From an optimization exercise on the open Yosys and OpenROAD flow, aimed at small area; shortcuts taken in it are not production practice.
Only simulation tests tie the RTL to the original design; equivalence was not proved.
The series may have gaps, and a smaller design here may also do less where the tests do not look.

### design/flow/constraint.sdc
create_clock -name core_clock -period 12.0 [get_ports {clk}]
set_input_delay 2.4000 -clock core_clock [delete_from_list [all_inputs] [get_ports {clk}]]
set_output_delay 2.4000 -clock core_clock [all_outputs]
set_load 0.01 [all_outputs]
### design/flow/design.v
module fp16_approximate_multiplier #(
    parameter APPROX_BITS = 6   
)(
    input wire [15:0] a,       
    input wire [15:0] b,       
    output wire [15:0] result  
);
    wire sign_a = a[15];
    wire sign_b = b[15];
    wire [4:0] exp_a = a[14:10];
    wire [4:0] exp_b = b[14:10];
    wire [9:0] mant_a = a[9:0];
    wire [9:0] mant_b = b[9:0];
    wire sign_result;
    reg [4:0] exp_result;
    reg [9:0] mant_result;
    assign sign_result = sign_a ^ sign_b;
    wire [5:0] exp_sum = exp_a + exp_b;
    wire [5:0] exp_unbiased = exp_sum - 6'd15;
    wire [10:0] mant_a_full = (exp_a == 0) ? {1'b0, mant_a} : {1'b1, mant_a};
    wire [10:0] mant_b_full = (exp_b == 0) ? {1'b0, mant_b} : {1'b1, mant_b};
    wire [APPROX_BITS-1:0] mant_a_approx = mant_a_full[10:10-APPROX_BITS+1];
    wire [APPROX_BITS-1:0] mant_b_approx = mant_b_full[10:10-APPROX_BITS+1];
    wire [2*APPROX_BITS-1:0] mant_mult_approx = mant_a_approx * mant_b_approx;
    wire normalize = mant_mult_approx[2*APPROX_BITS-1];
    always @(*) begin
        if (exp_a == 0 || exp_b == 0) begin
            exp_result = 5'b00000;
            mant_result = 10'b0;
        end else if (exp_a == 5'b11111 || exp_b == 5'b11111) begin
            exp_result = 5'b11111;
            mant_result = 10'b0;
        end else begin
            if (normalize) begin
                exp_result = exp_unbiased[4:0] + 1;
                mant_result = {mant_mult_approx[2*APPROX_BITS-2:2*APPROX_BITS-2-5], 4'b0};
            end else begin
                exp_result = exp_unbiased[4:0];
                mant_result = {mant_mult_approx[2*APPROX_BITS-3:2*APPROX_BITS-3-5], 4'b0};
            end
            if (exp_unbiased[5] == 1'b1) begin   
                exp_result = 5'b00000;
                mant_result = 10'b0;
            end else if (exp_result >= 5'b11111) begin   
                exp_result = 5'b11111;
                mant_result = 10'b0;
            end
        end
    end
    assign result = {sign_result, exp_result, mant_result};
endmodule
module fp16_approximate_adder #(
    parameter APPROX_ALIGN = 4   
)(
    input wire [15:0] a,
    input wire [15:0] b,
    output wire [15:0] result
);
    wire sign_a = a[15];
    wire sign_b = b[15];
    wire [4:0] exp_a = a[14:10];
    wire [4:0] exp_b = b[14:10];
    wire [9:0] mant_a = a[9:0];
    wire [9:0] mant_b = b[9:0];
    wire a_larger = (exp_a > exp_b) || ((exp_a == exp_b) && (mant_a >= mant_b));
    wire [4:0] exp_large = a_larger ? exp_a : exp_b;
    wire [4:0] exp_small = a_larger ? exp_b : exp_a;
    wire [9:0] mant_large = a_larger ? mant_a : mant_b;
    wire [9:0] mant_small = a_larger ? mant_b : mant_a;
    wire sign_large = a_larger ? sign_a : sign_b;
    wire sign_small = a_larger ? sign_b : sign_a;
    wire [10:0] mant_large_full = (exp_large == 0) ? {1'b0, mant_large} : {1'b1, mant_large};
    wire [10:0] mant_small_full = (exp_small == 0) ? {1'b0, mant_small} : {1'b1, mant_small};
    wire [4:0] exp_diff = exp_large - exp_small;
    wire [4:0] shift_amount = (exp_diff > APPROX_ALIGN) ? APPROX_ALIGN : exp_diff;
    wire [10:0] mant_small_aligned = mant_small_full >> shift_amount;
    reg [11:0] mant_sum;
    reg sign_result;
    always @(*) begin
        if (sign_large == sign_small) begin
            mant_sum = mant_large_full + mant_small_aligned;
            sign_result = sign_large;
        end else begin
            mant_sum = mant_large_full - mant_small_aligned;
            sign_result = sign_large;
        end
    end
    reg [4:0] exp_result;
    reg [9:0] mant_result;
    always @(*) begin
        if (mant_sum[11]) begin
            exp_result = exp_large + 1;
            mant_result = mant_sum[10:1];
        end else if (mant_sum[10]) begin
            exp_result = exp_large;
            mant_result = mant_sum[9:0];
        end else begin
            exp_result = exp_large - 1;
            mant_result = mant_sum[8:0] << 1;
        end
        if (exp_large == 0) begin
            exp_result = 5'b00000;
            mant_result = 10'b0;
        end else if (exp_result >= 5'b11111) begin
            exp_result = 5'b11111;
            mant_result = 10'b0;
        end
    end
    assign result = {sign_result, exp_result, mant_result};
endmodule
module fp16_approx_mac_unit #(
    parameter APPROX_MULT_BITS = 6,   
    parameter APPROX_ALIGN = 4         
)(
    input wire clk,
    input wire rst_n,
    input wire enable,
    input wire acc_clear,
    input wire [15:0] a_in,       
    input wire [15:0] w_in,       
    input wire [15:0] acc_in,     
    output reg [15:0] a_out,      
    output reg [15:0] w_out,      
    output reg [15:0] acc_out     
);
    wire [15:0] mult_result;
    reg [15:0] mult_result_reg;   
    wire [15:0] add_result;
    reg [15:0] accumulator;
    fp16_approximate_multiplier #(
        .APPROX_BITS(APPROX_MULT_BITS)
    ) mult (
        .a(a_in),
        .b(w_in),
        .result(mult_result)
    );
    fp16_approximate_adder #(
        .APPROX_ALIGN(APPROX_ALIGN)
    ) adder (
        .a(accumulator),
        .b(mult_result_reg),
        .result(add_result)
    );
    always @(posedge clk or negedge rst_n) begin
        if (!rst_n) begin
            mult_result_reg <= 16'h0000;   
            accumulator <= 16'h0000;   
            a_out <= 16'h0000;
            w_out <= 16'h0000;
            acc_out <= 16'h0000;
        end else if (enable) begin
            mult_result_reg <= mult_result;
            a_out <= a_in;
            w_out <= w_in;
            if (acc_clear) begin
                accumulator <= mult_result_reg;
            end else begin
                accumulator <= add_result;
            end
            acc_out <= accumulator;
        end
    end
endmodule
module fp16_approx_systolic_array #(
    parameter SIZE = 8,               
    parameter APPROX_MULT_BITS = 6,   
    parameter APPROX_ALIGN = 4        
)(
    input wire clk,
    input wire rst_n,
    input wire enable,
    input wire acc_clear,
    input wire [15:0] a_in_0, a_in_1, a_in_2, a_in_3,
    input wire [15:0] a_in_4, a_in_5, a_in_6, a_in_7,
    input wire [15:0] w_in_0, w_in_1, w_in_2, w_in_3,
    input wire [15:0] w_in_4, w_in_5, w_in_6, w_in_7,
    output wire [15:0] acc_out_00, acc_out_01, acc_out_02, acc_out_03, acc_out_04, acc_out_05, acc_out_06, acc_out_07,
    output wire [15:0] acc_out_10, acc_out_11, acc_out_12, acc_out_13, acc_out_14, acc_out_15, acc_out_16, acc_out_17,
    output wire [15:0] acc_out_20, acc_out_21, acc_out_22, acc_out_23, acc_out_24, acc_out_25, acc_out_26, acc_out_27,
    output wire [15:0] acc_out_30, acc_out_31, acc_out_32, acc_out_33, acc_out_34, acc_out_35, acc_out_36, acc_out_37,
    output wire [15:0] acc_out_40, acc_out_41, acc_out_42, acc_out_43, acc_out_44, acc_out_45, acc_out_46, acc_out_47,
    output wire [15:0] acc_out_50, acc_out_51, acc_out_52, acc_out_53, acc_out_54, acc_out_55, acc_out_56, acc_out_57,
    output wire [15:0] acc_out_60, acc_out_61, acc_out_62, acc_out_63, acc_out_64, acc_out_65, acc_out_66, acc_out_67,
    output wire [15:0] acc_out_70, acc_out_71, acc_out_72, acc_out_73, acc_out_74, acc_out_75, acc_out_76, acc_out_77
);
    wire [15:0] a_wire [0:SIZE-1][0:SIZE];
    wire [15:0] w_wire [0:SIZE][0:SIZE-1];
    wire [15:0] acc_wire [0:SIZE-1][0:SIZE-1];
    assign a_wire[0][0] = a_in_0;
    assign a_wire[1][0] = a_in_1;
    assign a_wire[2][0] = a_in_2;
    assign a_wire[3][0] = a_in_3;
    assign a_wire[4][0] = a_in_4;
    assign a_wire[5][0] = a_in_5;
    assign a_wire[6][0] = a_in_6;
    assign a_wire[7][0] = a_in_7;
    assign w_wire[0][0] = w_in_0;
    assign w_wire[0][1] = w_in_1;
    assign w_wire[0][2] = w_in_2;
    assign w_wire[0][3] = w_in_3;
    assign w_wire[0][4] = w_in_4;
    assign w_wire[0][5] = w_in_5;
    assign w_wire[0][6] = w_in_6;
    assign w_wire[0][7] = w_in_7;
    assign acc_out_00 = acc_wire[0][0];
    assign acc_out_01 = acc_wire[0][1];
    assign acc_out_02 = acc_wire[0][2];
    assign acc_out_03 = acc_wire[0][3];
    assign acc_out_04 = acc_wire[0][4];
    assign acc_out_05 = acc_wire[0][5];
    assign acc_out_06 = acc_wire[0][6];
    assign acc_out_07 = acc_wire[0][7];
    assign acc_out_10 = acc_wire[1][0];
    assign acc_out_11 = acc_wire[1][1];
    assign acc_out_12 = acc_wire[1][2];
    assign acc_out_13 = acc_wire[1][3];
    assign acc_out_14 = acc_wire[1][4];
    assign acc_out_15 = acc_wire[1][5];
    assign acc_out_16 = acc_wire[1][6];
    assign acc_out_17 = acc_wire[1][7];
    assign acc_out_20 = acc_wire[2][0];
    assign acc_out_21 = acc_wire[2][1];
    assign acc_out_22 = acc_wire[2][2];
    assign acc_out_23 = acc_wire[2][3];
    assign acc_out_24 = acc_wire[2][4];
    assign acc_out_25 = acc_wire[2][5];
    assign acc_out_26 = acc_wire[2][6];
    assign acc_out_27 = acc_wire[2][7];
    assign acc_out_30 = acc_wire[3][0];
    assign acc_out_31 = acc_wire[3][1];
    assign acc_out_32 = acc_wire[3][2];
    assign acc_out_33 = acc_wire[3][3];
    assign acc_out_34 = acc_wire[3][4];
    assign acc_out_35 = acc_wire[3][5];
    assign acc_out_36 = acc_wire[3][6];
    assign acc_out_37 = acc_wire[3][7];
    assign acc_out_40 = acc_wire[4][0];
    assign acc_out_41 = acc_wire[4][1];
    assign acc_out_42 = acc_wire[4][2];
    assign acc_out_43 = acc_wire[4][3];
    assign acc_out_44 = acc_wire[4][4];
    assign acc_out_45 = acc_wire[4][5];
    assign acc_out_46 = acc_wire[4][6];
    assign acc_out_47 = acc_wire[4][7];
    assign acc_out_50 = acc_wire[5][0];
    assign acc_out_51 = acc_wire[5][1];
    assign acc_out_52 = acc_wire[5][2];
    assign acc_out_53 = acc_wire[5][3];
    assign acc_out_54 = acc_wire[5][4];
    assign acc_out_55 = acc_wire[5][5];
    assign acc_out_56 = acc_wire[5][6];
    assign acc_out_57 = acc_wire[5][7];
    assign acc_out_60 = acc_wire[6][0];
    assign acc_out_61 = acc_wire[6][1];
    assign acc_out_62 = acc_wire[6][2];
    assign acc_out_63 = acc_wire[6][3];
    assign acc_out_64 = acc_wire[6][4];
    assign acc_out_65 = acc_wire[6][5];
    assign acc_out_66 = acc_wire[6][6];
    assign acc_out_67 = acc_wire[6][7];
    assign acc_out_70 = acc_wire[7][0];
    assign acc_out_71 = acc_wire[7][1];
    assign acc_out_72 = acc_wire[7][2];
    assign acc_out_73 = acc_wire[7][3];
    assign acc_out_74 = acc_wire[7][4];
    assign acc_out_75 = acc_wire[7][5];
    assign acc_out_76 = acc_wire[7][6];
    assign acc_out_77 = acc_wire[7][7];
    genvar row, col;
    generate
        for (row = 0; row < SIZE; row = row + 1) begin : gen_row
            for (col = 0; col < SIZE; col = col + 1) begin : gen_col
                fp16_approx_mac_unit #(
                    .APPROX_MULT_BITS(APPROX_MULT_BITS),
                    .APPROX_ALIGN(APPROX_ALIGN)
                ) pe (
                    .clk(clk),
                    .rst_n(rst_n),
                    .enable(enable),
                    .acc_clear(acc_clear),
                    .a_in(a_wire[row][col]),
                    .w_in(w_wire[row][col]),
                    .acc_in(16'h0000),
                    .a_out(a_wire[row][col+1]),
                    .w_out(w_wire[row+1][col]),
                    .acc_out(acc_wire[row][col])
                );
            end
        end
    endgenerate
endmodule
### design/flow/run.sh
#!/bin/bash
# synth_recipe.tcl (not shown) runs the flow's synth.tcl, then flattens the netlist and writes it again
# the make line also repeats each setting of config.mk as NAME=value (left out here)
make -C /OpenROAD-flow-scripts/flow DESIGN_CONFIG=/design/flow/config.mk WORK_HOME=/design/flow/orfs CLKGATE_MAP_FILE= SYNTH_SCRIPT=/design/flow/synth_recipe.tcl finish
### design/flow/config.mk
export PLATFORM = sky130hd
export DESIGN_NAME = fp16_approx_systolic_array
export DESIGN_NICKNAME = fp16_approx_systolic_array
export VERILOG_FILES = /design/flow/design.v
export SDC_FILE = /design/flow/constraint.sdc
export NUM_CORES = 8
export LEC_CHECK = 0
export CAP_MARGIN = 20
export CORE_MARGIN = 2
export CORE_UTILIZATION = 40
export SLEW_MARGIN = 20
**Run 1: track usage over the die**

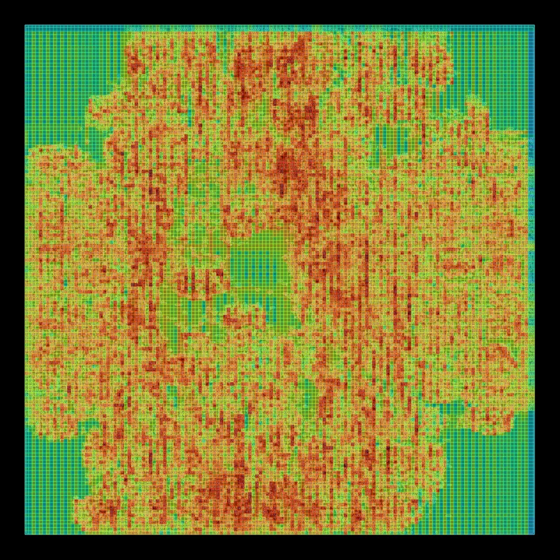
met1 Track Usage GR: 0.370
WL/cell: 24.6 um
post-layout util: 0.449

**Run 1: M4 wires**

Cells faint in the background.
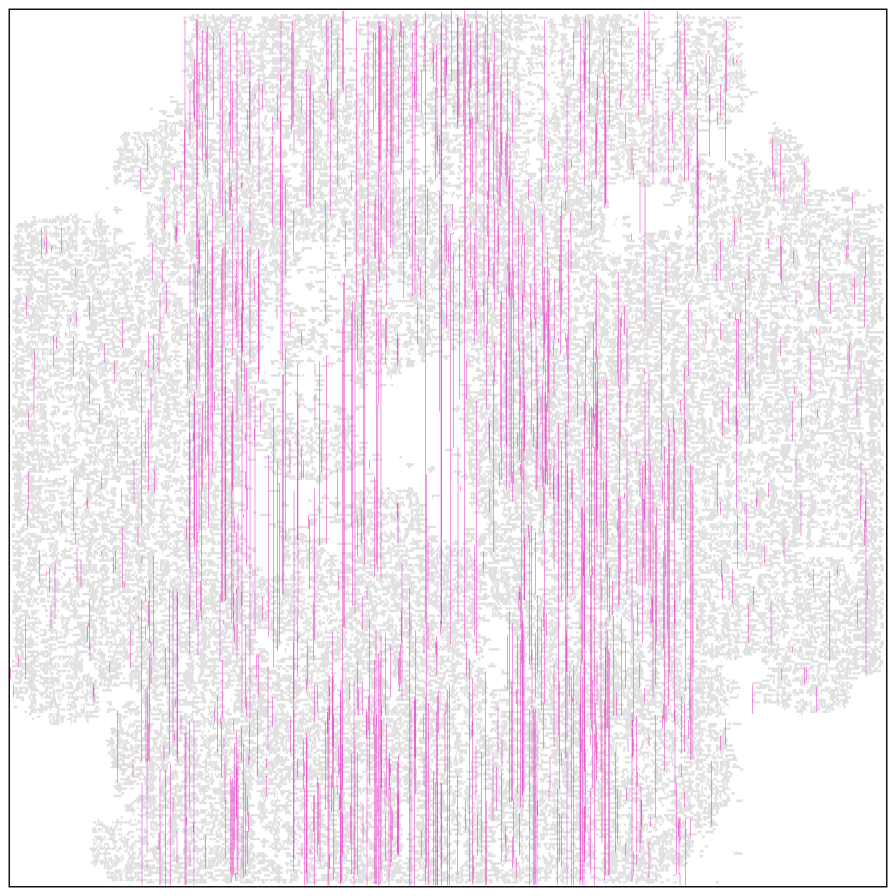
The layer holds 6.6% of the routed length. 811 nets have wire on it. The layer carries 95.2 mm of wire. The longest straight run is 715 um. The wires run mostly vertical.

**Run 1: wiring heat map**

The die is cut into 25 by 25 equal tiles; dark purple is low, yellow is high, scaled to the fullest tile. Values are wire area over tile area, all layers added.
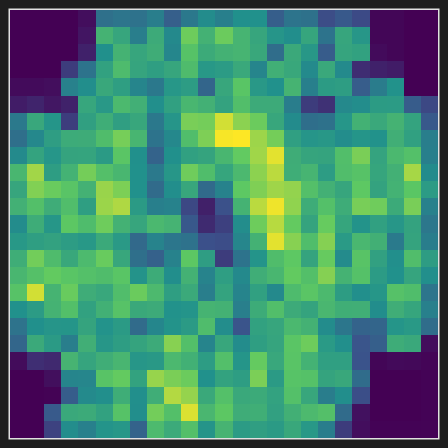
The fullest tile reaches 0.49. 63% of the tiles are over half the peak. The mean over all tiles is 0.25. 9.1% of the tiles are nearly empty.
overall routing resource usage: 0.283
vias: 341,343
routed wire length: 1,440,000 um

==> results.json, run 1 <==
{
  "final_max_slew_viol_count": 0,
  "reg2reg_from": "gen_row[7].gen_col[2].pe.accumulator[10]",
  "synth_top_cell_by_area": "dfrtp_1",
  "worstSetupStartpoint": "gen_row[7].gen_col[2].pe.accumulator[10]",
  "cp.depth": 35,
  "post_cts_buffers": 0,
  "cts_buffer_depth": 5,
  "cts_tree": "built",
  "grt_max_degree": 164,
  "slowest_stage": "nand3_1",
  "period_minus_slack_ns": 10.96,
  "yosys.area_share.simple": 0.155,
  "yosys-mux-area-fraction": 0.131,
  "area_delta_synth_final_pct": 11.8,
  "min_to": "gen_row[5].gen_col[0].pe.accumulator[9]",
  "port-buffer-count": 1203,
  "worstMarginPinSlew_ns": 1.28,
  "finalSetupViolCount": 0,
  "htreeDepth": 6,
  "ant_nets": 0,
  "totalNegativeSetupSlack_ns": 0,
  "rsz0062_at_grt": "no",
  "clockRootBuffer": "clkbuf_16",
  "clock_latency_ns": 1.16,
  "worst-r2r-setup-slack_ns": 1.04,
  "antenna_found_initial": 236,
  "synth_flop_cell": "dfrtp_1",
  "die_h_um": 992,
  "r2r_cells": 35,
  "start_util": 0.402,
  "dp_hpwl_um": 1140000,
  "ctsResizeCount": 0,
  "synth_edf_count": 0,
  "status": "timing/DRC/antenna clean",
  "postLayoutCellArea_sq_um": 437000,
  "routabilityCongestion": 0.961,
  "synth_seq_area_share": 0.259,
  "final_hold_viol_count": 0,
  "crit_type": "register to register",
  "met2_usage": 0.433,
  "die_area_sq_um": 984000,
  "synth-compound-area-share": 0.172,
  "synthesis.area_sq_um": 390000,
  "yosysTopAreaCellShare": 0.259,
  "synth_area_leaders": "dfrtp_1, ha_1, mux2_2",
  "use_met3": 0.0580
}
[run 1: layout make-up]
cell class              count  share of cell area
well taps               12922              0.0370
multi-input cells       34712               0.614
repair buffers           1743              0.0380
diodes                    162            0.000929
flip-flops and latches   4048               0.232
inverters                3915              0.0337
clock inverters           258             0.00814
clock buffers             718              0.0359
[run 1: stage by stage]
stage               worst slack [ns]  instances
floorplan                       3.28      44439
global placement                1.25      57334
detailed placement              1.39      57335
CTS                             1.29      58311
global route                   0.391      58414
finish                          1.04      58478
[run 1: layout by cell type, fill, tap and decap left out, drive strengths merged, types with 284 or more instances in the layout]
master,n
mux2i,1802
mux2,2515
nand3,740
xnor2,1544
o22ai,852
nand4,314
a21o,669
buf,548
nor3,1007
fa,1216
nand2,3873
and2,959
dfrtp,4048
nor2,3110
clkbuf,719
nor2b,898
ha,3392
o211ai,284
inv,3926
nand2b,377
a21oi,3512
xor2,915
o21ai,2164
o21bai,303
clkdlybuf4s50,1194
a211oi,286
[run 1: layer usage]
layer	wire (um)	vias to the layer above	part of all wire
met5	615	-	0.00043
met4	95200	100	0.066
met3	108000	2382	0.075
met2	626000	11104	0.44
met1	608000	168745	0.42
li1	-	159012	-
==> run 2: a larger rewrite; changed files in full <==
==> design/flow/design.v <==
module fp16_approximate_multiplier (
    input  wire [10:0] a,
    input  wire        a_ok,    
    input  wire [10:0] b,
    input  wire        b_ok,
    output wire [11:0] p
);
    wire [4:0] ea = a[9:5], eb = b[9:5];
    wire [11:0] prod;
    mant_mul mm (.a(a[4:0]), .b(b[4:0]), .s(prod));
    wire norm = prod[11];
    wire [5:0] m = norm ? prod[10:5] : prod[9:4];
    wire [5:0] c;
    wire [4:0] u;
    assign c[0] = norm;
    genvar i;
    generate for (i = 0; i < 5; i = i + 1) begin : g_e
        assign u[i] = ea[i] ^ eb[i] ^ c[i];
        assign c[i+1] = (ea[i] & eb[i]) | (c[i] & (ea[i] ^ eb[i]));
    end endgenerate
    wire u5 = ea[4] ^ c[5];
    wire uf = u5 ^ (norm & (u == 5'd0));
    wire za = !a_ok | (ea == 5'b10000);
    wire zb = !b_ok | (eb == 5'b00001);
    wire ia = a_ok & (ea == 5'b01111);
    wire ib = b_ok & (eb == 5'b00000);
    wire zin = za | zb;
    wire iin = ia | ib;
    wire zero = zin | (!iin & uf);
    wire inf = !zin & (iin | (!uf & (u == 5'd31)));
    assign p[11] = (a[10] & a_ok) ^ (b[10] & b_ok);
    assign p[10:6] = zero ? 5'd0 : inf ? 5'd31 : u;
    assign p[5:0] = (zero | inf) ? 6'd0 : m;
endmodule
module mant_mul (
    input  wire [4:0] a,
    input  wire [4:0] b,
    output wire [11:0] s
);
    wire t1 = (a[0] & b[4]) ^ (a[1] & b[3]);
    wire t2 = (a[0] & b[4]) & (a[1] & b[3]);
    wire t3 = (a[1] & b[4]) ^ (a[2] & b[3]) ^ (a[3] & b[2]);
    wire t4 = ((a[1] & b[4]) & (a[2] & b[3])) | ((a[3] & b[2]) & ((a[1] & b[4]) ^ (a[2] & b[3])));
    wire t5 = (a[4] & b[1]) ^ a[0];
    wire t6 = (a[4] & b[1]) & a[0];
    wire t7 = (a[2] & b[4]) ^ (a[3] & b[3]) ^ (a[4] & b[2]);
    wire t8 = ((a[2] & b[4]) & (a[3] & b[3])) | ((a[4] & b[2]) & ((a[2] & b[4]) ^ (a[3] & b[3])));
    wire t9 = a[1] ^ b[1];
    wire t10 = a[1] & b[1];
    wire t11 = (a[3] & b[4]) ^ (a[4] & b[3]) ^ a[2];
    wire t12 = ((a[3] & b[4]) & (a[4] & b[3])) | (a[2] & ((a[3] & b[4]) ^ (a[4] & b[3])));
    wire t13 = (a[0] & b[3]) ^ (a[1] & b[2]);
    wire t14 = (a[0] & b[3]) & (a[1] & b[2]);
    wire t15 = t1 ^ (a[2] & b[2]) ^ (a[3] & b[1]);
    wire t16 = (t1 & (a[2] & b[2])) | ((a[3] & b[1]) & (t1 ^ (a[2] & b[2])));
    wire t17 = t2 ^ t3 ^ t5;
    wire t18 = (t2 & t3) | (t5 & (t2 ^ t3));
    wire t19 = t4 ^ t6 ^ t7;
    wire t20 = (t4 & t6) | (t7 & (t4 ^ t6));
    wire t21 = t8 ^ t10 ^ t11;
    wire t22 = (t8 & t10) | (t11 & (t8 ^ t10));
    wire t23 = t12 ^ (a[4] & b[4]) ^ a[3];
    wire t24 = (t12 & (a[4] & b[4])) | (a[3] & (t12 ^ (a[4] & b[4])));
    wire t25 = (a[0] & b[2]) ^ (a[1] & b[1]);
    wire t26 = (a[0] & b[2]) & (a[1] & b[1]);
    wire t27 = t13 ^ (a[2] & b[1]) ^ (a[3] & b[0]);
    wire t28 = (t13 & (a[2] & b[1])) | ((a[3] & b[0]) & (t13 ^ (a[2] & b[1])));
    wire t29 = t14 ^ t15 ^ (a[4] & b[0]);
    wire t30 = (t14 & t15) | ((a[4] & b[0]) & (t14 ^ t15));
    wire t31 = t16 ^ t17 ^ b[0];
    wire t32 = (t16 & t17) | (b[0] & (t16 ^ t17));
    wire t33 = t18 ^ t19 ^ t9;
    wire t34 = (t18 & t19) | (t9 & (t18 ^ t19));
    wire t35 = t20 ^ t21 ^ b[2];
    wire t36 = (t20 & t21) | (b[2] & (t20 ^ t21));
    wire t37 = t22 ^ t23 ^ b[3];
    wire t38 = (t22 & t23) | (b[3] & (t22 ^ t23));
    wire t39 = t24 ^ a[4] ^ b[4];
    wire t40 = (t24 & a[4]) | (b[4] & (t24 ^ a[4]));
    wire [12:0] c;
    assign c[0] = 1'b0;
    assign s[0] = (a[0] & b[0]) ^ 1'b0 ^ c[0];
    assign c[1] = ((a[0] & b[0]) & 1'b0) | (c[0] & ((a[0] & b[0]) ^ 1'b0));
    assign s[1] = (a[0] & b[1]) ^ (a[1] & b[0]) ^ c[1];
    assign c[2] = ((a[0] & b[1]) & (a[1] & b[0])) | (c[1] & ((a[0] & b[1]) ^ (a[1] & b[0])));
    assign s[2] = t25 ^ (a[2] & b[0]) ^ c[2];
    assign c[3] = (t25 & (a[2] & b[0])) | (c[2] & (t25 ^ (a[2] & b[0])));
    assign s[3] = t26 ^ t27 ^ c[3];
    assign c[4] = (t26 & t27) | (c[3] & (t26 ^ t27));
    assign s[4] = t28 ^ t29 ^ c[4];
    assign c[5] = (t28 & t29) | (c[4] & (t28 ^ t29));
    assign s[5] = t30 ^ t31 ^ c[5];
    assign c[6] = (t30 & t31) | (c[5] & (t30 ^ t31));
    assign s[6] = t32 ^ t33 ^ c[6];
    assign c[7] = (t32 & t33) | (c[6] & (t32 ^ t33));
    assign s[7] = t34 ^ t35 ^ c[7];
    assign c[8] = (t34 & t35) | (c[7] & (t34 ^ t35));
    assign s[8] = t36 ^ t37 ^ c[8];
    assign c[9] = (t36 & t37) | (c[8] & (t36 ^ t37));
    assign s[9] = t38 ^ t39 ^ c[9];
    assign c[10] = (t38 & t39) | (c[9] & (t38 ^ t39));
    assign s[10] = t40 ^ 1'b1 ^ c[10];
    assign c[11] = (t40 & 1'b1) | (c[10] & (t40 ^ 1'b1));
    assign s[11] = 1'b0 ^ 1'b0 ^ c[11];
    assign c[12] = (1'b0 & 1'b0) | (c[11] & (1'b0 ^ 1'b0));
endmodule
module fp16_approximate_adder (
    input  wire [15:0] x_in,
    input  wire [11:0] y,
    input  wire        clr,     
    input  wire        hold,    
    output wire [15:0] r
);
    wire sy = hold ? x_in[15] : y[11];
    wire [15:0] x = clr ? {sy, 15'd0} : x_in;
    wire sx = x[15];
    wire [4:0] ex = x[14:10], ey = y[10:6];
    wire [9:0] mx = x[9:0];
    wire [5:0] my = y[5:0];
    genvar i;
    wire [6:0] bc;
    assign bc[0] = 1'b0;
    generate for (i = 0; i < 6; i = i + 1) begin : g_bm
        assign bc[i+1] = (!mx[i+4] & my[i]) | (!(mx[i+4] ^ my[i]) & bc[i]);
    end endgenerate
    wire bm = bc[6];
    wire [5:0] tb;
    wire [5:0] t;
    assign tb[0] = 1'b0;
    generate for (i = 0; i < 5; i = i + 1) begin : g_t
        assign t[i] = ex[i] ^ ey[i] ^ tb[i];
        assign tb[i+1] = (!ex[i] & ey[i]) | (!(ex[i] ^ ey[i]) & tb[i]);
    end endgenerate
    assign t[5] = tb[5];
    wire tz = t[4:0] == 5'd0;
    wire x_ge = !t[5] & (!tz | !bm);
    wire sh4 = !((t[5:2] == 4'b0000) | ((t[5:2] == 4'b1111) & (t[1] | t[0])));
    wire sh1 = !sh4 & t[0];
    wire sh2 = !sh4 & (t[1] ^ (t[0] & t[5]));
    wire [4:0] el = x_ge ? ex : ey;
    wire hx = ex != 5'd0, hy = ey != 5'd0;
    wire [10:0] L = x_ge ? {1'b1, mx} : {1'b1, my, 4'd0};
    wire [10:0] S = x_ge ? {hy, my, 4'd0} : {hx, mx};
    wire o0 = !sh4 & !sh1 & !sh2, o1 = sh1 & !sh2, o2 = !sh1 & sh2, o3 = sh1 & sh2, o4 = sh4;
    wire [14:0] Sx = {4'b0, S};
    wire [10:0] S3;
    generate for (i = 0; i < 11; i = i + 1) begin : g_sh
        assign S3[i] = (o0 & Sx[i]) | (o1 & Sx[i+1]) | (o2 & Sx[i+2]) | (o3 & Sx[i+3]) | (o4 & Sx[i+4]);
    end endgenerate
    wire sub = sx ^ sy;
    wire [10:0] B = S3 ^ {11{sub}};
    wire [11:0] cc;
    wire [11:0] sum;
    assign cc[0] = sub;
    generate for (i = 0; i < 11; i = i + 1) begin : g_s
        assign sum[i] = L[i] ^ B[i] ^ cc[i];
        assign cc[i+1] = (L[i] & B[i]) | (cc[i] & (L[i] ^ B[i]));
    end endgenerate
    assign sum[11] = cc[11] & !sub;
    wire up = sum[11], dn = !sum[11] & !sum[10];
    wire kp = !sum[11] & sum[10];
    wire [11:0] sx0 = {sum[10:0], 1'b0};
    wire [9:0] mr;
    generate for (i = 0; i < 10; i = i + 1) begin : g_n
        assign mr[i] = (up & sum[i+1]) | (kp & sum[i]) | (dn & sx0[i]);
    end endgenerate
    wire [5:0] k;
    wire [4:0] er;
    assign k[0] = up | dn;
    generate for (i = 0; i < 5; i = i + 1) begin : g_e
        assign er[i] = el[i] ^ k[i];
        assign k[i+1] = k[i] & (el[i] ^ dn);
    end endgenerate
    wire zero = !clr & !hold & (x_ge ? !hx : !hy);
    wire inf = !zero & (er == 5'd31);
    assign r[15] = x_ge ? sx : sy;
    assign r[14:10] = zero ? 5'd0 : er;
    assign r[9:0] = (zero | inf) ? 10'd0 : mr;
endmodule
module fp16_approx_mac_unit (
    input  wire        clk,
    input  wire        rst_n,
    input  wire        enable,
    input  wire        clr_d,
    input  wire        p_ok,    
    input  wire [10:0] a,       
    input  wire        a_ok,    
    input  wire [10:0] w,
    input  wire        w_ok,
    output reg  [15:0] acc_out
);
    wire [11:0] p;
    reg  [11:0] p_reg;
    fp16_approximate_multiplier mult (.a(a), .a_ok(a_ok), .b(w), .b_ok(w_ok), .p(p));
    always @(posedge clk) begin
        if (enable)
            p_reg <= p;
    end
    wire live = enable & p_ok;
    wire [11:0] y = {p_reg[11], p_reg[10:0] & {11{live}}};
    wire [15:0] s;
    fp16_approximate_adder adder (.x_in(acc_out), .y(y), .clr(clr_d & enable), .hold(!enable), .r(s));
    always @(posedge clk or negedge rst_n) begin
        if (!rst_n)
            acc_out <= 16'h0000;
        else
            acc_out <= s;
    end
endmodule
module fp16_approx_systolic_array #(
    parameter SIZE = 8,
    parameter APPROX_MULT_BITS = 6,
    parameter APPROX_ALIGN = 4
)(
    input wire clk,
    input wire rst_n,
    input wire enable,
    input wire acc_clear,
    input wire [15:0] a_in_0,
    input wire [15:0] a_in_1,
    input wire [15:0] a_in_2,
    input wire [15:0] a_in_3,
    input wire [15:0] a_in_4,
    input wire [15:0] a_in_5,
    input wire [15:0] a_in_6,
    input wire [15:0] a_in_7,
    input wire [15:0] w_in_0,
    input wire [15:0] w_in_1,
    input wire [15:0] w_in_2,
    input wire [15:0] w_in_3,
    input wire [15:0] w_in_4,
    input wire [15:0] w_in_5,
    input wire [15:0] w_in_6,
    input wire [15:0] w_in_7,
    output wire [15:0] acc_out_00,
    output wire [15:0] acc_out_01,
    output wire [15:0] acc_out_02,
    output wire [15:0] acc_out_03,
    output wire [15:0] acc_out_04,
    output wire [15:0] acc_out_05,
    output wire [15:0] acc_out_06,
    output wire [15:0] acc_out_07,
    output wire [15:0] acc_out_10,
    output wire [15:0] acc_out_11,
    output wire [15:0] acc_out_12,
    output wire [15:0] acc_out_13,
    output wire [15:0] acc_out_14,
    output wire [15:0] acc_out_15,
    output wire [15:0] acc_out_16,
    output wire [15:0] acc_out_17,
    output wire [15:0] acc_out_20,
    output wire [15:0] acc_out_21,
    output wire [15:0] acc_out_22,
    output wire [15:0] acc_out_23,
    output wire [15:0] acc_out_24,
    output wire [15:0] acc_out_25,
    output wire [15:0] acc_out_26,
    output wire [15:0] acc_out_27,
    output wire [15:0] acc_out_30,
    output wire [15:0] acc_out_31,
    output wire [15:0] acc_out_32,
    output wire [15:0] acc_out_33,
    output wire [15:0] acc_out_34,
    output wire [15:0] acc_out_35,
    output wire [15:0] acc_out_36,
    output wire [15:0] acc_out_37,
    output wire [15:0] acc_out_40,
    output wire [15:0] acc_out_41,
    output wire [15:0] acc_out_42,
    output wire [15:0] acc_out_43,
    output wire [15:0] acc_out_44,
    output wire [15:0] acc_out_45,
    output wire [15:0] acc_out_46,
    output wire [15:0] acc_out_47,
    output wire [15:0] acc_out_50,
    output wire [15:0] acc_out_51,
    output wire [15:0] acc_out_52,
    output wire [15:0] acc_out_53,
    output wire [15:0] acc_out_54,
    output wire [15:0] acc_out_55,
    output wire [15:0] acc_out_56,
    output wire [15:0] acc_out_57,
    output wire [15:0] acc_out_60,
    output wire [15:0] acc_out_61,
    output wire [15:0] acc_out_62,
    output wire [15:0] acc_out_63,
    output wire [15:0] acc_out_64,
    output wire [15:0] acc_out_65,
    output wire [15:0] acc_out_66,
    output wire [15:0] acc_out_67,
    output wire [15:0] acc_out_70,
    output wire [15:0] acc_out_71,
    output wire [15:0] acc_out_72,
    output wire [15:0] acc_out_73,
    output wire [15:0] acc_out_74,
    output wire [15:0] acc_out_75,
    output wire [15:0] acc_out_76,
    output wire [15:0] acc_out_77
);
    wire [15:0] a_in [0:7];
    wire [15:0] w_in [0:7];
    wire [15:0] acc  [0:7][0:7];
    assign a_in[0] = a_in_0;
    assign w_in[0] = w_in_0;
    assign a_in[1] = a_in_1;
    assign w_in[1] = w_in_1;
    assign a_in[2] = a_in_2;
    assign w_in[2] = w_in_2;
    assign a_in[3] = a_in_3;
    assign w_in[3] = w_in_3;
    assign a_in[4] = a_in_4;
    assign w_in[4] = w_in_4;
    assign a_in[5] = a_in_5;
    assign w_in[5] = w_in_5;
    assign a_in[6] = a_in_6;
    assign w_in[6] = w_in_6;
    assign a_in[7] = a_in_7;
    assign w_in[7] = w_in_7;
    assign acc_out_00 = acc[0][0];
    assign acc_out_01 = acc[0][1];
    assign acc_out_02 = acc[0][2];
    assign acc_out_03 = acc[0][3];
    assign acc_out_04 = acc[0][4];
    assign acc_out_05 = acc[0][5];
    assign acc_out_06 = acc[0][6];
    assign acc_out_07 = acc[0][7];
    assign acc_out_10 = acc[1][0];
    assign acc_out_11 = acc[1][1];
    assign acc_out_12 = acc[1][2];
    assign acc_out_13 = acc[1][3];
    assign acc_out_14 = acc[1][4];
    assign acc_out_15 = acc[1][5];
    assign acc_out_16 = acc[1][6];
    assign acc_out_17 = acc[1][7];
    assign acc_out_20 = acc[2][0];
    assign acc_out_21 = acc[2][1];
    assign acc_out_22 = acc[2][2];
    assign acc_out_23 = acc[2][3];
    assign acc_out_24 = acc[2][4];
    assign acc_out_25 = acc[2][5];
    assign acc_out_26 = acc[2][6];
    assign acc_out_27 = acc[2][7];
    assign acc_out_30 = acc[3][0];
    assign acc_out_31 = acc[3][1];
    assign acc_out_32 = acc[3][2];
    assign acc_out_33 = acc[3][3];
    assign acc_out_34 = acc[3][4];
    assign acc_out_35 = acc[3][5];
    assign acc_out_36 = acc[3][6];
    assign acc_out_37 = acc[3][7];
    assign acc_out_40 = acc[4][0];
    assign acc_out_41 = acc[4][1];
    assign acc_out_42 = acc[4][2];
    assign acc_out_43 = acc[4][3];
    assign acc_out_44 = acc[4][4];
    assign acc_out_45 = acc[4][5];
    assign acc_out_46 = acc[4][6];
    assign acc_out_47 = acc[4][7];
    assign acc_out_50 = acc[5][0];
    assign acc_out_51 = acc[5][1];
    assign acc_out_52 = acc[5][2];
    assign acc_out_53 = acc[5][3];
    assign acc_out_54 = acc[5][4];
    assign acc_out_55 = acc[5][5];
    assign acc_out_56 = acc[5][6];
    assign acc_out_57 = acc[5][7];
    assign acc_out_60 = acc[6][0];
    assign acc_out_61 = acc[6][1];
    assign acc_out_62 = acc[6][2];
    assign acc_out_63 = acc[6][3];
    assign acc_out_64 = acc[6][4];
    assign acc_out_65 = acc[6][5];
    assign acc_out_66 = acc[6][6];
    assign acc_out_67 = acc[6][7];
    assign acc_out_70 = acc[7][0];
    assign acc_out_71 = acc[7][1];
    assign acc_out_72 = acc[7][2];
    assign acc_out_73 = acc[7][3];
    assign acc_out_74 = acc[7][4];
    assign acc_out_75 = acc[7][5];
    assign acc_out_76 = acc[7][6];
    assign acc_out_77 = acc[7][7];
    reg [10:0] a_dl [0:7][1:8];
    reg [10:0] w_dl [0:7][1:8];
    integer i, k;
    always @(posedge clk) begin
        if (enable) begin
            for (i = 0; i < 8; i = i + 1) begin
                a_dl[i][1] <= {a_in[i][15], a_in[i][14:10] ^ 5'b10000, a_in[i][9:5]};
                w_dl[i][1] <= {w_in[i][15], w_in[i][14:10] + 5'd1, w_in[i][9:5]};
                for (k = 2; k <= 8; k = k + 1) begin
                    a_dl[i][k] <= a_dl[i][k-1];
                    w_dl[i][k] <= w_dl[i][k-1];
                end
            end
        end
    end
    reg [8:1] fill;
    reg clr_d;
    always @(posedge clk or negedge rst_n) begin
        if (!rst_n) begin
            fill <= 8'd0;
            clr_d <= 1'b0;
        end else if (enable) begin
            fill <= {fill[7:1], 1'b1};
            clr_d <= acc_clear;
        end
    end
    genvar r, c;
    generate
        for (r = 0; r < 8; r = r + 1) begin : gen_row
            for (c = 0; c < 8; c = c + 1) begin : gen_col
                fp16_approx_mac_unit pe (
                    .clk(clk), .rst_n(rst_n), .enable(enable), .clr_d(clr_d), .p_ok(fill[1]),
                    .a(a_dl[r][c+1]), .a_ok(fill[c+1]),
                    .w(w_dl[c][r+1]), .w_ok(fill[r+1]),
                    .acc_out(acc[r][c])
                );
            end
        end
    endgenerate
endmodule
**Run 2: wiring heat map**

The die is cut into 21 by 21 equal tiles; dark purple is low, yellow is high, scaled to the fullest tile. Values are wire area over tile area, all layers added.
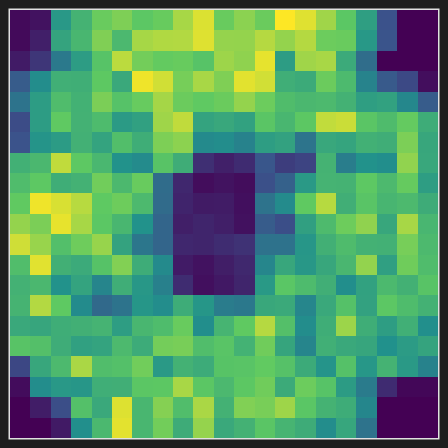
The mean over all tiles is 0.23. The densest ninth of the die: top middle. The fullest tile reaches 0.40. 4.1% of the tiles are nearly empty. The emptiest ninth of the die: middle.

**Run 2: M4 wires**

Cells faint in the background.
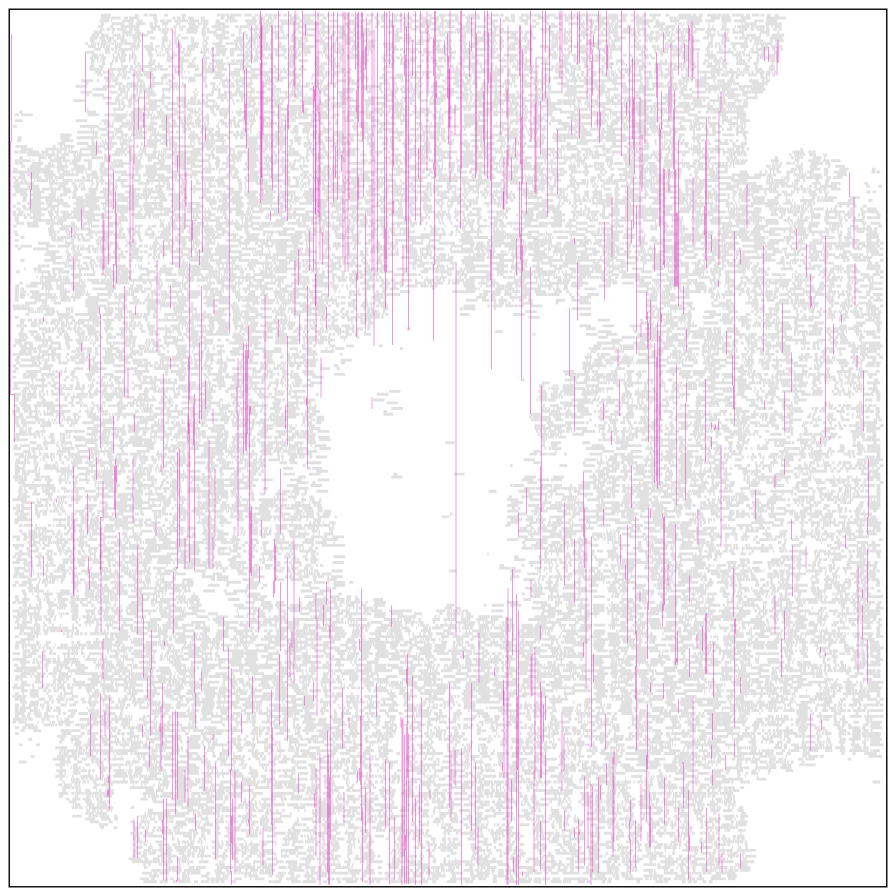
The longest straight run is 354 um. The layer holds 4.4% of the routed length. The layer carries 43.0 mm of wire.
vias: 231,310
routed wire length: 975,000 um

==> run 2 against run 1 <==
Still clean on timing, DRC and antenna. Global-route usage down 1.0 points. Die area decreased by 29%. Routed wire length decreased by 32%. First-iteration DRC count is 26% lower. Setup slack got worse by 0.69 ns. Via count down 32%. Synthesized cell count shrank 35%. Highest routed layer unchanged.
==> results.json, run 2 <==
{
  "synth_seq_area_share": 0.329,
  "status": "timing/DRC/antenna clean",
  "layout_setup_ws_ns": 0.350,
  "ff_latch_area_sq_um": 91200,
  "clockRootBuffer": "clkbuf_16",
  "totalNegativeSetupSlack_ns": 0,
  "cp.depth": 41,
  "post_cts_buffers": 0,
  "dp_hpwl_um": 787000,
  "synthesis.area_sq_um": 277000,
  "worstMarginPinSlew_ns": 1.14,
  "dp.cells": 40510,
  "yosysTopAreaCellShare": 0.236,
  "routabilityCongestion": 0.955,
  "synth_flop_cell": "edfxtp_1",
  "worst-r2r-setup-slack_ns": 1.23,
  "ant_nets": 0,
  "final_hold_viol_count": 0,
  "die_area_sq_um": 699000,
  "clock_latency_ns": 1.12,
  "cts_tree": "built",
  "start_util": 0.401,
  "worstSetupStartpoint": "enable",
  "slowest_stage": "or4b_2",
  "final_max_slew_viol_count": 0,
  "dp_slack_ns": -0.692,
  "min_to": "a_dl[42][10]",
  "yosys-mux-area-fraction": 0.0406,
  "synth_top_cell_by_area": "edfxtp_1",
  "synth_edf_count": 2176,
  "synth_area_leaders": "edfxtp_1, fa_1, dfrtp_1",
  "final_common_cell": "nand2_1",
  "reg2reg_from": "clr_d",
  "period_minus_slack_ns": 11.65,
  "area_delta_synth_final_pct": 20.1,
  "finalSetupViolCount": 0,
  "die_h_um": 836,
  "grt_max_degree": 140,
  "htreeDepth": 5,
  "ctsResizeCount": 0,
  "grt_util_all_layers": 0.272,
  "cts_buffer_depth": 4,
  "wire_per_inst_um": 23.6,
  "crit_type": "input pin to register",
  "final-instance-count-excl-fill": 41283
}
**Run 2: track usage over the die**

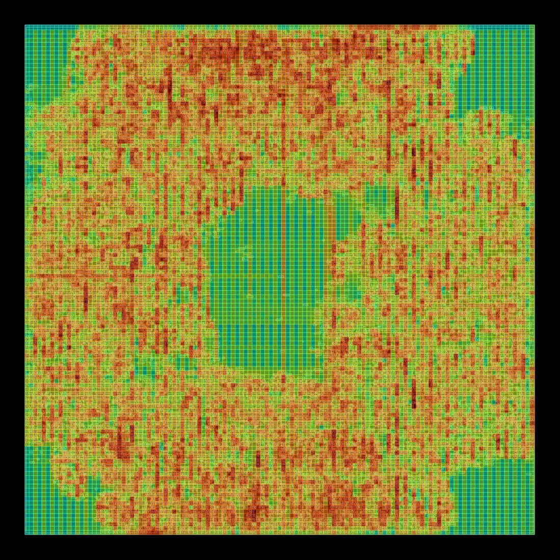
met3 Track Usage GR: 0.0445
post-layout util: 0.482

## run 2: changes by cell type after synthesis, moves of 657 or more
cell | before | now
mux2i_1 | 1798 | 931
fa_1 | 1216 | 2496
dfrtp_1 | 4048 | 1033
a21oi_1 | 3499 | 1090
nor2b_1 | 898 | 241
inv_1 | 3882 | 2362
o21ai_0 | 2044 | 1220
edfxtp_1 | 0 | 2176
ha_1 | 3392 | 968
mux2_2 | 2508 | 156
## run 2: area by class of cell
class | instances | share of cell area
clock buffers | 466 | 0.0315
well taps | 9210 | 0.0347
multi-input cells | 21892 | 0.524
flip-flops and latches | 3209 | 0.274
diodes | 28 | 0.000211
clock inverters | 278 | 0.00990
repair buffers | 3834 | 0.0989
inverters | 2366 | 0.0267
## run 2: metal layers
metal,global-route usage,share of wire
met4,0.0999,0.044
met5,0,0.000038
met1,0.377,0.43
met2,0.432,0.45
met3,0.0445,0.071
==> run 3: changes to the inputs <==
==> design/flow/flow/run.sh (new file) <==
#!/bin/bash
# Own flow: the standard layout (standard.sh), with one change in synthesis: the final ABC
# technology mapping uses an area-oriented script (flow/area.abc) instead of ORFS's
# abc_speed/abc_area scripts. Everything else (the Yosys passes before it, the registers, and
# every layout step) is the standard flow's.
set -euo pipefail
here=$(pwd)
# synth_recipe.tcl with the abc command's -script argument replaced
{
  cat <<TCL
proc abc {args} {
  set i [lsearch -exact \$args -script]
  if {\$i >= 0} { lset args [expr {\$i + 1}] {$here/flow/area.abc} }
  puts "own flow: abc -script [lindex \$args [expr {\$i + 1}]]"
  yosys abc {*}\$args
}
TCL
  cat synth_recipe.tcl
} > own_synth.tcl
bash standard.sh SYNTH_SCRIPT="$here/own_synth.tcl" synth > synth.log 2>&1
bash standard.sh SYNTH_SCRIPT="$here/own_synth.tcl" finish > layout.log 2>&1
==> design/flow/flow/area.abc (new file) <==
strash
&get -n
&st
&dch
&nf -a -R 1000
&put
==> design/flow/standard.sh (new file) <==
#!/bin/bash
# synth_recipe.tcl (not shown) runs the flow's synth.tcl, then flattens the netlist and writes it again
# the make line also repeats each setting of config.mk as NAME=value (left out here)
make -C /OpenROAD-flow-scripts/flow DESIGN_CONFIG=/design/flow/config.mk WORK_HOME=/design/flow/orfs CLKGATE_MAP_FILE= SYNTH_SCRIPT=/design/flow/synth_recipe.tcl "${@:-finish}"
removed: design/flow/run.sh
**Run 3: track usage over the die**

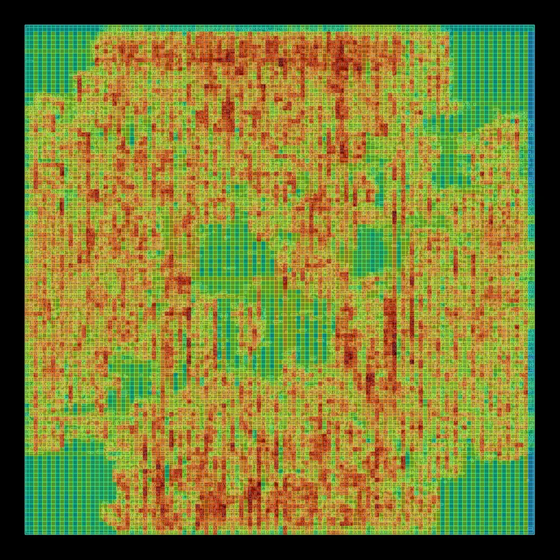
met2 Usage GRT: 0.419
met3 Track Usage GR: 0.0362
GRT busiest layer: met2

**Run 3: cell area per tile**

The bar under the picture is 200 um long. The die is cut into 20 by 20 equal tiles; dark purple is low, yellow is high, 0 to 100% covered.
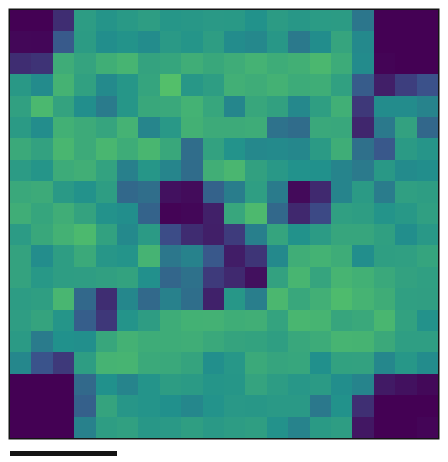
The fullest tile reaches 70%. The mean over all tiles is 46%. 7.5% of the tiles are nearly empty.
Initial Utilization: 0.402
post-layout util: 0.487

==> run 3 against run 2 <==
Synthesized area is 7.6% lower. Flip-flop and latch count stayed put. Worst hold slack lost 0.017 ns. Core utilization is 0.52 points higher. Design area fell by 6.7%. Register-to-register slack better by 0.37 ns. Clock-buffer cell count increased by 27. Critical endpoint is now gen_row[2].gen_col[3].pe.acc_out[2].
==> results.json, run 3 <==
{
  "die_h_um": 804,
  "synth_top_cell_by_area": "edfxtp_1",
  "status": "timing/DRC/antenna clean",
  "period_minus_slack_ns": 11.37,
  "worstMarginPinSlew_ns": 1.15,
  "met1Wirelength_um": 345000,
  "yosys.area_share.simple": 0.175,
  "synth_flop_cell": "edfxtp_1",
  "post_cts_buffers": 0,
  "crit_type": "input pin to register",
  "synthesis.area_sq_um": 256000,
  "slowest_stage": "fa_1",
  "synth_seq_area_share": 0.357,
  "wl_met2_um": 392000,
  "ant_nets": 0,
  "grtUsageMet1": 0.328,
  "wire_per_inst_um": 22.2,
  "cts_tree": "built",
  "synth_edf_count": 2176,
  "area_delta_synth_final_pct": 21.4,
  "yosys-mux-area-fraction": 0.0231,
  "port-buffer-count": 1203,
  "layout_common_cells": "nand2_1, nor2_1, clkinv_1, edfxtp_1, fa_1",
  "dr.max_layer_used": "met5",
  "wirelength_um": 835000
}
**Run 3: M4 wires**

Cells faint in the background.
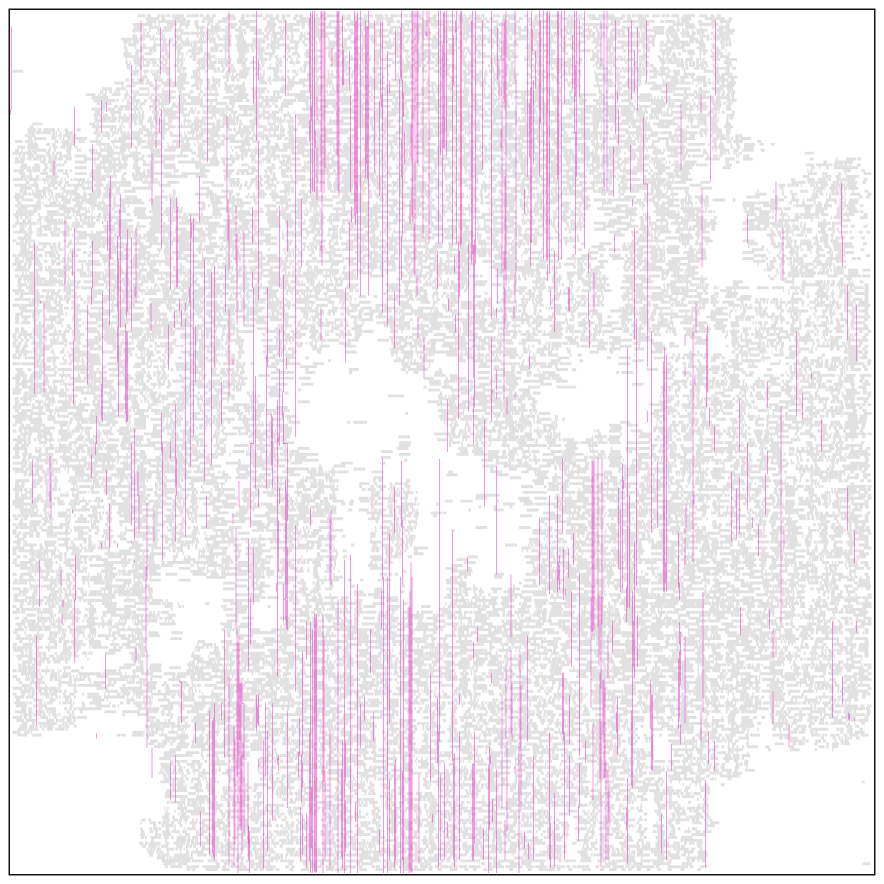
The layer holds 5.9% of the routed length. The wires run mostly vertical.

run 3: changes by cell type in the layout (fill, tap and decap cells not counted), moves of 279 or more:
cell,previous run,this run
and2_0,3,902
and2_1,988,6
buf_4,2547,1846
clkinv_1,43,2248
a31oi_1,300,21
mux2i_1,926,577
xnor2_1,948,562
xor2_1,495,956
o22ai_1,388,1079
inv_1,2352,0
nor2_1,2970,2371
a211oi_1,445,96
run 3: final cells by class:
cell class	count	area [sq um]
Timing Repair Buffer	3126	27500
Clock buffer	493	10600
Fill cell	58500	326000
Antenna cell	21	52.6
Multi-Input combinational cell	19840	159000
Inverter	2225	8380
Tap cell	8407	10500
Clock inverter	244	2810
Sequential cell	3209	91200
run 3: path summary, 6_finish.rpt:
check	to	from	slack, ns	cells after the start
max reg2reg	gen_row[7].gen_col[1].pe.acc_out[0]	fill[1]	1.60	37
max	gen_row[2].gen_col[3].pe.acc_out[2]	enable	0.63	41
min reg2reg	a_dl[58][10]	a_dl[57][10]	0.41	0
min	a_dl[58][10]	a_dl[57][10]	0.41	0
min in group asynchronous	fill[5]	rst_n	1.26	1
max in group asynchronous	gen_row[1].gen_col[0].pe.acc_out[4]	rst_n	8.40	3
==> run 4: changes to the inputs <==
--- a/design/flow/design.v
+++ b/design/flow/design.v
@@ -106,13 +106,12 @@
 endmodule
 module fp16_approximate_adder (
-    input  wire [15:0] x_in,
+    input  wire [15:0] x,
     input  wire [11:0] y,
-    input  wire        clr,     
-    input  wire        hold,    
+    input  wire        clr,
+    input  wire        kill,
     output wire [15:0] r
 );
-    wire sy = hold ? x_in[15] : y[11];
-    wire [15:0] x = clr ? {sy, 15'd0} : x_in;
     wire sx = x[15];
+    wire sy = y[11];
     wire [4:0] ex = x[14:10], ey = y[10:6];
     wire [9:0] mx = x[9:0];
@@ -134,5 +133,5 @@
     assign t[5] = tb[5];
     wire tz = t[4:0] == 5'd0;
-    wire x_ge = !t[5] & (!tz | !bm);
+    wire x_ge = kill | (!clr & !t[5] & (!tz | !bm));
     wire sh4 = !((t[5:2] == 4'b0000) | ((t[5:2] == 4'b1111) & (t[1] | t[0])));
     wire sh1 = !sh4 & t[0];
@@ -142,5 +141,7 @@
     wire [10:0] L = x_ge ? {1'b1, mx} : {1'b1, my, 4'd0};
     wire [10:0] S = x_ge ? {hy, my, 4'd0} : {hx, mx};
-    wire o0 = !sh4 & !sh1 & !sh2, o1 = sh1 & !sh2, o2 = !sh1 & sh2, o3 = sh1 & sh2, o4 = sh4;
+    wire nz = !(clr | kill);
+    wire o0 = nz & !sh4 & !sh1 & !sh2, o1 = nz & sh1 & !sh2, o2 = nz & !sh1 & sh2,
+         o3 = nz & sh1 & sh2, o4 = nz & sh4;
     wire [14:0] Sx = {4'b0, S};
     wire [10:0] S3;
@@ -172,5 +173,5 @@
         assign k[i+1] = k[i] & (el[i] ^ dn);
     end endgenerate
-    wire zero = !clr & !hold & (x_ge ? !hx : !hy);
+    wire zero = !clr & (x_ge ? !hx : !hy);
     wire inf = !zero & (er == 5'd31);
     assign r[15] = x_ge ? sx : sy;
@@ -197,12 +198,10 @@
             p_reg <= p;
     end
-    wire live = enable & p_ok;
-    wire [11:0] y = {p_reg[11], p_reg[10:0] & {11{live}}};
     wire [15:0] s;
-    fp16_approximate_adder adder (.x_in(acc_out), .y(y), .clr(clr_d & enable), .hold(!enable), .r(s));
+    fp16_approximate_adder adder (.x(acc_out), .y(p_reg), .clr(clr_d), .kill(!p_ok), .r(s));
     always @(posedge clk or negedge rst_n) begin
         if (!rst_n)
             acc_out <= 16'h0000;
-        else
+        else if (enable)
             acc_out <= s;
     end
==> design/flow/flow/run.sh (replaced) <==
#!/bin/bash
# Own flow: the standard layout (standard.sh), with two changes in synthesis: Yosys's synth
# runs without its generic ABC pass (-noabc), and the final ABC technology mapping uses an
# area-oriented script (flow/area.abc) instead of ORFS's abc_speed/abc_area scripts. Everything
# else (the Yosys passes, the registers, and every layout step) is the standard flow's.
set -euo pipefail
here=$(pwd)
# synth_recipe.tcl with the abc command's -script argument replaced
{
  cat <<TCL
proc abc {args} {
  set i [lsearch -exact \$args -script]
  if {\$i >= 0} { lset args [expr {\$i + 1}] {$here/flow/area.abc} }
  puts "own flow: abc -script [lindex \$args [expr {\$i + 1}]]"
  yosys abc {*}\$args
}
TCL
  head -n 1 synth_recipe.tcl
  # replaces synth_recipe.tcl's synth (its first line) with one that also skips the generic ABC
  # pass inside synth's fine stage, so that extract_fa sees the adders as written
  echo 'proc synth {args} { yosys synth -nofsm -noshare -noabc {*}$args }'
  tail -n +2 synth_recipe.tcl
} > own_synth.tcl
bash standard.sh SYNTH_SCRIPT="$here/own_synth.tcl" synth > synth.log 2>&1
bash standard.sh SYNTH_SCRIPT="$here/own_synth.tcl" finish > layout.log 2>&1
--- a/design/flow/config.mk
+++ b/design/flow/config.mk
@@ -8,4 +8,7 @@
 export CAP_MARGIN = 20
 export CORE_MARGIN = 2
-export CORE_UTILIZATION = 40
+export CORE_UTILIZATION = 60
+export CTS_BUF_LIST = sky130_fd_sc_hd__clkbuf_8
+export GPL_TIMING_DRIVEN = 0
+export PLACE_DENSITY = 0.72
 export SLEW_MARGIN = 20
**Run 4: wiring heat map**

The die is cut into 33 by 33 equal tiles; dark purple is low, yellow is high, scaled to the fullest tile. Values are wire area over tile area, all layers added.
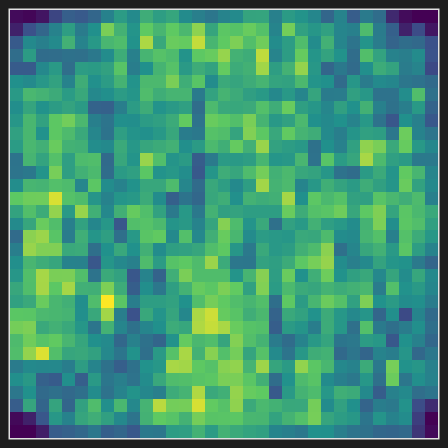
0.60% of the tiles are nearly empty. The fullest tile reaches 0.57. 65% of the tiles are over half the peak. The mean over all tiles is 0.32.

**Run 4: track usage over the die**

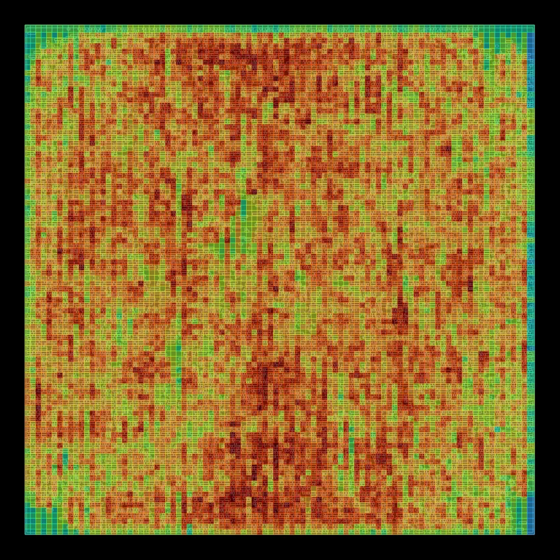
met1 Track Usage GR: 0.439
met3 Track Usage GR: 0.0660

==> run 4 against run 3 <==
Design area fell by 8.1%. Worst hold slack improved by 0.030 ns. Flip-flop and latch count unchanged. Die area is 34% lower. Cell count decreased by 17%. Clock-buffer cell count increased by 148. Fmax down 0.59%. Still clean on timing, DRC and antenna. Setup slack lost 0.068 ns. Synthesized cell count fell by 8.0%. Largest cell class unchanged.
==> results.json, run 4 <==
{
  "status": "timing/DRC/antenna clean",
  "synth_seq_area_share": 0.363,
  "antenna_found_initial": 52,
  "final_max_slew_viol_count": 0,
  "area_delta_synth_final_pct": 13.5,
  "htreeDepth": 6,
  "die_area_sq_um": 424000,
  "r2r_cells": 34,
  "grt_max_degree": 172,
  "synth_top_cell_by_area": "edfxtp_1",
  "r2r-end": "gen_row[5].gen_col[1].pe.acc_out[6]",
  "grt_util_all_layers": 0.362,
  "layout_common_cells": "fa_1, nor2_1, edfxtp_1, o22ai_1, nand2_1",
  "synthesis.area_sq_um": 251000,
  "synth-compound-area-share": 0.133,
  "cts_tree": "built",
  "reg2reg_from": "gen_row[5].gen_col[1].pe.acc_out[10]",
  "dp_slack_ns": -0.272,
  "dr.max_layer_used": "met5",
  "clockRootBuffer": "clkbuf_8",
  "final-instance-count-excl-fill": 31176,
  "totalNegativeSetupSlack_ns": 0,
  "worstSetupStartpoint": "gen_row[5].gen_col[1].pe.acc_out[10]",
  "synth_edf_count": 2176,
  "met1Wirelength_um": 285000,
  "clock_latency_ns": 1.27,
  "yosys-mux-area-fraction": 0.0322,
  "finalSetupViolCount": 0,
  "synth_area_leaders": "edfxtp_1, fa_1, dfrtp_1",
  "rsz0062_at_grt": "no",
  "postLayoutCellArea_sq_um": 285000,
  "final_hold_viol_count": 0,
  "routabilityCongestion": 0.969,
  "worstMarginPinSlew_ns": 1.23,
  "period_minus_slack_ns": 11.44
}
**Run 4: M4 wires**

Cells faint in the background.
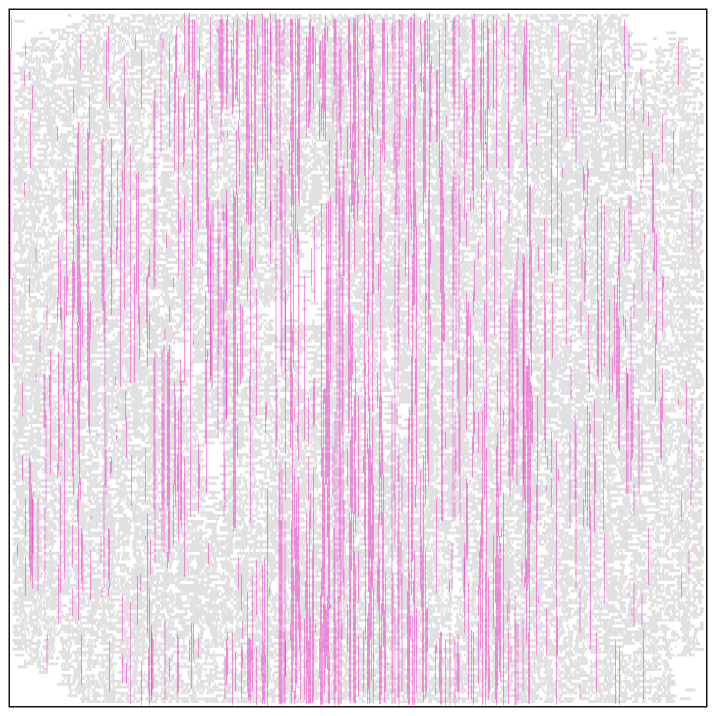
The layer holds 9.9% of the routed length. The layer carries 76.7 mm of wire. The longest straight run is 394 um.
routed wire length: 773,000 um
vias: 195,108

-- run 4: layout make-up --
type,instances,area (sq um)
Multi-Input combinational cell,18746,156000
Tap cell,5497,6880
Antenna cell,38,95.1
Fill cell,31915,132000
Timing Repair Buffer,1321,14500
Clock inverter,436,3010
Sequential cell,3209,91200
Inverter,1288,4840
Clock buffer,641,8820
-- run 4: routing by layer --
layer  up-vias  GRT usage
met5         -          0
met4        34      0.298
met3      2005     0.0660
met2      7953      0.568
met1     96458      0.439
li1      88658          -
-- run 4: worst max-delay path, delay by kind of cell, from the launching register on --
family	cells	cell delay, ns
AO/OA/AOI/OAI	5	1.25
XOR/XNOR	2	0.34
adder cells (fa/ha/maj)	16	6.04
buffers and inverters	4	0.74
flip-flops	1	0.45
multiplexers	1	0.40
AND/OR/NAND/NOR	6	1.97
-- run 4: timing repair --
action	in CTS	in global routing
pin swaps	0	3
gates resized for setup	5	37
endpoints found under the setup margin	39	264
setup buffers	0	4
==> run 5: changes to the inputs <==
--- a/design/flow/config.mk
+++ b/design/flow/config.mk
@@ -8,7 +8,4 @@
 export CAP_MARGIN = 20
 export CORE_MARGIN = 2
-export CORE_UTILIZATION = 60
-export CTS_BUF_LIST = sky130_fd_sc_hd__clkbuf_8
-export GPL_TIMING_DRIVEN = 0
-export PLACE_DENSITY = 0.72
+export CORE_UTILIZATION = 40
 export SLEW_MARGIN = 20
**Run 5: M4 wires**

Cells faint in the background.
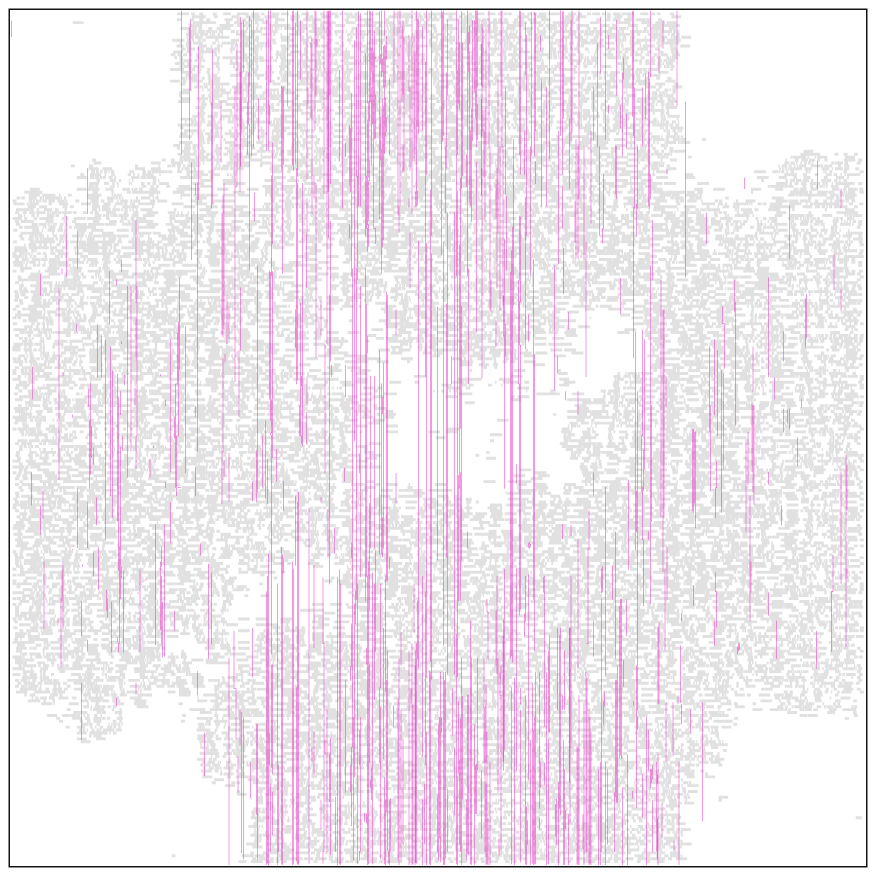
The layer carries 73.6 mm of wire. 578 nets have wire on it.
vias: 193,203
routed wire length: 847,000 um

**Run 5: track usage over the die**

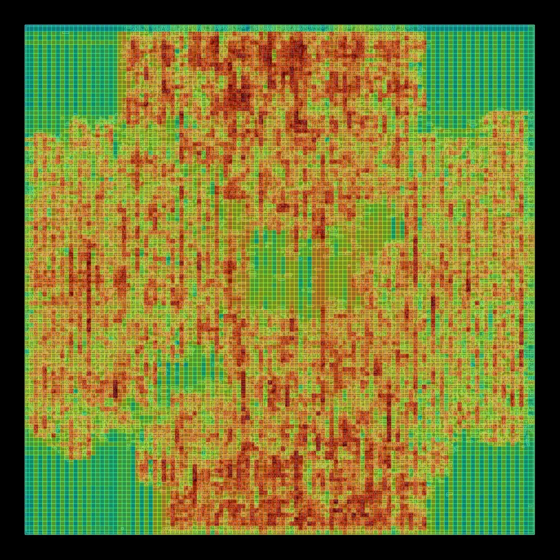
met2 Usage GRT: 0.432
met3 Track Usage GR: 0.0470
met1 Track Usage GR: 0.310
overall routing resource usage: 0.262
WL/cell: 25.0 um

==> run 5 against run 4 <==
Die area increased by 50%. Flip-flop and latch count unchanged. Critical path depth increased by 3. Cell count increased by 8.7%. Clock-buffer cell count decreased by 161. Clock skew increased by 0.0064 ns. Synthesized cell count unchanged. Routed wire length increased by 9.6%. Highest routed layer unchanged.
==> results.json, run 5 <==
{
  "status": "timing/DRC/antenna clean",
  "rsz0062_at_grt": "no",
  "clock_latency_ns": 1.07,
  "worst-path-buf-inv": 2,
  "antenna_found_initial": 82,
  "postLayoutCellArea_sq_um": 290000,
  "htreeDepth": 5,
  "cts_buffer_depth": 4,
  "finalSetupViolCount": 0,
  "cp.depth": 37,
  "synth_area_leaders": "edfxtp_1, fa_1, dfrtp_1",
  "final_hold_viol_count": 0,
  "min_to": "a_dl[21][10]",
  "post_cts_buffers": 0,
  "yosysTopAreaCellShare": 0.260,
  "dp_hpwl_um": 671000,
  "dp.cells": 33115,
  "start_util": 0.401,
  "clockRootBuffer": "clkbuf_16",
  "synthesis.area_sq_um": 251000,
  "crit_type": "register to register",
  "routabilityCongestion": 0.953,
  "dp_slack_ns": 0.988,
  "layout_common_cells": "fa_1, nor2_1, edfxtp_1, o22ai_1, nand2_1",
  "final_common_cell": "fa_1",
  "grt_max_degree": 159,
  "period_minus_slack_ns": 11.19,
  "synth_edf_count": 2176,
  "totalNegativeSetupSlack_ns": 0,
  "min-delay-start": "a_dl[20][10]",
  "port-buffer-count": 1203,
  "worstSetupStartpoint": "gen_row[2].gen_col[1].pe.acc_out[10]",
  "min_path_cells": 0,
  "r2r-end": "gen_row[2].gen_col[1].pe.acc_out[8]",
  "area_delta_synth_final_pct": 15.6,
  "die_h_um": 796
}
**Run 5: cell area per tile**

The bar under the picture is 200 um long. The die is cut into 40 by 40 equal tiles; dark purple is low, yellow is high, 0 to 100% covered.
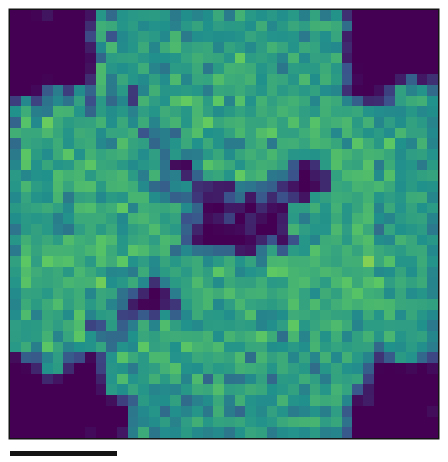
The emptiest ninth of the die: bottom left. The fullest tile reaches 81%. 0.40% of the tiles are over 75% full. 14% of the tiles are nearly empty.

-- run 5: final cells by class --
type | instances | area (sq um)
Tap cell | 8350 | 10400
Inverter | 1288 | 4840
Clock inverter | 251 | 3220
Multi-Input combinational cell | 18746 | 155000
Clock buffer | 480 | 10400
Antenna cell | 56 | 140
Fill cell | 57984 | 337000
Sequential cell | 3209 | 91200
Timing Repair Buffer | 1522 | 14700
-- run 5: kinds of logic (layout without fill, tap and decap cells) --
family	after synthesis	in the layout	synth area share
flip-flops	3209	3209	0.363
AO/OA/AOI/OAI	5296	5296	0.133
adder cells (fa/ha/maj)	3528	3528	0.252
other	0	56	0
multiplexers	795	795	0.0322
buffers and inverters	1288	3541	0.0192
AND/OR/NAND/NOR	7591	7591	0.146
XOR/XNOR	1536	1536	0.0536
-- run 5: per-layer routing --
metal / track usage / wire length (um)
met5: 0 / 236
met3: 0.0470 / 53100
met4: 0.188 / 73600
met2: 0.432 / 401000
met1: 0.310 / 319000
==> run 6: changes to the inputs <==
--- a/design/flow/design.v
+++ b/design/flow/design.v
@@ -161,8 +161,12 @@
     wire up = sum[11], dn = !sum[11] & !sum[10];
     wire kp = !sum[11] & sum[10];
+    wire zero = !clr & (x_ge ? !hx : !hy);
+    wire upm = up & !zero & (el != 5'd30);
+    wire kpm = kp & !zero & (el != 5'd31);
+    wire dnm = dn & !zero & (el != 5'd0);
     wire [11:0] sx0 = {sum[10:0], 1'b0};
     wire [9:0] mr;
     generate for (i = 0; i < 10; i = i + 1) begin : g_n
-        assign mr[i] = (up & sum[i+1]) | (kp & sum[i]) | (dn & sx0[i]);
+        assign mr[i] = (upm & sum[i+1]) | (kpm & sum[i]) | (dnm & sx0[i]);
     end endgenerate
     wire [5:0] k;
@@ -173,9 +177,7 @@
         assign k[i+1] = k[i] & (el[i] ^ dn);
     end endgenerate
-    wire zero = !clr & (x_ge ? !hx : !hy);
-    wire inf = !zero & (er == 5'd31);
     assign r[15] = x_ge ? sx : sy;
     assign r[14:10] = zero ? 5'd0 : er;
-    assign r[9:0] = (zero | inf) ? 10'd0 : mr;
+    assign r[9:0] = mr;
 endmodule
 module fp16_approx_mac_unit (
--- a/design/flow/flow/run.sh
+++ b/design/flow/flow/run.sh
@@ -3,5 +3,6 @@
 # runs without its generic ABC pass (-noabc), and the final ABC technology mapping uses an
 # area-oriented script (flow/area.abc) instead of ORFS's abc_speed/abc_area scripts. Everything
-# else (the Yosys passes, the registers, and every layout step) is the standard flow's.
+# else (the Yosys passes, the registers, and every layout step) is the standard flow's, except
+# for the clock tree synthesis options (cts_args below) and the port buffers' cell.
 set -euo pipefail
 here=$(pwd)
@@ -22,4 +23,8 @@
   tail -n +2 synth_recipe.tcl
 } > own_synth.tcl
+# clock tree: larger sink clusters and no dummy loads (fewer clock buffers)
+cts_args="-sink_clustering_enable -repair_clock_nets -dont_use_dummy_load -sink_clustering_size 20 -sink_clustering_max_diameter 100"
 bash standard.sh SYNTH_SCRIPT="$here/own_synth.tcl" synth > synth.log 2>&1
-bash standard.sh SYNTH_SCRIPT="$here/own_synth.tcl" finish > layout.log 2>&1
+# every input and output port still gets its buffer, the smallest one (buf_1)
+bash standard.sh SYNTH_SCRIPT="$here/own_synth.tcl" CTS_ARGS="$cts_args" \
+  BUFFER_PORTS_ARGS="-buffer_cell sky130_fd_sc_hd__buf_1" finish > layout.log 2>&1
--- a/design/flow/config.mk
+++ b/design/flow/config.mk
@@ -8,4 +8,6 @@
 export CAP_MARGIN = 20
 export CORE_MARGIN = 2
-export CORE_UTILIZATION = 40
+export CORE_UTILIZATION = 60
+export GPL_TIMING_DRIVEN = 0
+export PLACE_DENSITY = 0.72
 export SLEW_MARGIN = 20
**Run 6: cell area per tile**

The bar under the picture is 200 um long. The die is cut into 33 by 33 equal tiles; dark purple is low, yellow is high, 0 to 100% covered.
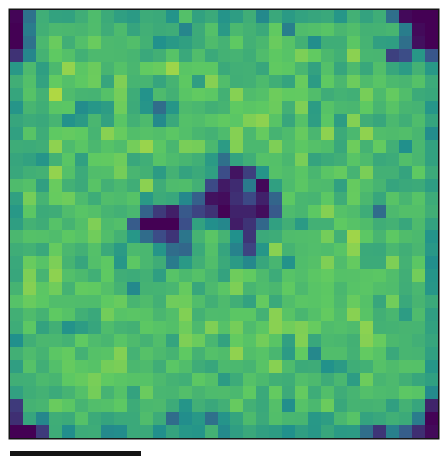
The fullest tile reaches 88%. The emptiest ninth of the die: middle. 1.3% of the tiles are nearly empty.

**Run 6: wiring heat map**

The die is cut into 33 by 33 equal tiles; dark purple is low, yellow is high, scaled to the fullest tile. Values are wire area over tile area, all layers added.
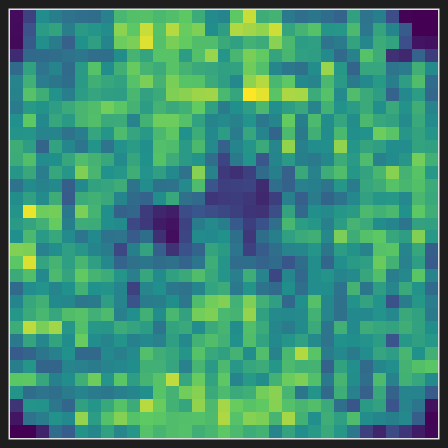
The emptiest ninth of the die: middle. The fullest tile reaches 0.55. 56% of the tiles are over half the peak. The mean over all tiles is 0.29. 0.80% of the tiles are nearly empty.
overall routing resource usage: 0.339
routed wire length: 727,000 um

==> run 6 against run 5 <==
Still clean. Routed wire length is 14% lower. Core utilization is 19 points higher. Critical path depth is 7 lower. Setup slack better by 0.72 ns. Non-clock buffer count is 35 lower. Clock skew is 0.0041 ns lower. Fmax is 6.8% higher. Worst hold slack better by 0.0024 ns. Die area is 33% lower. Critical path type unchanged. Highest routed layer unchanged.
==> results.json, run 6 <==
{
  "status": "timing/DRC/antenna clean",
  "synth_area_leaders": "edfxtp_1, fa_1, dfrtp_1",
  "wl_met2_um": 336000,
  "area_delta_synth_final_pct": 8.93,
  "worstSetupStartpoint": "gen_row[3].gen_col[6].pe.acc_out[10]",
  "multi_input_area_sq_um": 158000,
  "grtUsageMet1": 0.441,
  "wire_per_inst_um": 24.0,
  "taps": 5520,
  "clock_buffers": 195,
  "worst-r2r-setup-slack_ns": 1.52,
  "htreeDepth": 4,
  "r2r-end": "gen_row[3].gen_col[6].pe.acc_out[2]",
  "antenna_cells": 29,
  "route.vias.total": 192095,
  "layout_setup_ws_ns": 1.52,
  "clock_latency_ns": 0.98,
  "dp.cells": 30047,
  "cts_tree": "built",
  "dr.max_layer_used": "met5",
  "synth_flop_cell": "edfxtp_1",
  "inverters_excl_clock": 1182,
  "die_h_um": 652,
  "ctsResizeCount": 0,
  "antenna_found_initial": 38,
  "min_path_cells": 0,
  "final-instance-count-excl-fill": 30272,
  "synth_seq_area_share": 0.362,
  "crit_path_end": "gen_row[3].gen_col[6].pe.acc_out[2]",
  "dp_slack_ns": 1.70,
  "met3_length_um": 52500,
  "yosys.area_share.simple": 0.153,
  "final_hold_viol_count": 0,
  "fillers": 32854,
  "final_max_slew_viol_count": 0,
  "min_to": "a_dl[9][10]",
  "synth_xor_area_frac": 0.0534,
  "busiest_layer": "met2"
}
**Run 6: track usage over the die**

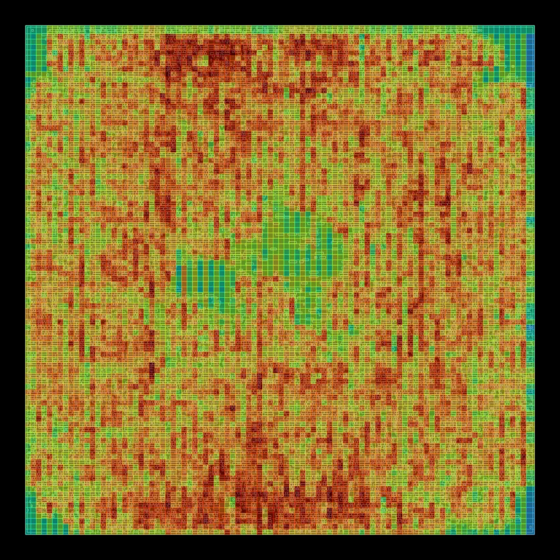
met2 Usage GRT: 0.538
met3 Track Usage GR: 0.0516

## run 6: cell count changes after synthesis, sizes merged, moves of 77 or more
cell,before,now
nor3,675,598
nor2b,211,385
a22oi,87,192
o22ai,1865,1319
a21oi,1321,1006
a2111oi,0,85
clkinv,1288,1182
a22o,508,10
mux2i,691,936
a222oi,0,453
a31oi,42,181
## run 6: cell families (layout without fill, tap and decap cells)
kind of cell	Yosys count	count (layout)
other cells	0	29
xor+xnor	1536	1536
simple gates	7873	7873
mux	1030	1030
buf+inv	1182	2864
fa+ha+maj	3528	3528
flops	3209	3209
compound gates	4683	4683
## run 6: worst max-delay path, delay by kind of cell, from the launching register on
family,cells,cell delay (ns)
adders and majority gates,16,6.01
buffers and inverters,2,0.20
AOI/OAI and AO/OA,3,1.17
xor gates and xnor gates,1,0.15
DFF,1,0.36
muxes,1,0.51
and+or+nand+nor,7,2.00
## run 6: metrics by stage
step,utilization,cell area (sq um)
floorplan,-,252000
global placement,0.629,264000
detailed placement,0.643,269000
CTS,0.654,274000
global route,0.655,275000
finish,0.655,275000
==> run 7: changes to the inputs <==
--- a/design/flow/design.v
+++ b/design/flow/design.v
@@ -121,5 +121,5 @@
     assign bc[0] = 1'b0;
     generate for (i = 0; i < 6; i = i + 1) begin : g_bm
-        assign bc[i+1] = (!mx[i+4] & my[i]) | (!(mx[i+4] ^ my[i]) & bc[i]);
+        assign bc[i+1] = (!mx[i+4] & my[i]) | (!mx[i+4] & bc[i]) | (my[i] & bc[i]);
     end endgenerate
     wire bm = bc[6];
--- a/design/flow/config.mk
+++ b/design/flow/config.mk
@@ -6,8 +6,8 @@
 export NUM_CORES = 8
 export LEC_CHECK = 0
-export CAP_MARGIN = 20
+export CAP_MARGIN = 10
 export CORE_MARGIN = 2
-export CORE_UTILIZATION = 60
+export CORE_UTILIZATION = 70
 export GPL_TIMING_DRIVEN = 0
-export PLACE_DENSITY = 0.72
-export SLEW_MARGIN = 20
+export PLACE_DENSITY = 0.8
+export SLEW_MARGIN = 10
**Run 7: cell area per tile**

The bar under the picture is 200 um long. The die is cut into 30 by 30 equal tiles; dark purple is low, yellow is high, 0 to 100% covered.
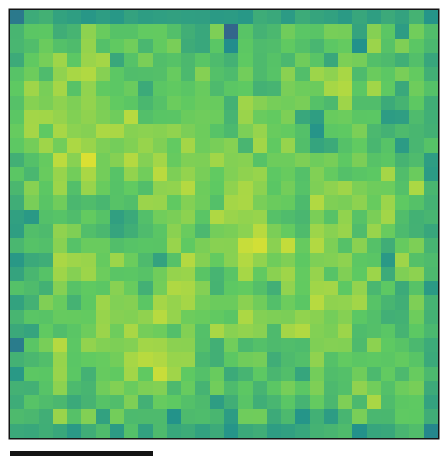
48% of the tiles are over 75% full. The mean over all tiles is 74%. The fullest tile reaches 95%.

**Run 7: wiring heat map**

The die is cut into 30 by 30 equal tiles; dark purple is low, yellow is high, scaled to the fullest tile. Values are wire area over tile area, all layers added.
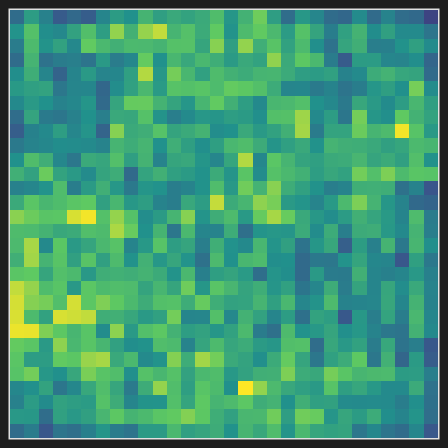
The mean over all tiles is 0.37. The fullest tile reaches 0.63. 72% of the tiles are over half the peak.
overall routing resource usage: 0.413
WL/cell: 24.9 um
routed wire length: 742,000 um

==> run 7 against run 6 <==
First-iteration DRC count up 20%. Global-route usage up 7.3 points. Design area down 1.6%. Highest routed layer unchanged. Routed wire length up 2.1%. Die area down 15%. Fmax down 4.8%. Setup slack worse by 0.53 ns. Clock skew up 0.014 ns. Core utilization up 11 points.
==> results.json, run 7 <==
{
  "final_hold_viol_count": 0,
  "final_max_slew_viol_count": 0,
  "synth_edf_count": 2176,
  "period_minus_slack_ns": 11.00,
  "routabilityCongestion": 0.989,
  "final_common_cell": "fa_1",
  "die_area_sq_um": 360000,
  "ant_nets": 0,
  "synth_xor_area_frac": 0.0542,
  "clock_latency_ns": 0.96,
  "synth_top_cell_by_area": "edfxtp_1",
  "wl_met2_um": 336000,
  "worst-r2r-setup-slack_ns": 1.0,
  "status": "timing/DRC/antenna clean",
  "place_area_sq_um": 265000,
  "crit_type": "register to register",
  "grtUsageMet1": 0.506,
  "min_to": "a_dl[41][10]",
  "rsz0062_at_grt": "no",
  "antenna_found_initial": 81,
  "worstSetupStartpoint": "gen_row[1].gen_col[5].pe.acc_out[10]",
  "synth_area_leaders": "edfxtp_1, fa_1, dfrtp_1",
  "worst-path-buf-inv": 4,
  "grt_max_degree": 201,
  "die_h_um": 600,
  "synth_seq_area_share": 0.367,
  "critPathTopFamily": "adder cells",
  "yosys-mux-area-fraction": 0.0181,
  "dp_slack_ns": 1.08,
  "area_delta_synth_final_pct": 8.80
}
**Run 7: M4 wires**

Cells faint in the background.
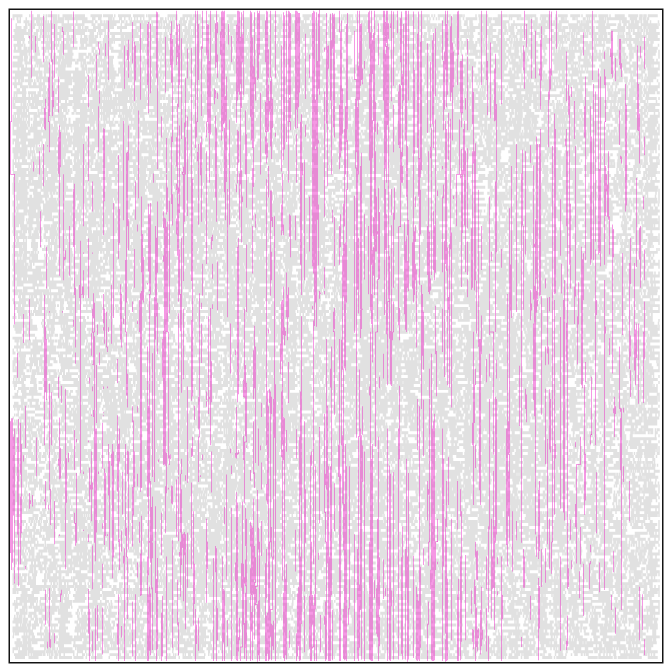
The layer holds 10% of the routed length. 905 nets have wire on it. The wires run mostly vertical. The longest straight run is 403 um. The layer carries 76.6 mm of wire.
vias: 196,458

## run 7: cell types whose count changed after synthesis, sizes merged, moves of 62 or more
| cell | before | now |
|---|---|---|
| o21ai | 688 | 1663 |
| nand2 | 1452 | 2409 |
| a21oi | 1006 | 401 |
| mux2i | 936 | 437 |
| ha | 968 | 648 |
| maj3 | 0 | 320 |
| nor2b | 385 | 86 |
| and2 | 1368 | 1564 |
| nor2 | 2554 | 2368 |
| a22oi | 192 | 101 |
| nor4 | 187 | 100 |
| mux2 | 94 | 11 |
| a222oi | 453 | 526 |
| xor2 | 472 | 534 |
## run 7: cell type report
cell class | instances | area [sq um]
Antenna cell | 46 | 115
Fill cell | 24072 | 82800
Multi-Input combinational cell | 18967 | 154000
Clock buffer | 189 | 4730
Sequential cell | 3209 | 91200
Timing Repair Buffer | 1479 | 9520
Tap cell | 4730 | 5920
Inverter | 1161 | 4370
==> run 8: changes to the inputs <==
--- a/design/flow/flow/run.sh
+++ b/design/flow/flow/run.sh
@@ -24,5 +24,5 @@
 } > own_synth.tcl
 # clock tree: larger sink clusters and no dummy loads (fewer clock buffers)
-cts_args="-sink_clustering_enable -repair_clock_nets -dont_use_dummy_load -sink_clustering_size 20 -sink_clustering_max_diameter 100"
+cts_args="-sink_clustering_enable -repair_clock_nets -dont_use_dummy_load -sink_clustering_size 25 -sink_clustering_max_diameter 120"
 bash standard.sh SYNTH_SCRIPT="$here/own_synth.tcl" synth > synth.log 2>&1
 # every input and output port still gets its buffer, the smallest one (buf_1)
**Run 8: M4 wires**

Cells faint in the background.
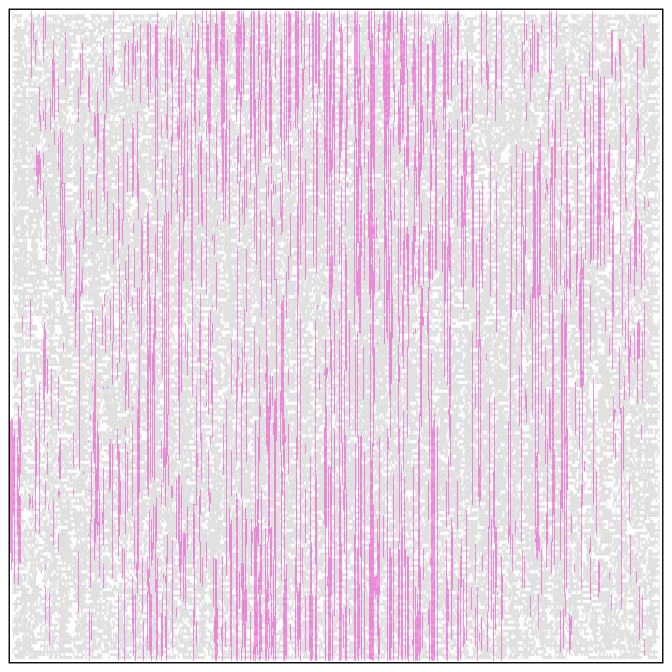
The longest straight run is 403 um. 866 nets have wire on it.

**Run 8: track usage over the die**

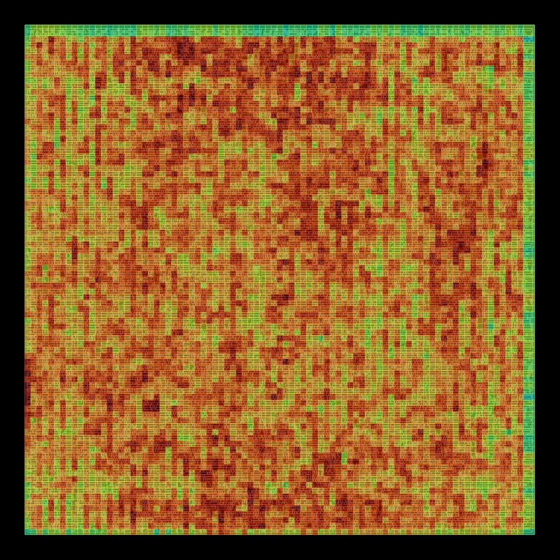
WL/cell: 24.9 um
met3 Track Usage GR: 0.0851
met1 Track Usage GR: 0.504
met2 Usage GRT: 0.637

==> run 8 against run 7 <==
Still clean on timing, DRC and antenna. Design area decreased by 0.31%. Critical endpoint is now gen_row[2].gen_col[3].pe.acc_out[1]. Critical path type unchanged. Highest routed layer unchanged. Sequential share of layout area grew 0.11 points. Clock skew down 0.018 ns.
==> results.json, run 8 <==
{
  "final_max_slew_viol_count": 0,
  "ff_latch_area_sq_um": 91200,
  "critPathTopFamily": "adder cells",
  "route.vias.total": 195798,
  "ant_nets": 0,
  "multi_input_area_sq_um": 154000,
  "dp.cells": 29545,
  "rsz0062_at_grt": "no",
  "min-delay-start": "w_dl[43][10]",
  "status": "timing/DRC/antenna clean",
  "start_util": 0.704,
  "min_to": "w_dl[44][10]",
  "yosysTopAreaCellShare": 0.263,
  "area_delta_synth_final_pct": 8.46,
  "cp.depth": 32,
  "post-route-util": 0.763,
  "buffer_area_frac": 0.0354,
  "r2r_cells": 32,
  "wirelength_um": 740000,
  "met1Wirelength_um": 261000,
  "worstMarginPinSlew_ns": 1.33,
  "multi_input_area_share": 0.573,
  "taps": 4730,
  "clockRootBuffer": "clkbuf_16",
  "nFlopsAndLatches": 3209,
  "dr.max_layer_used": "met5",
  "final_hold_viol_count": 0,
  "antenna_cells": 47,
  "dp_hpwl_um": 585000,
  "clock_latency_ns": 1.00,
  "cts_buffer_depth": 4,
  "antenna_found_initial": 73,
  "buffers": 1479,
  "final_common_cell": "fa_1",
  "synth_seq_area_share": 0.367,
  "worst-path-buf-inv": 3,
  "reg2reg_from": "gen_row[2].gen_col[3].pe.acc_out[10]",
  "place_area_sq_um": 265000,
  "port-buffer-count": 1203,
  "dp_slack_ns": 1.08,
  "met3_length_um": 66900,
  "cts_tree": "built",
  "htreeDepth": 4,
  "die_area_sq_um": 360000,
  "worst-r2r-setup-slack_ns": 0.99,
  "synth_area_leaders": "edfxtp_1, fa_1, dfrtp_1",
  "r2r-end": "gen_row[2].gen_col[3].pe.acc_out[1]",
  "crit_type": "register to register",
  "post_cts_buffers": 0,
  "min_path_cells": 0,
  "synthesis.area_sq_um": 248000,
  "clock_buffers": 155
}
**Run 8: wiring heat map**

The die is cut into 30 by 30 equal tiles; dark purple is low, yellow is high, scaled to the fullest tile. Values are wire area over tile area, all layers added.
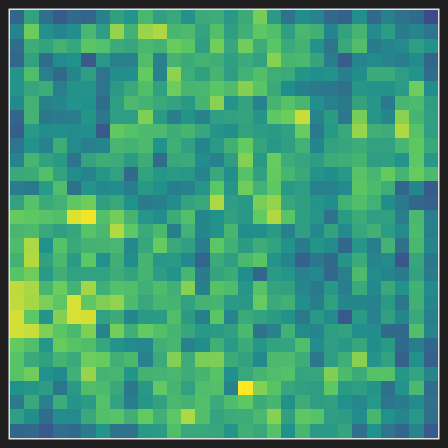
The fullest tile reaches 0.64. 70% of the tiles are over half the peak. The mean over all tiles is 0.37.

## run 8: cell counts after synthesis
No cell type changed its count.
## run 8: worst max path at each step
stage	slack, ns	start	end
after floorplan	0.14	gen_row[5].gen_col[6].pe.acc_out[10]	gen_row[5].gen_col[6].pe.acc_out[2]
after global placement	-229.46	enable	gen_row[7].gen_col[6].pe.acc_out[0]
after detailed placement	1.08	gen_row[2].gen_col[3].pe.acc_out[10]	gen_row[2].gen_col[3].pe.acc_out[1]
after CTS	1.05	gen_row[2].gen_col[2].pe.acc_out[10]	gen_row[2].gen_col[2].pe.acc_out[5]
after global routing	0.49	gen_row[3].gen_col[4].pe.acc_out[10]	gen_row[3].gen_col[4].pe.acc_out[7]
final	0.99	gen_row[2].gen_col[3].pe.acc_out[10]	gen_row[2].gen_col[3].pe.acc_out[1]
## run 8: logic make-up after synthesis
logic type / after synthesis / synth area share
AO/OA/AOI/OAI: 4885 / 0.127
buffers and inverters: 1161 / 0.0175
multiplexers: 448 / 0.0181
flip-flops: 3209 / 0.367
XOR/XNOR: 1537 / 0.0542
AND/OR/NAND/NOR: 8569 / 0.164
adder cells (fa/ha/maj): 3528 / 0.252
==> run 9: changes to the inputs <==
--- a/design/flow/design.v
+++ b/design/flow/design.v
@@ -110,4 +110,5 @@
     input  wire        clr,
     input  wire        kill,
+    input  wire        hold,
     output wire [15:0] r
 );
@@ -121,5 +122,5 @@
     assign bc[0] = 1'b0;
     generate for (i = 0; i < 6; i = i + 1) begin : g_bm
-        assign bc[i+1] = (!mx[i+4] & my[i]) | (!mx[i+4] & bc[i]) | (my[i] & bc[i]);
+        assign bc[i+1] = (!mx[i+4] & my[i]) | (!(mx[i+4] ^ my[i]) & bc[i]);
     end endgenerate
     wire bm = bc[6];
@@ -137,9 +138,10 @@
     wire sh1 = !sh4 & t[0];
     wire sh2 = !sh4 & (t[1] ^ (t[0] & t[5]));
-    wire [4:0] el = x_ge ? ex : ey;
+    wire xl = x_ge | hold;                 
+    wire [4:0] el = xl ? ex : ey;
     wire hx = ex != 5'd0, hy = ey != 5'd0;
-    wire [10:0] L = x_ge ? {1'b1, mx} : {1'b1, my, 4'd0};
+    wire [10:0] L = xl ? {1'b1, mx} : {1'b1, my, 4'd0};
     wire [10:0] S = x_ge ? {hy, my, 4'd0} : {hx, mx};
-    wire nz = !(clr | kill);
+    wire nz = !(clr | kill | hold);
     wire o0 = nz & !sh4 & !sh1 & !sh2, o1 = nz & sh1 & !sh2, o2 = nz & !sh1 & sh2,
          o3 = nz & sh1 & sh2, o4 = nz & sh4;
@@ -149,5 +151,5 @@
         assign S3[i] = (o0 & Sx[i]) | (o1 & Sx[i+1]) | (o2 & Sx[i+2]) | (o3 & Sx[i+3]) | (o4 & Sx[i+4]);
     end endgenerate
-    wire sub = sx ^ sy;
+    wire sub = !hold & (sx ^ sy);
     wire [10:0] B = S3 ^ {11{sub}};
     wire [11:0] cc;
@@ -161,5 +163,5 @@
     wire up = sum[11], dn = !sum[11] & !sum[10];
     wire kp = !sum[11] & sum[10];
-    wire zero = !clr & (x_ge ? !hx : !hy);
+    wire zero = !clr & !hold & (x_ge ? !hx : !hy);
     wire upm = up & !zero & (el != 5'd30);
     wire kpm = kp & !zero & (el != 5'd31);
@@ -177,5 +179,5 @@
         assign k[i+1] = k[i] & (el[i] ^ dn);
     end endgenerate
-    assign r[15] = x_ge ? sx : sy;
+    assign r[15] = xl ? sx : sy;
     assign r[14:10] = zero ? 5'd0 : er;
     assign r[9:0] = mr;
@@ -201,9 +203,10 @@
     end
     wire [15:0] s;
-    fp16_approximate_adder adder (.x(acc_out), .y(p_reg), .clr(clr_d), .kill(!p_ok), .r(s));
+    fp16_approximate_adder adder (.x(acc_out), .y(p_reg), .clr(clr_d & enable), .kill(!p_ok),
+                                  .hold(!enable), .r(s));
     always @(posedge clk or negedge rst_n) begin
         if (!rst_n)
             acc_out <= 16'h0000;
-        else if (enable)
+        else
             acc_out <= s;
     end
--- a/design/flow/flow/run.sh
+++ b/design/flow/flow/run.sh
@@ -24,5 +24,5 @@
 } > own_synth.tcl
 # clock tree: larger sink clusters and no dummy loads (fewer clock buffers)
-cts_args="-sink_clustering_enable -repair_clock_nets -dont_use_dummy_load -sink_clustering_size 25 -sink_clustering_max_diameter 120"
+cts_args="-sink_clustering_enable -repair_clock_nets -dont_use_dummy_load -sink_clustering_size 20 -sink_clustering_max_diameter 100"
 bash standard.sh SYNTH_SCRIPT="$here/own_synth.tcl" synth > synth.log 2>&1
 # every input and output port still gets its buffer, the smallest one (buf_1)
**Run 9: M4 wires**

Cells faint in the background.
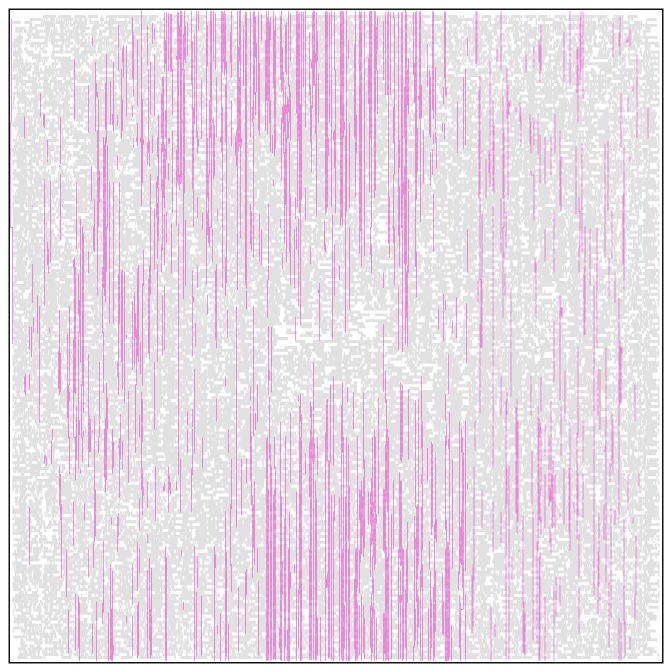
The longest straight run is 313 um. The wires run mostly vertical. 713 nets have wire on it. The layer carries 60.3 mm of wire. The layer holds 8.4% of the routed length.

**Run 9: track usage over the die**

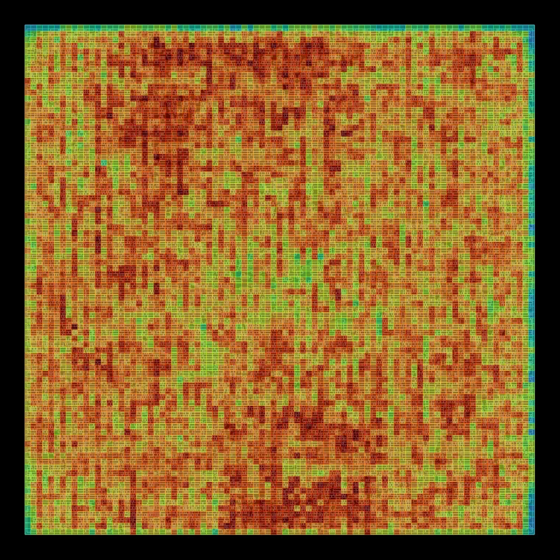
overall routing resource usage: 0.398
met3 Track Usage GR: 0.0855
WL/cell: 25.0 um
met2 Usage GRT: 0.606

==> run 9 against run 8 <==
Synthesized area rose by 0.24%. Setup slack got worse by 0.65 ns. Clock-buffer cell count rose by 33. Still clean. Cell count fell by 3.1%. Critical endpoint is now gen_row[3].gen_col[5].pe.acc_out[14]. Register-to-register slack improved by 0.70 ns. Worst hold slack worse by 0.00078 ns. Core utilization down 0.087 points. Routed wire length is 2.5% lower. Die area is 0.24% higher.
==> results.json, run 9 <==
{
  "final_common_cell": "fa_1",
  "final_max_slew_viol_count": 0,
  "layout_common_cells": "fa_1, nor2_1, edfxtp_1, clkinv_1, nand2_1",
  "status": "timing/DRC/antenna clean",
  "rsz0062_at_grt": "no",
  "synth_flop_cell": "edfxtp_1",
  "wl_met2_um": 324000,
  "dp_slack_ns": -3.85,
  "layout_setup_ws_ns": 0.344,
  "area_delta_synth_final_pct": 8.16,
  "die_area_sq_um": 360000,
  "htreeDepth": 4,
  "final_hold_viol_count": 0,
  "worst-path-buf-inv": 12,
  "place_area_sq_um": 263000,
  "cts_buffer_depth": 4,
  "crit_type": "input pin to register",
  "synth_edf_count": 2176,
  "worstMarginPinSlew_ns": 1.29,
  "antenna_found_initial": 47,
  "busiest_layer": "met2",
  "yosysTopAreaCellShare": 0.262,
  "dp_hpwl_um": 569000,
  "final-instance-count-excl-fill": 28831,
  "synth-compound-area-share": 0.107,
  "grt_max_degree": 43,
  "met1Wirelength_um": 267000,
  "synth_top_cell_by_area": "edfxtp_1",
  "slowest_stage": "nor4_2",
  "dp.cells": 28557,
  "dr.max_layer_used": "met5",
  "period_minus_slack_ns": 11.66,
  "start_util": 0.705,
  "clockRootBuffer": "clkbuf_16",
  "synth_fa_ha_area_frac": 0.255,
  "clock_latency_ns": 0.97,
  "port-buffer-count": 1203,
  "cts_tree": "built",
  "die_h_um": 600,
  "synthesis.area_sq_um": 249000,
  "finalSetupViolCount": 0
}
**Run 9: wiring heat map**

The die is cut into 30 by 30 equal tiles; dark purple is low, yellow is high, scaled to the fullest tile. Values are wire area over tile area, all layers added.
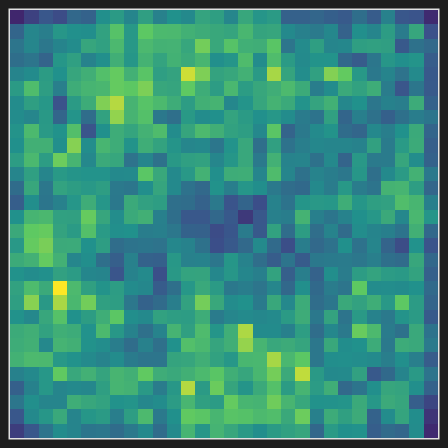
52% of the tiles are over half the peak. The fullest tile reaches 0.69. The mean over all tiles is 0.35.
routed wire length: 721,000 um
vias: 190,074

run 9: final cells by class:
type | count | area (sq um)
Clock buffer | 188 | 4700
Fill cell | 24054 | 84000
Timing Repair Buffer | 1419 | 8430
Inverter | 1627 | 6110
Sequential cell | 3209 | 91200
Multi-Input combinational cell | 17612 | 153000
Tap cell | 4730 | 5920
Antenna cell | 46 | 115
run 9: timing repair:
action                     CTS  global route
setup buffers               14            13
pin swaps                    2             3
resized for setup          189            24
setup endpoints to repair  959           856
cloned                       9             4
run 9: worst paths after layout:
check	startpoint	endpoint	cells after the start	slack (ns)
max	enable	gen_row[3].gen_col[5].pe.acc_out[14]	38	0.34
min	w_dl[1][10]	w_dl[2][10]	0	0.45
max reg2reg	gen_row[1].gen_col[0].pe.acc_out[10]	gen_row[1].gen_col[0].pe.acc_out[5]	31	1.69
min reg2reg	w_dl[1][10]	w_dl[2][10]	0	0.45
max in group asynchronous	rst_n	gen_row[1].gen_col[5].pe.acc_out[13]	10	7.99
min in group asynchronous	rst_n	gen_row[7].gen_col[3].pe.acc_out[12]	1	1.39
==> run 10: changes to the inputs <==
--- a/design/flow/config.mk
+++ b/design/flow/config.mk
@@ -6,8 +6,8 @@
 export NUM_CORES = 8
 export LEC_CHECK = 0
-export CAP_MARGIN = 10
+export CAP_MARGIN = 20
 export CORE_MARGIN = 2
-export CORE_UTILIZATION = 70
+export CORE_UTILIZATION = 60
 export GPL_TIMING_DRIVEN = 0
-export PLACE_DENSITY = 0.8
-export SLEW_MARGIN = 10
+export PLACE_DENSITY = 0.72
+export SLEW_MARGIN = 20
**Run 10: M4 wires**

Cells faint in the background.
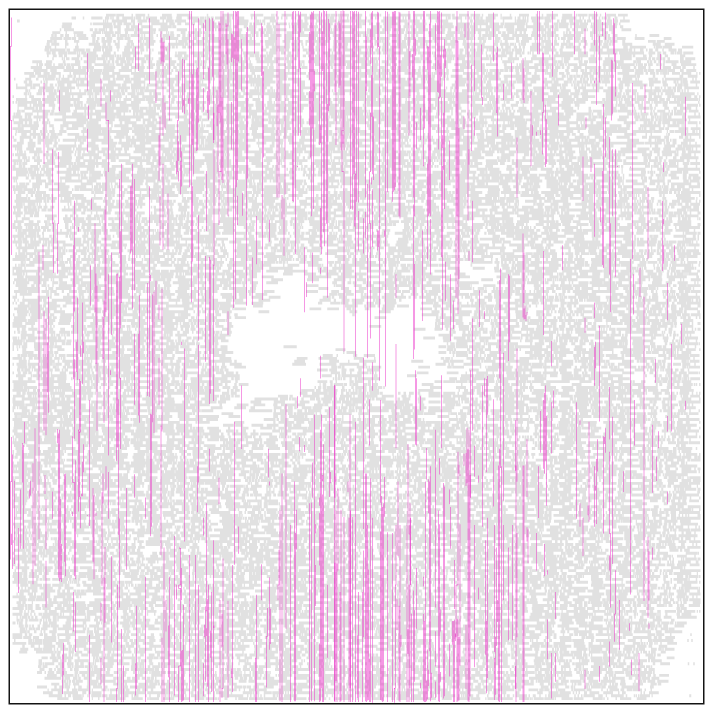
The wires run mostly vertical. The longest straight run is 351 um. The layer holds 7.7% of the routed length. 548 nets have wire on it.
routed wire length: 726,000 um
vias: 186,757

**Run 10: wiring heat map**

The die is cut into 32 by 32 equal tiles; dark purple is low, yellow is high, scaled to the fullest tile. Values are wire area over tile area, all layers added.
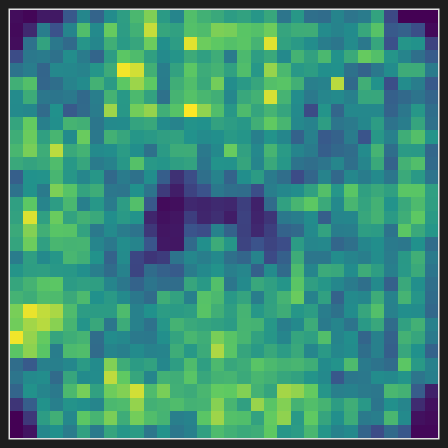
0.60% of the tiles are nearly empty. The emptiest ninth of the die: middle. 54% of the tiles are over half the peak. The fullest tile reaches 0.58. The mean over all tiles is 0.30.
overall routing resource usage: 0.344
WL/cell: 24.5 um

==> run 10 against run 9 <==
Still clean. Flip-flop and latch count unchanged. Via count down 1.7%. Synthesized cell count unchanged. Routed wire length up 0.67%. Die area up 17%. Cell count up 2.6%. Register-to-register slack better by 0.11 ns. Core utilization down 11 points. Non-clock buffer count up 28. Clock-buffer cell count up 9. Critical endpoint is now gen_row[1].gen_col[5].pe.acc_out[14].
==> results.json, run 10 <==
{
  "nFlopsAndLatches": 3209,
  "synthesis.area_sq_um": 249000,
  "fillers": 32284,
  "met2_usage": 0.529,
  "grtUsageMet1": 0.449,
  "min-delay-start": "w_dl[49][10]",
  "use_met3": 0.0682,
  "synth_area_leaders": "edfxtp_1, fa_1, dfrtp_1",
  "status": "timing/DRC/antenna clean",
  "worst-r2r-setup-slack_ns": 1.80,
  "synth_edf_count": 2176,
  "final-instance-count-excl-fill": 29590,
  "start_util": 0.603,
  "dp_slack_ns": -2.96,
  "inverters_excl_clock": 1627,
  "synth_top_cell_by_area": "edfxtp_1",
  "multi_input_gates": 17612,
  "area_delta_synth_final_pct": 9.00,
  "layout_setup_ws_ns": 0.415,
  "period_minus_slack_ns": 11.58,
  "layout_common_cells": "fa_1, nor2_1, edfxtp_1, clkinv_1, nand2_1",
  "clock_latency_ns": 1.01,
  "taps": 5474,
  "finalSetupViolCount": 0,
  "synth_flop_cell": "edfxtp_1",
  "grt_max_degree": 38,
  "crit_path_end": "gen_row[1].gen_col[5].pe.acc_out[14]",
  "cts_buffer_depth": 4,
  "multi_input_area_sq_um": 153000,
  "totalNegativeSetupSlack_ns": 0,
  "r2r-end": "gen_row[1].gen_col[0].pe.acc_out[14]",
  "buffers": 1447,
  "routabilityCongestion": 0.980,
  "busiest_layer": "met2",
  "post-route-util": 0.657,
  "seq_share": 0.336,
  "clock_buffers": 197,
  "die_area_sq_um": 420000,
  "buffer_area_frac": 0.0325,
  "r2r_cells": 34,
  "min_to": "w_dl[50][10]",
  "synth_seq_area_share": 0.366,
  "port-buffer-count": 1203,
  "final_hold_viol_count": 0,
  "antenna_cells": 24,
  "rsz0062_at_grt": "no",
  "final_max_slew_viol_count": 0,
  "worstSetupStartpoint": "enable"
}
**Run 10: cell area per tile**

The bar under the picture is 200 um long. The die is cut into 32 by 32 equal tiles; dark purple is low, yellow is high, 0 to 100% covered.
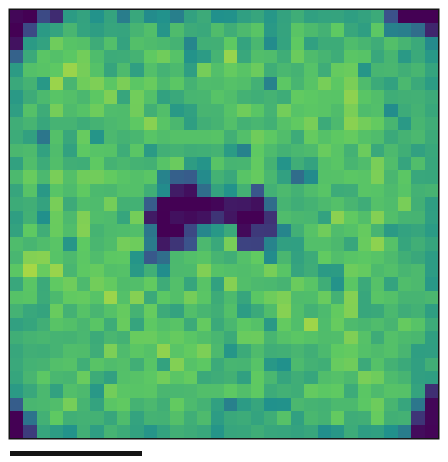
14% of the tiles are over 75% full. 2.1% of the tiles are nearly empty. The mean over all tiles is 63%. The emptiest ninth of the die: middle.

## run 10: cell counts after synthesis
No cell type changed its count.
## run 10: kinds of logic (layout without fill, tap and decap cells)
family / Yosys count / after routing / share of synthesized area
xor+xnor: 1447 / 1447 / 0.0509
buf+inv: 1627 / 3271 / 0.0245
fa+ha+maj: 3528 / 3528 / 0.255
mux: 979 / 979 / 0.0400
other cells: 0 / 24 / 0
simple gates: 7824 / 7825 / 0.156
flops: 3209 / 3209 / 0.366
compound gates: 3832 / 3833 / 0.107
## run 10: worst max-delay path, delay by kind of cell
family | cells | cell delay (ns)
xor+xnor | 3 | 0.52
buf+inv | 15 | 3.03
simple gates | 6 | 0.78
fa+ha+maj | 11 | 4.24
mux | 1 | 0.43
compound gates | 3 | 0.61
## run 10: repair_timing
item | 4_1_cts | 5_1_grt
setup buffers | 9 | 12
endpoints found under the setup margin | 911 | 892
gates resized for setup | 239 | 42
endpoints found under the hold margin | 0 | 0
gates cloned | 2 | 9
pin swaps | 3 | 4
## run 10: per-layer routing
layer	up-vias	wire length, um	part of all wire
li1	83974	-	-
met1	93272	281000	0.39
met2	8007	327000	0.45
met3	1488	62400	0.086
met4	16	56000	0.077
met5	-	114	0.00016
==> run 11: changes to the inputs <==
--- a/design/flow/design.v
+++ b/design/flow/design.v
@@ -122,5 +122,5 @@
     assign bc[0] = 1'b0;
     generate for (i = 0; i < 6; i = i + 1) begin : g_bm
-        assign bc[i+1] = (!mx[i+4] & my[i]) | (!(mx[i+4] ^ my[i]) & bc[i]);
+        assign bc[i+1] = (!mx[i+4] & my[i]) | (!mx[i+4] & bc[i]) | (my[i] & bc[i]);
     end endgenerate
     wire bm = bc[6];
--- a/design/flow/config.mk
+++ b/design/flow/config.mk
@@ -6,8 +6,8 @@
 export NUM_CORES = 8
 export LEC_CHECK = 0
-export CAP_MARGIN = 20
+export CAP_MARGIN = 10
 export CORE_MARGIN = 2
-export CORE_UTILIZATION = 60
+export CORE_UTILIZATION = 70
 export GPL_TIMING_DRIVEN = 0
-export PLACE_DENSITY = 0.72
-export SLEW_MARGIN = 20
+export PLACE_DENSITY = 0.8
+export SLEW_MARGIN = 10
**Run 11: M4 wires**

Cells faint in the background.
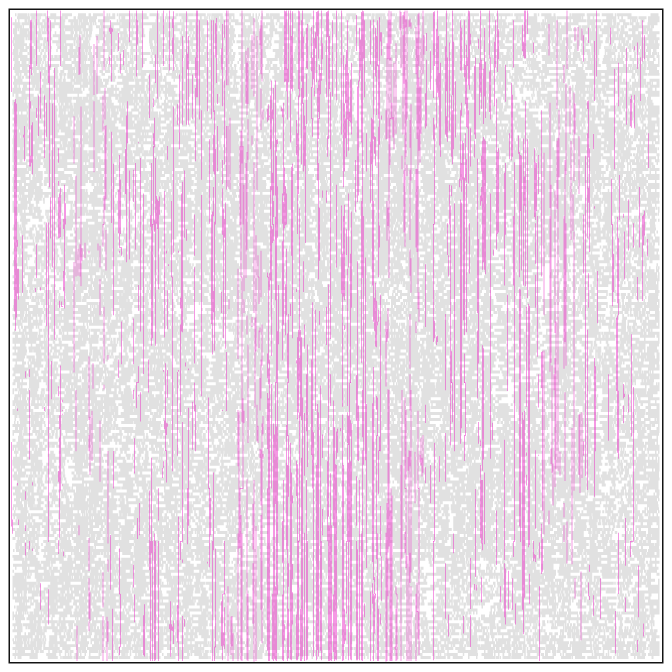
The layer carries 64.9 mm of wire. The layer holds 9.0% of the routed length.

**Run 11: wiring heat map**

The die is cut into 30 by 30 equal tiles; dark purple is low, yellow is high, scaled to the fullest tile. Values are wire area over tile area, all layers added.
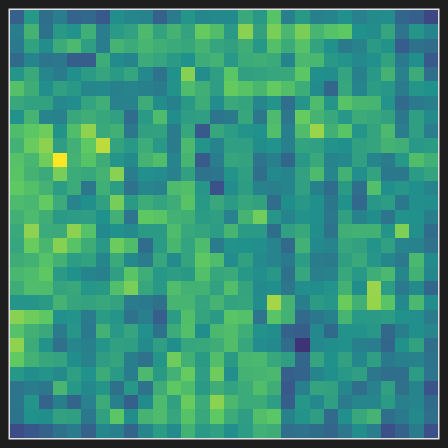
The fullest tile reaches 0.67. The mean over all tiles is 0.36. 61% of the tiles are over half the peak.
overall routing resource usage: 0.403
vias: 187,732
routed wire length: 725,000 um
WL/cell: 25.3 um

==> run 11 against run 10 <==
Non-clock buffer count up 23. Core utilization is 11 points higher. Still clean on timing, DRC and antenna. Register-to-register slack gained 0.09 ns.
==> results.json, run 11 <==
{
  "status": "timing/DRC/antenna clean",
  "min_path_cells": 0,
  "min_to": "a_dl[63][10]",
  "period_minus_slack_ns": 11.71,
  "yosysTopAreaCellShare": 0.266,
  "grt_max_degree": 43,
  "critPathTopFamily": "adder cells",
  "worstSetupStartpoint": "enable",
  "crit_path_end": "gen_row[5].gen_col[5].pe.acc_out[14]",
  "fillers": 23721,
  "multi_input_area_sq_um": 149000,
  "dp.cells": 28261,
  "use_met3": 0.0948,
  "cts_buffer_depth": 4,
  "largestClassByArea": "multi-input combinational cells",
  "final_hold_viol_count": 0,
  "clock_buffers": 188,
  "finalSetupViolCount": 0,
  "taps": 4599,
  "crit_type": "input pin to register",
  "synth_area_leaders": "edfxtp_1, fa_1, dfrtp_1",
  "synth_edf_count": 2176,
  "synth_flop_cell": "edfxtp_1",
  "die_area_sq_um": 355000,
  "dp_hpwl_um": 570000
}
**Run 11: cell area per tile**

The bar under the picture is 200 um long. The die is cut into 30 by 30 equal tiles; dark purple is low, yellow is high, 0 to 100% covered.
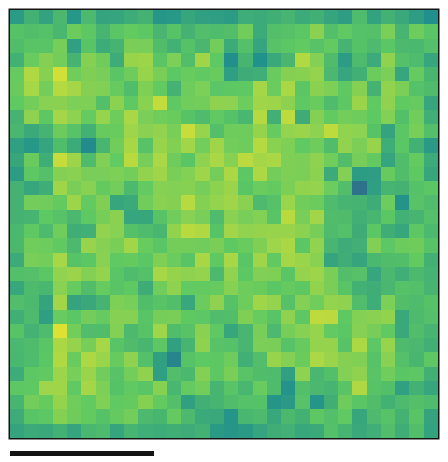
47% of the tiles are over 75% full. The fullest tile reaches 95%. The mean over all tiles is 73%.
post-layout util: 0.762
core area: 349,000 sq um
Initial Utilization: 0.703

## run 11: cell count changes after synthesis, moves of 50 or more
| cell | change |
|---|---|
| mux2i_1 | -148 |
| nand3b_1 | +50 |
| o22ai_1 | +152 |
| a21oi_1 | +98 |
| ha_1 | -320 |
| nand2_1 | -100 |
| nor3_1 | +157 |
| nor2b_1 | -387 |
| and2_0 | +162 |
| o21ai_0 | -102 |
| nor4_1 | -69 |
| clkinv_1 | +53 |
| maj3_1 | +320 |
| nor2_1 | +296 |
## run 11: cells by family (layout without fill, tap and decap cells)
logic type / Yosys count / count (layout) / synth area share
fa+ha+maj: 3528 / 3528 / 0.255
other cells: 0 / 37 / 0
flops: 3209 / 3209 / 0.372
buf+inv: 1680 / 3339 / 0.0257
xor+xnor: 1445 / 1445 / 0.0516
compound gates: 3755 / 3756 / 0.105
mux: 839 / 839 / 0.0349
simple gates: 7866 / 7867 / 0.156
## run 11: repair_timing
item,4_1_cts,5_1_grt
pin swaps,7,20
setup buffers,17,100
gates cloned,0,11
setup endpoints to repair,821,862
resized for setup,119,208
==> run 12: changes to the inputs <==
--- a/design/flow/design.v
+++ b/design/flow/design.v
@@ -8,5 +8,5 @@
     wire [4:0] ea = a[9:5], eb = b[9:5];
     wire [11:0] prod;
-    mant_mul mm (.a(a[4:0]), .b(b[4:0]), .s(prod));
+    mant_mul mm (.a(~a[4:0]), .b(~b[4:0]), .s(prod));    
     wire norm = prod[11];
     wire [5:0] m = norm ? prod[10:5] : prod[9:4];
@@ -122,5 +122,5 @@
     assign bc[0] = 1'b0;
     generate for (i = 0; i < 6; i = i + 1) begin : g_bm
-        assign bc[i+1] = (!mx[i+4] & my[i]) | (!mx[i+4] & bc[i]) | (my[i] & bc[i]);
+        assign bc[i+1] = (!mx[i+4] & my[i]) | (!(mx[i+4] ^ my[i]) & bc[i]);
     end endgenerate
     wire bm = bc[6];
@@ -203,6 +203,6 @@
     end
     wire [15:0] s;
-    fp16_approximate_adder adder (.x(acc_out), .y(p_reg), .clr(clr_d & enable), .kill(!p_ok),
-                                  .hold(!enable), .r(s));
+    fp16_approximate_adder adder (.x(acc_out), .y(p_reg), .clr(clr_d), .kill(!p_ok), .hold(!enable),
+                                  .r(s));
     always @(posedge clk or negedge rst_n) begin
         if (!rst_n)
@@ -391,6 +391,6 @@
         if (enable) begin
             for (i = 0; i < 8; i = i + 1) begin
-                a_dl[i][1] <= {a_in[i][15], a_in[i][14:10] ^ 5'b10000, a_in[i][9:5]};
-                w_dl[i][1] <= {w_in[i][15], w_in[i][14:10] + 5'd1, w_in[i][9:5]};
+                a_dl[i][1] <= {a_in[i][15], a_in[i][14:10] ^ 5'b10000, ~a_in[i][9:5]};
+                w_dl[i][1] <= {w_in[i][15], w_in[i][14:10] + 5'd1, ~w_in[i][9:5]};
                 for (k = 2; k <= 8; k = k + 1) begin
                     a_dl[i][k] <= a_dl[i][k-1];
--- a/design/flow/flow/run.sh
+++ b/design/flow/flow/run.sh
@@ -4,5 +4,6 @@
 # area-oriented script (flow/area.abc) instead of ORFS's abc_speed/abc_area scripts. Everything
 # else (the Yosys passes, the registers, and every layout step) is the standard flow's, except
-# for the clock tree synthesis options (cts_args below) and the port buffers' cell.
+# for the clock tree synthesis options (cts_args below), the port buffers' cell and no timing
+# repair in the floorplan step.
 set -euo pipefail
 here=$(pwd)
@@ -24,7 +25,9 @@
 } > own_synth.tcl
 # clock tree: larger sink clusters and no dummy loads (fewer clock buffers)
-cts_args="-sink_clustering_enable -repair_clock_nets -dont_use_dummy_load -sink_clustering_size 20 -sink_clustering_max_diameter 100"
+cts_args="-sink_clustering_enable -repair_clock_nets -dont_use_dummy_load -sink_clustering_size 25 -sink_clustering_max_diameter 120"
 bash standard.sh SYNTH_SCRIPT="$here/own_synth.tcl" synth > synth.log 2>&1
 # every input and output port still gets its buffer, the smallest one (buf_1)
-bash standard.sh SYNTH_SCRIPT="$here/own_synth.tcl" CTS_ARGS="$cts_args" \
+# floorplan: no timing repair before placement (REMOVE_ABC_BUFFERS, which only removes synthesis
+# buffers there); the enable net's unbuffered fanout makes that repair upsize cells for nothing
+bash standard.sh SYNTH_SCRIPT="$here/own_synth.tcl" CTS_ARGS="$cts_args" REMOVE_ABC_BUFFERS=1 \
   BUFFER_PORTS_ARGS="-buffer_cell sky130_fd_sc_hd__buf_1" finish > layout.log 2>&1
--- a/design/flow/config.mk
+++ b/design/flow/config.mk
@@ -6,8 +6,8 @@
 export NUM_CORES = 8
 export LEC_CHECK = 0
-export CAP_MARGIN = 10
+export CAP_MARGIN = 20
 export CORE_MARGIN = 2
-export CORE_UTILIZATION = 70
+export CORE_UTILIZATION = 60
 export GPL_TIMING_DRIVEN = 0
-export PLACE_DENSITY = 0.8
-export SLEW_MARGIN = 10
+export PLACE_DENSITY = 0.72
+export SLEW_MARGIN = 20
**Run 12: wiring heat map**

The die is cut into 32 by 32 equal tiles; dark purple is low, yellow is high, scaled to the fullest tile. Values are wire area over tile area, all layers added.
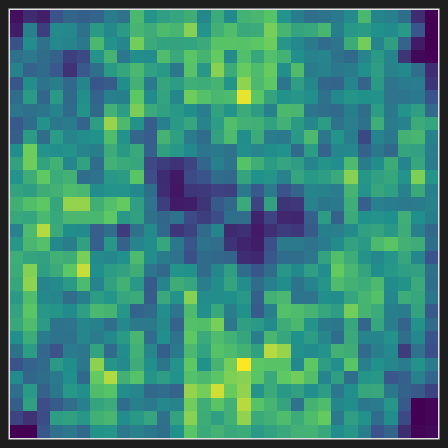
The fullest tile reaches 0.60. The mean over all tiles is 0.29. The emptiest ninth of the die: middle.
routed wire length: 718,000 um
vias: 189,516
overall routing resource usage: 0.339
WL/cell: 23.5 um

**Run 12: track usage over the die**

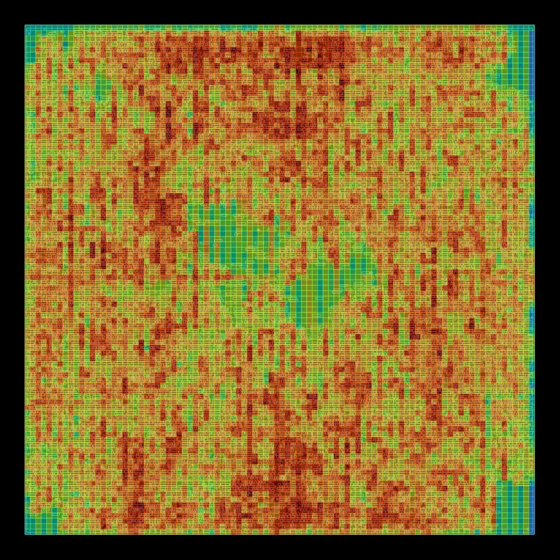
met2 Usage GRT: 0.531
post-layout util: 0.652
met3 Track Usage GR: 0.0567
met1 Track Usage GR: 0.442

==> run 12 against run 11 <==
Register-to-register slack got worse by 0.34 ns. Clock-buffer cell count is 30 lower. Synthesized area rose by 1.7%. Worst hold slack got worse by 0.0039 ns. Sequential share of layout area fell by 0.46 points. Synthesized cell count grew 5.2%.
==> results.json, run 12 <==
{
  "worstMarginPinSlew_ns": 1.18,
  "cts_buffer_depth": 4,
  "crit_type": "input pin to register",
  "start_util": 0.603,
  "final_common_cell": "nor2_1",
  "yosysTopAreaCellShare": 0.262,
  "status": "timing/DRC/antenna clean",
  "layout_common_cells": "nor2_1, clkinv_1, fa_1, edfxtp_1, nand2_1",
  "worst-path-buf-inv": 12,
  "postLayoutCellArea_sq_um": 270000,
  "period_minus_slack_ns": 11.60,
  "synth_edf_count": 2176,
  "htreeDepth": 4,
  "port-buffer-count": 1203,
  "r2r-end": "gen_row[1].gen_col[3].pe.acc_out[1]",
  "worst-r2r-setup-slack_ns": 1.55,
  "ctsResizeCount": 0,
  "final_max_slew_viol_count": 0,
  "ff_latch_area_sq_um": 91200,
  "min-delay-start": "w_dl[46][10]",
  "critPathTopFamily": "adder cells",
  "die_h_um": 649,
  "multi_input_area_sq_um": 149000,
  "dp.cells": 30369,
  "synth_seq_area_share": 0.366,
  "die_area_sq_um": 421000,
  "dp_hpwl_um": 579000,
  "place_area_sq_um": 265000,
  "slowest_stage": "nor2_2",
  "fillers": 32668,
  "area_delta_synth_final_pct": 8.11,
  "min_path_cells": 0,
  "final_hold_viol_count": 0,
  "synth_top_cell_by_area": "edfxtp_1",
  "totalNegativeSetupSlack_ns": 0,
  "rsz0062_at_grt": "yes",
  "routabilityCongestion": 0.965,
  "reg2reg_from": "gen_row[1].gen_col[3].pe.acc_out[10]",
  "final-instance-count-excl-fill": 30558,
  "post_cts_buffers": 0,
  "clock_latency_ns": 0.97,
  "dp_slack_ns": -0.607,
  "layout_setup_ws_ns": 0.397,
  "synth_flop_cell": "edfxtp_1"
}
**Run 12: M4 wires**

Cells faint in the background.
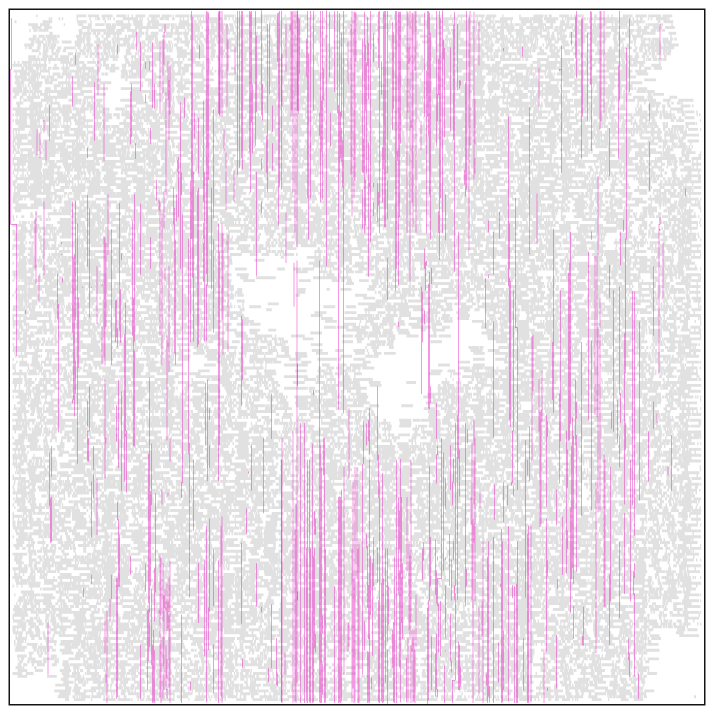
530 nets have wire on it. The layer holds 7.9% of the routed length. The wires run mostly vertical. The longest straight run is 413 um.

## run 12: per-layer routing
layer | up-vias | part of all wire | GRT usage
li1 | 85888 | - | -
met1 | 94206 | 0.39 | 0.442
met3 | 1472 | 0.078 | 0.0567
met2 | 7930 | 0.45 | 0.531
met5 | - | 0.00015 | 0
met4 | 20 | 0.079 | 0.218
## run 12: logic make-up (layout without fill, tap and decap cells)
group / after synthesis / in the layout / synth area share
fa+ha+maj: 3528 / 3528 / 0.254
compound gates: 3851 / 3851 / 0.106
xor+xnor: 1424 / 1424 / 0.0500
buf+inv: 2640 / 4217 / 0.0397
other cells: 0 / 26 / 0
flops: 3209 / 3209 / 0.366
simple gates: 7825 / 7825 / 0.143
mux: 1004 / 1004 / 0.0409
## run 12: area by class of cell
type,instances,share of cell area
Timing Repair Buffer,1419,0.0312
Sequential cell,3209,0.338
Antenna cell,26,0.000241
Inverter,2640,0.0368
Tap cell,5474,0.0254
Clock buffer,158,0.0147
Multi-Input combinational cell,17632,0.553

-- what the ideal ports hide --
In the flow no input, the clock included, has a driving cell. The finished layouts below were timed again as built, in two steps.
Step 1, drivers: a clkbuf_16 drives clk and a buf_2 each remaining input, both assumed.
Step 2 adds t to the input delays and takes it off the output delays; t is the mean of the earliest and latest rising clock arrival at the registers after step 1. Input paths then give back, and output paths get back, about the clock's delay inside the block.
Three values: ideal, step 1, step 2; two values: the first two.
| run | t (ns) | setup slack, ns | clock arrival spread, ns |
|---|---|---|---|
| run 1 | 1.220 | 1.044 / 1.044 / 1.044 | 0.127 / 0.127 |
| run 2 | 1.204 | 0.350 / 0.277 / -0.927 | 0.116 / 0.116 |
| run 3 | 1.160 | 0.628 / 0.709 / -0.451 | 0.098 / 0.098 |
| run 4 | 1.368 | 0.560 / 0.560 / 0.560 | 0.075 / 0.075 |
| run 5 | 1.179 | 0.806 / 0.806 / 0.806 | 0.079 / 0.079 |
| run 6 | 1.072 | 1.522 / 1.522 / 1.522 | 0.074 / 0.074 |
| run 7 | 1.063 | 0.996 / 0.996 / 0.996 | 0.104 / 0.104 |
| run 8 | 1.059 | 0.989 / 0.989 / 0.989 | 0.074 / 0.074 |
| run 9 | 1.067 | 0.344 / 0.420 / -0.646 | 0.063 / 0.063 |
| run 10 | 1.087 | 0.415 / 0.511 / -0.576 | 0.087 / 0.088 |
| run 11 | 1.062 | 0.287 / 0.377 / -0.684 | 0.084 / 0.085 |
| run 12 | 1.047 | 0.397 / 0.498 / -0.549 | 0.085 / 0.085 |
Met with ideal ports but missed after step 2: setup timing in 6 of these runs. The setup slack of run 2, which loses most, moves by -0.073 ns with the drivers and by -1.277 ns with both steps.
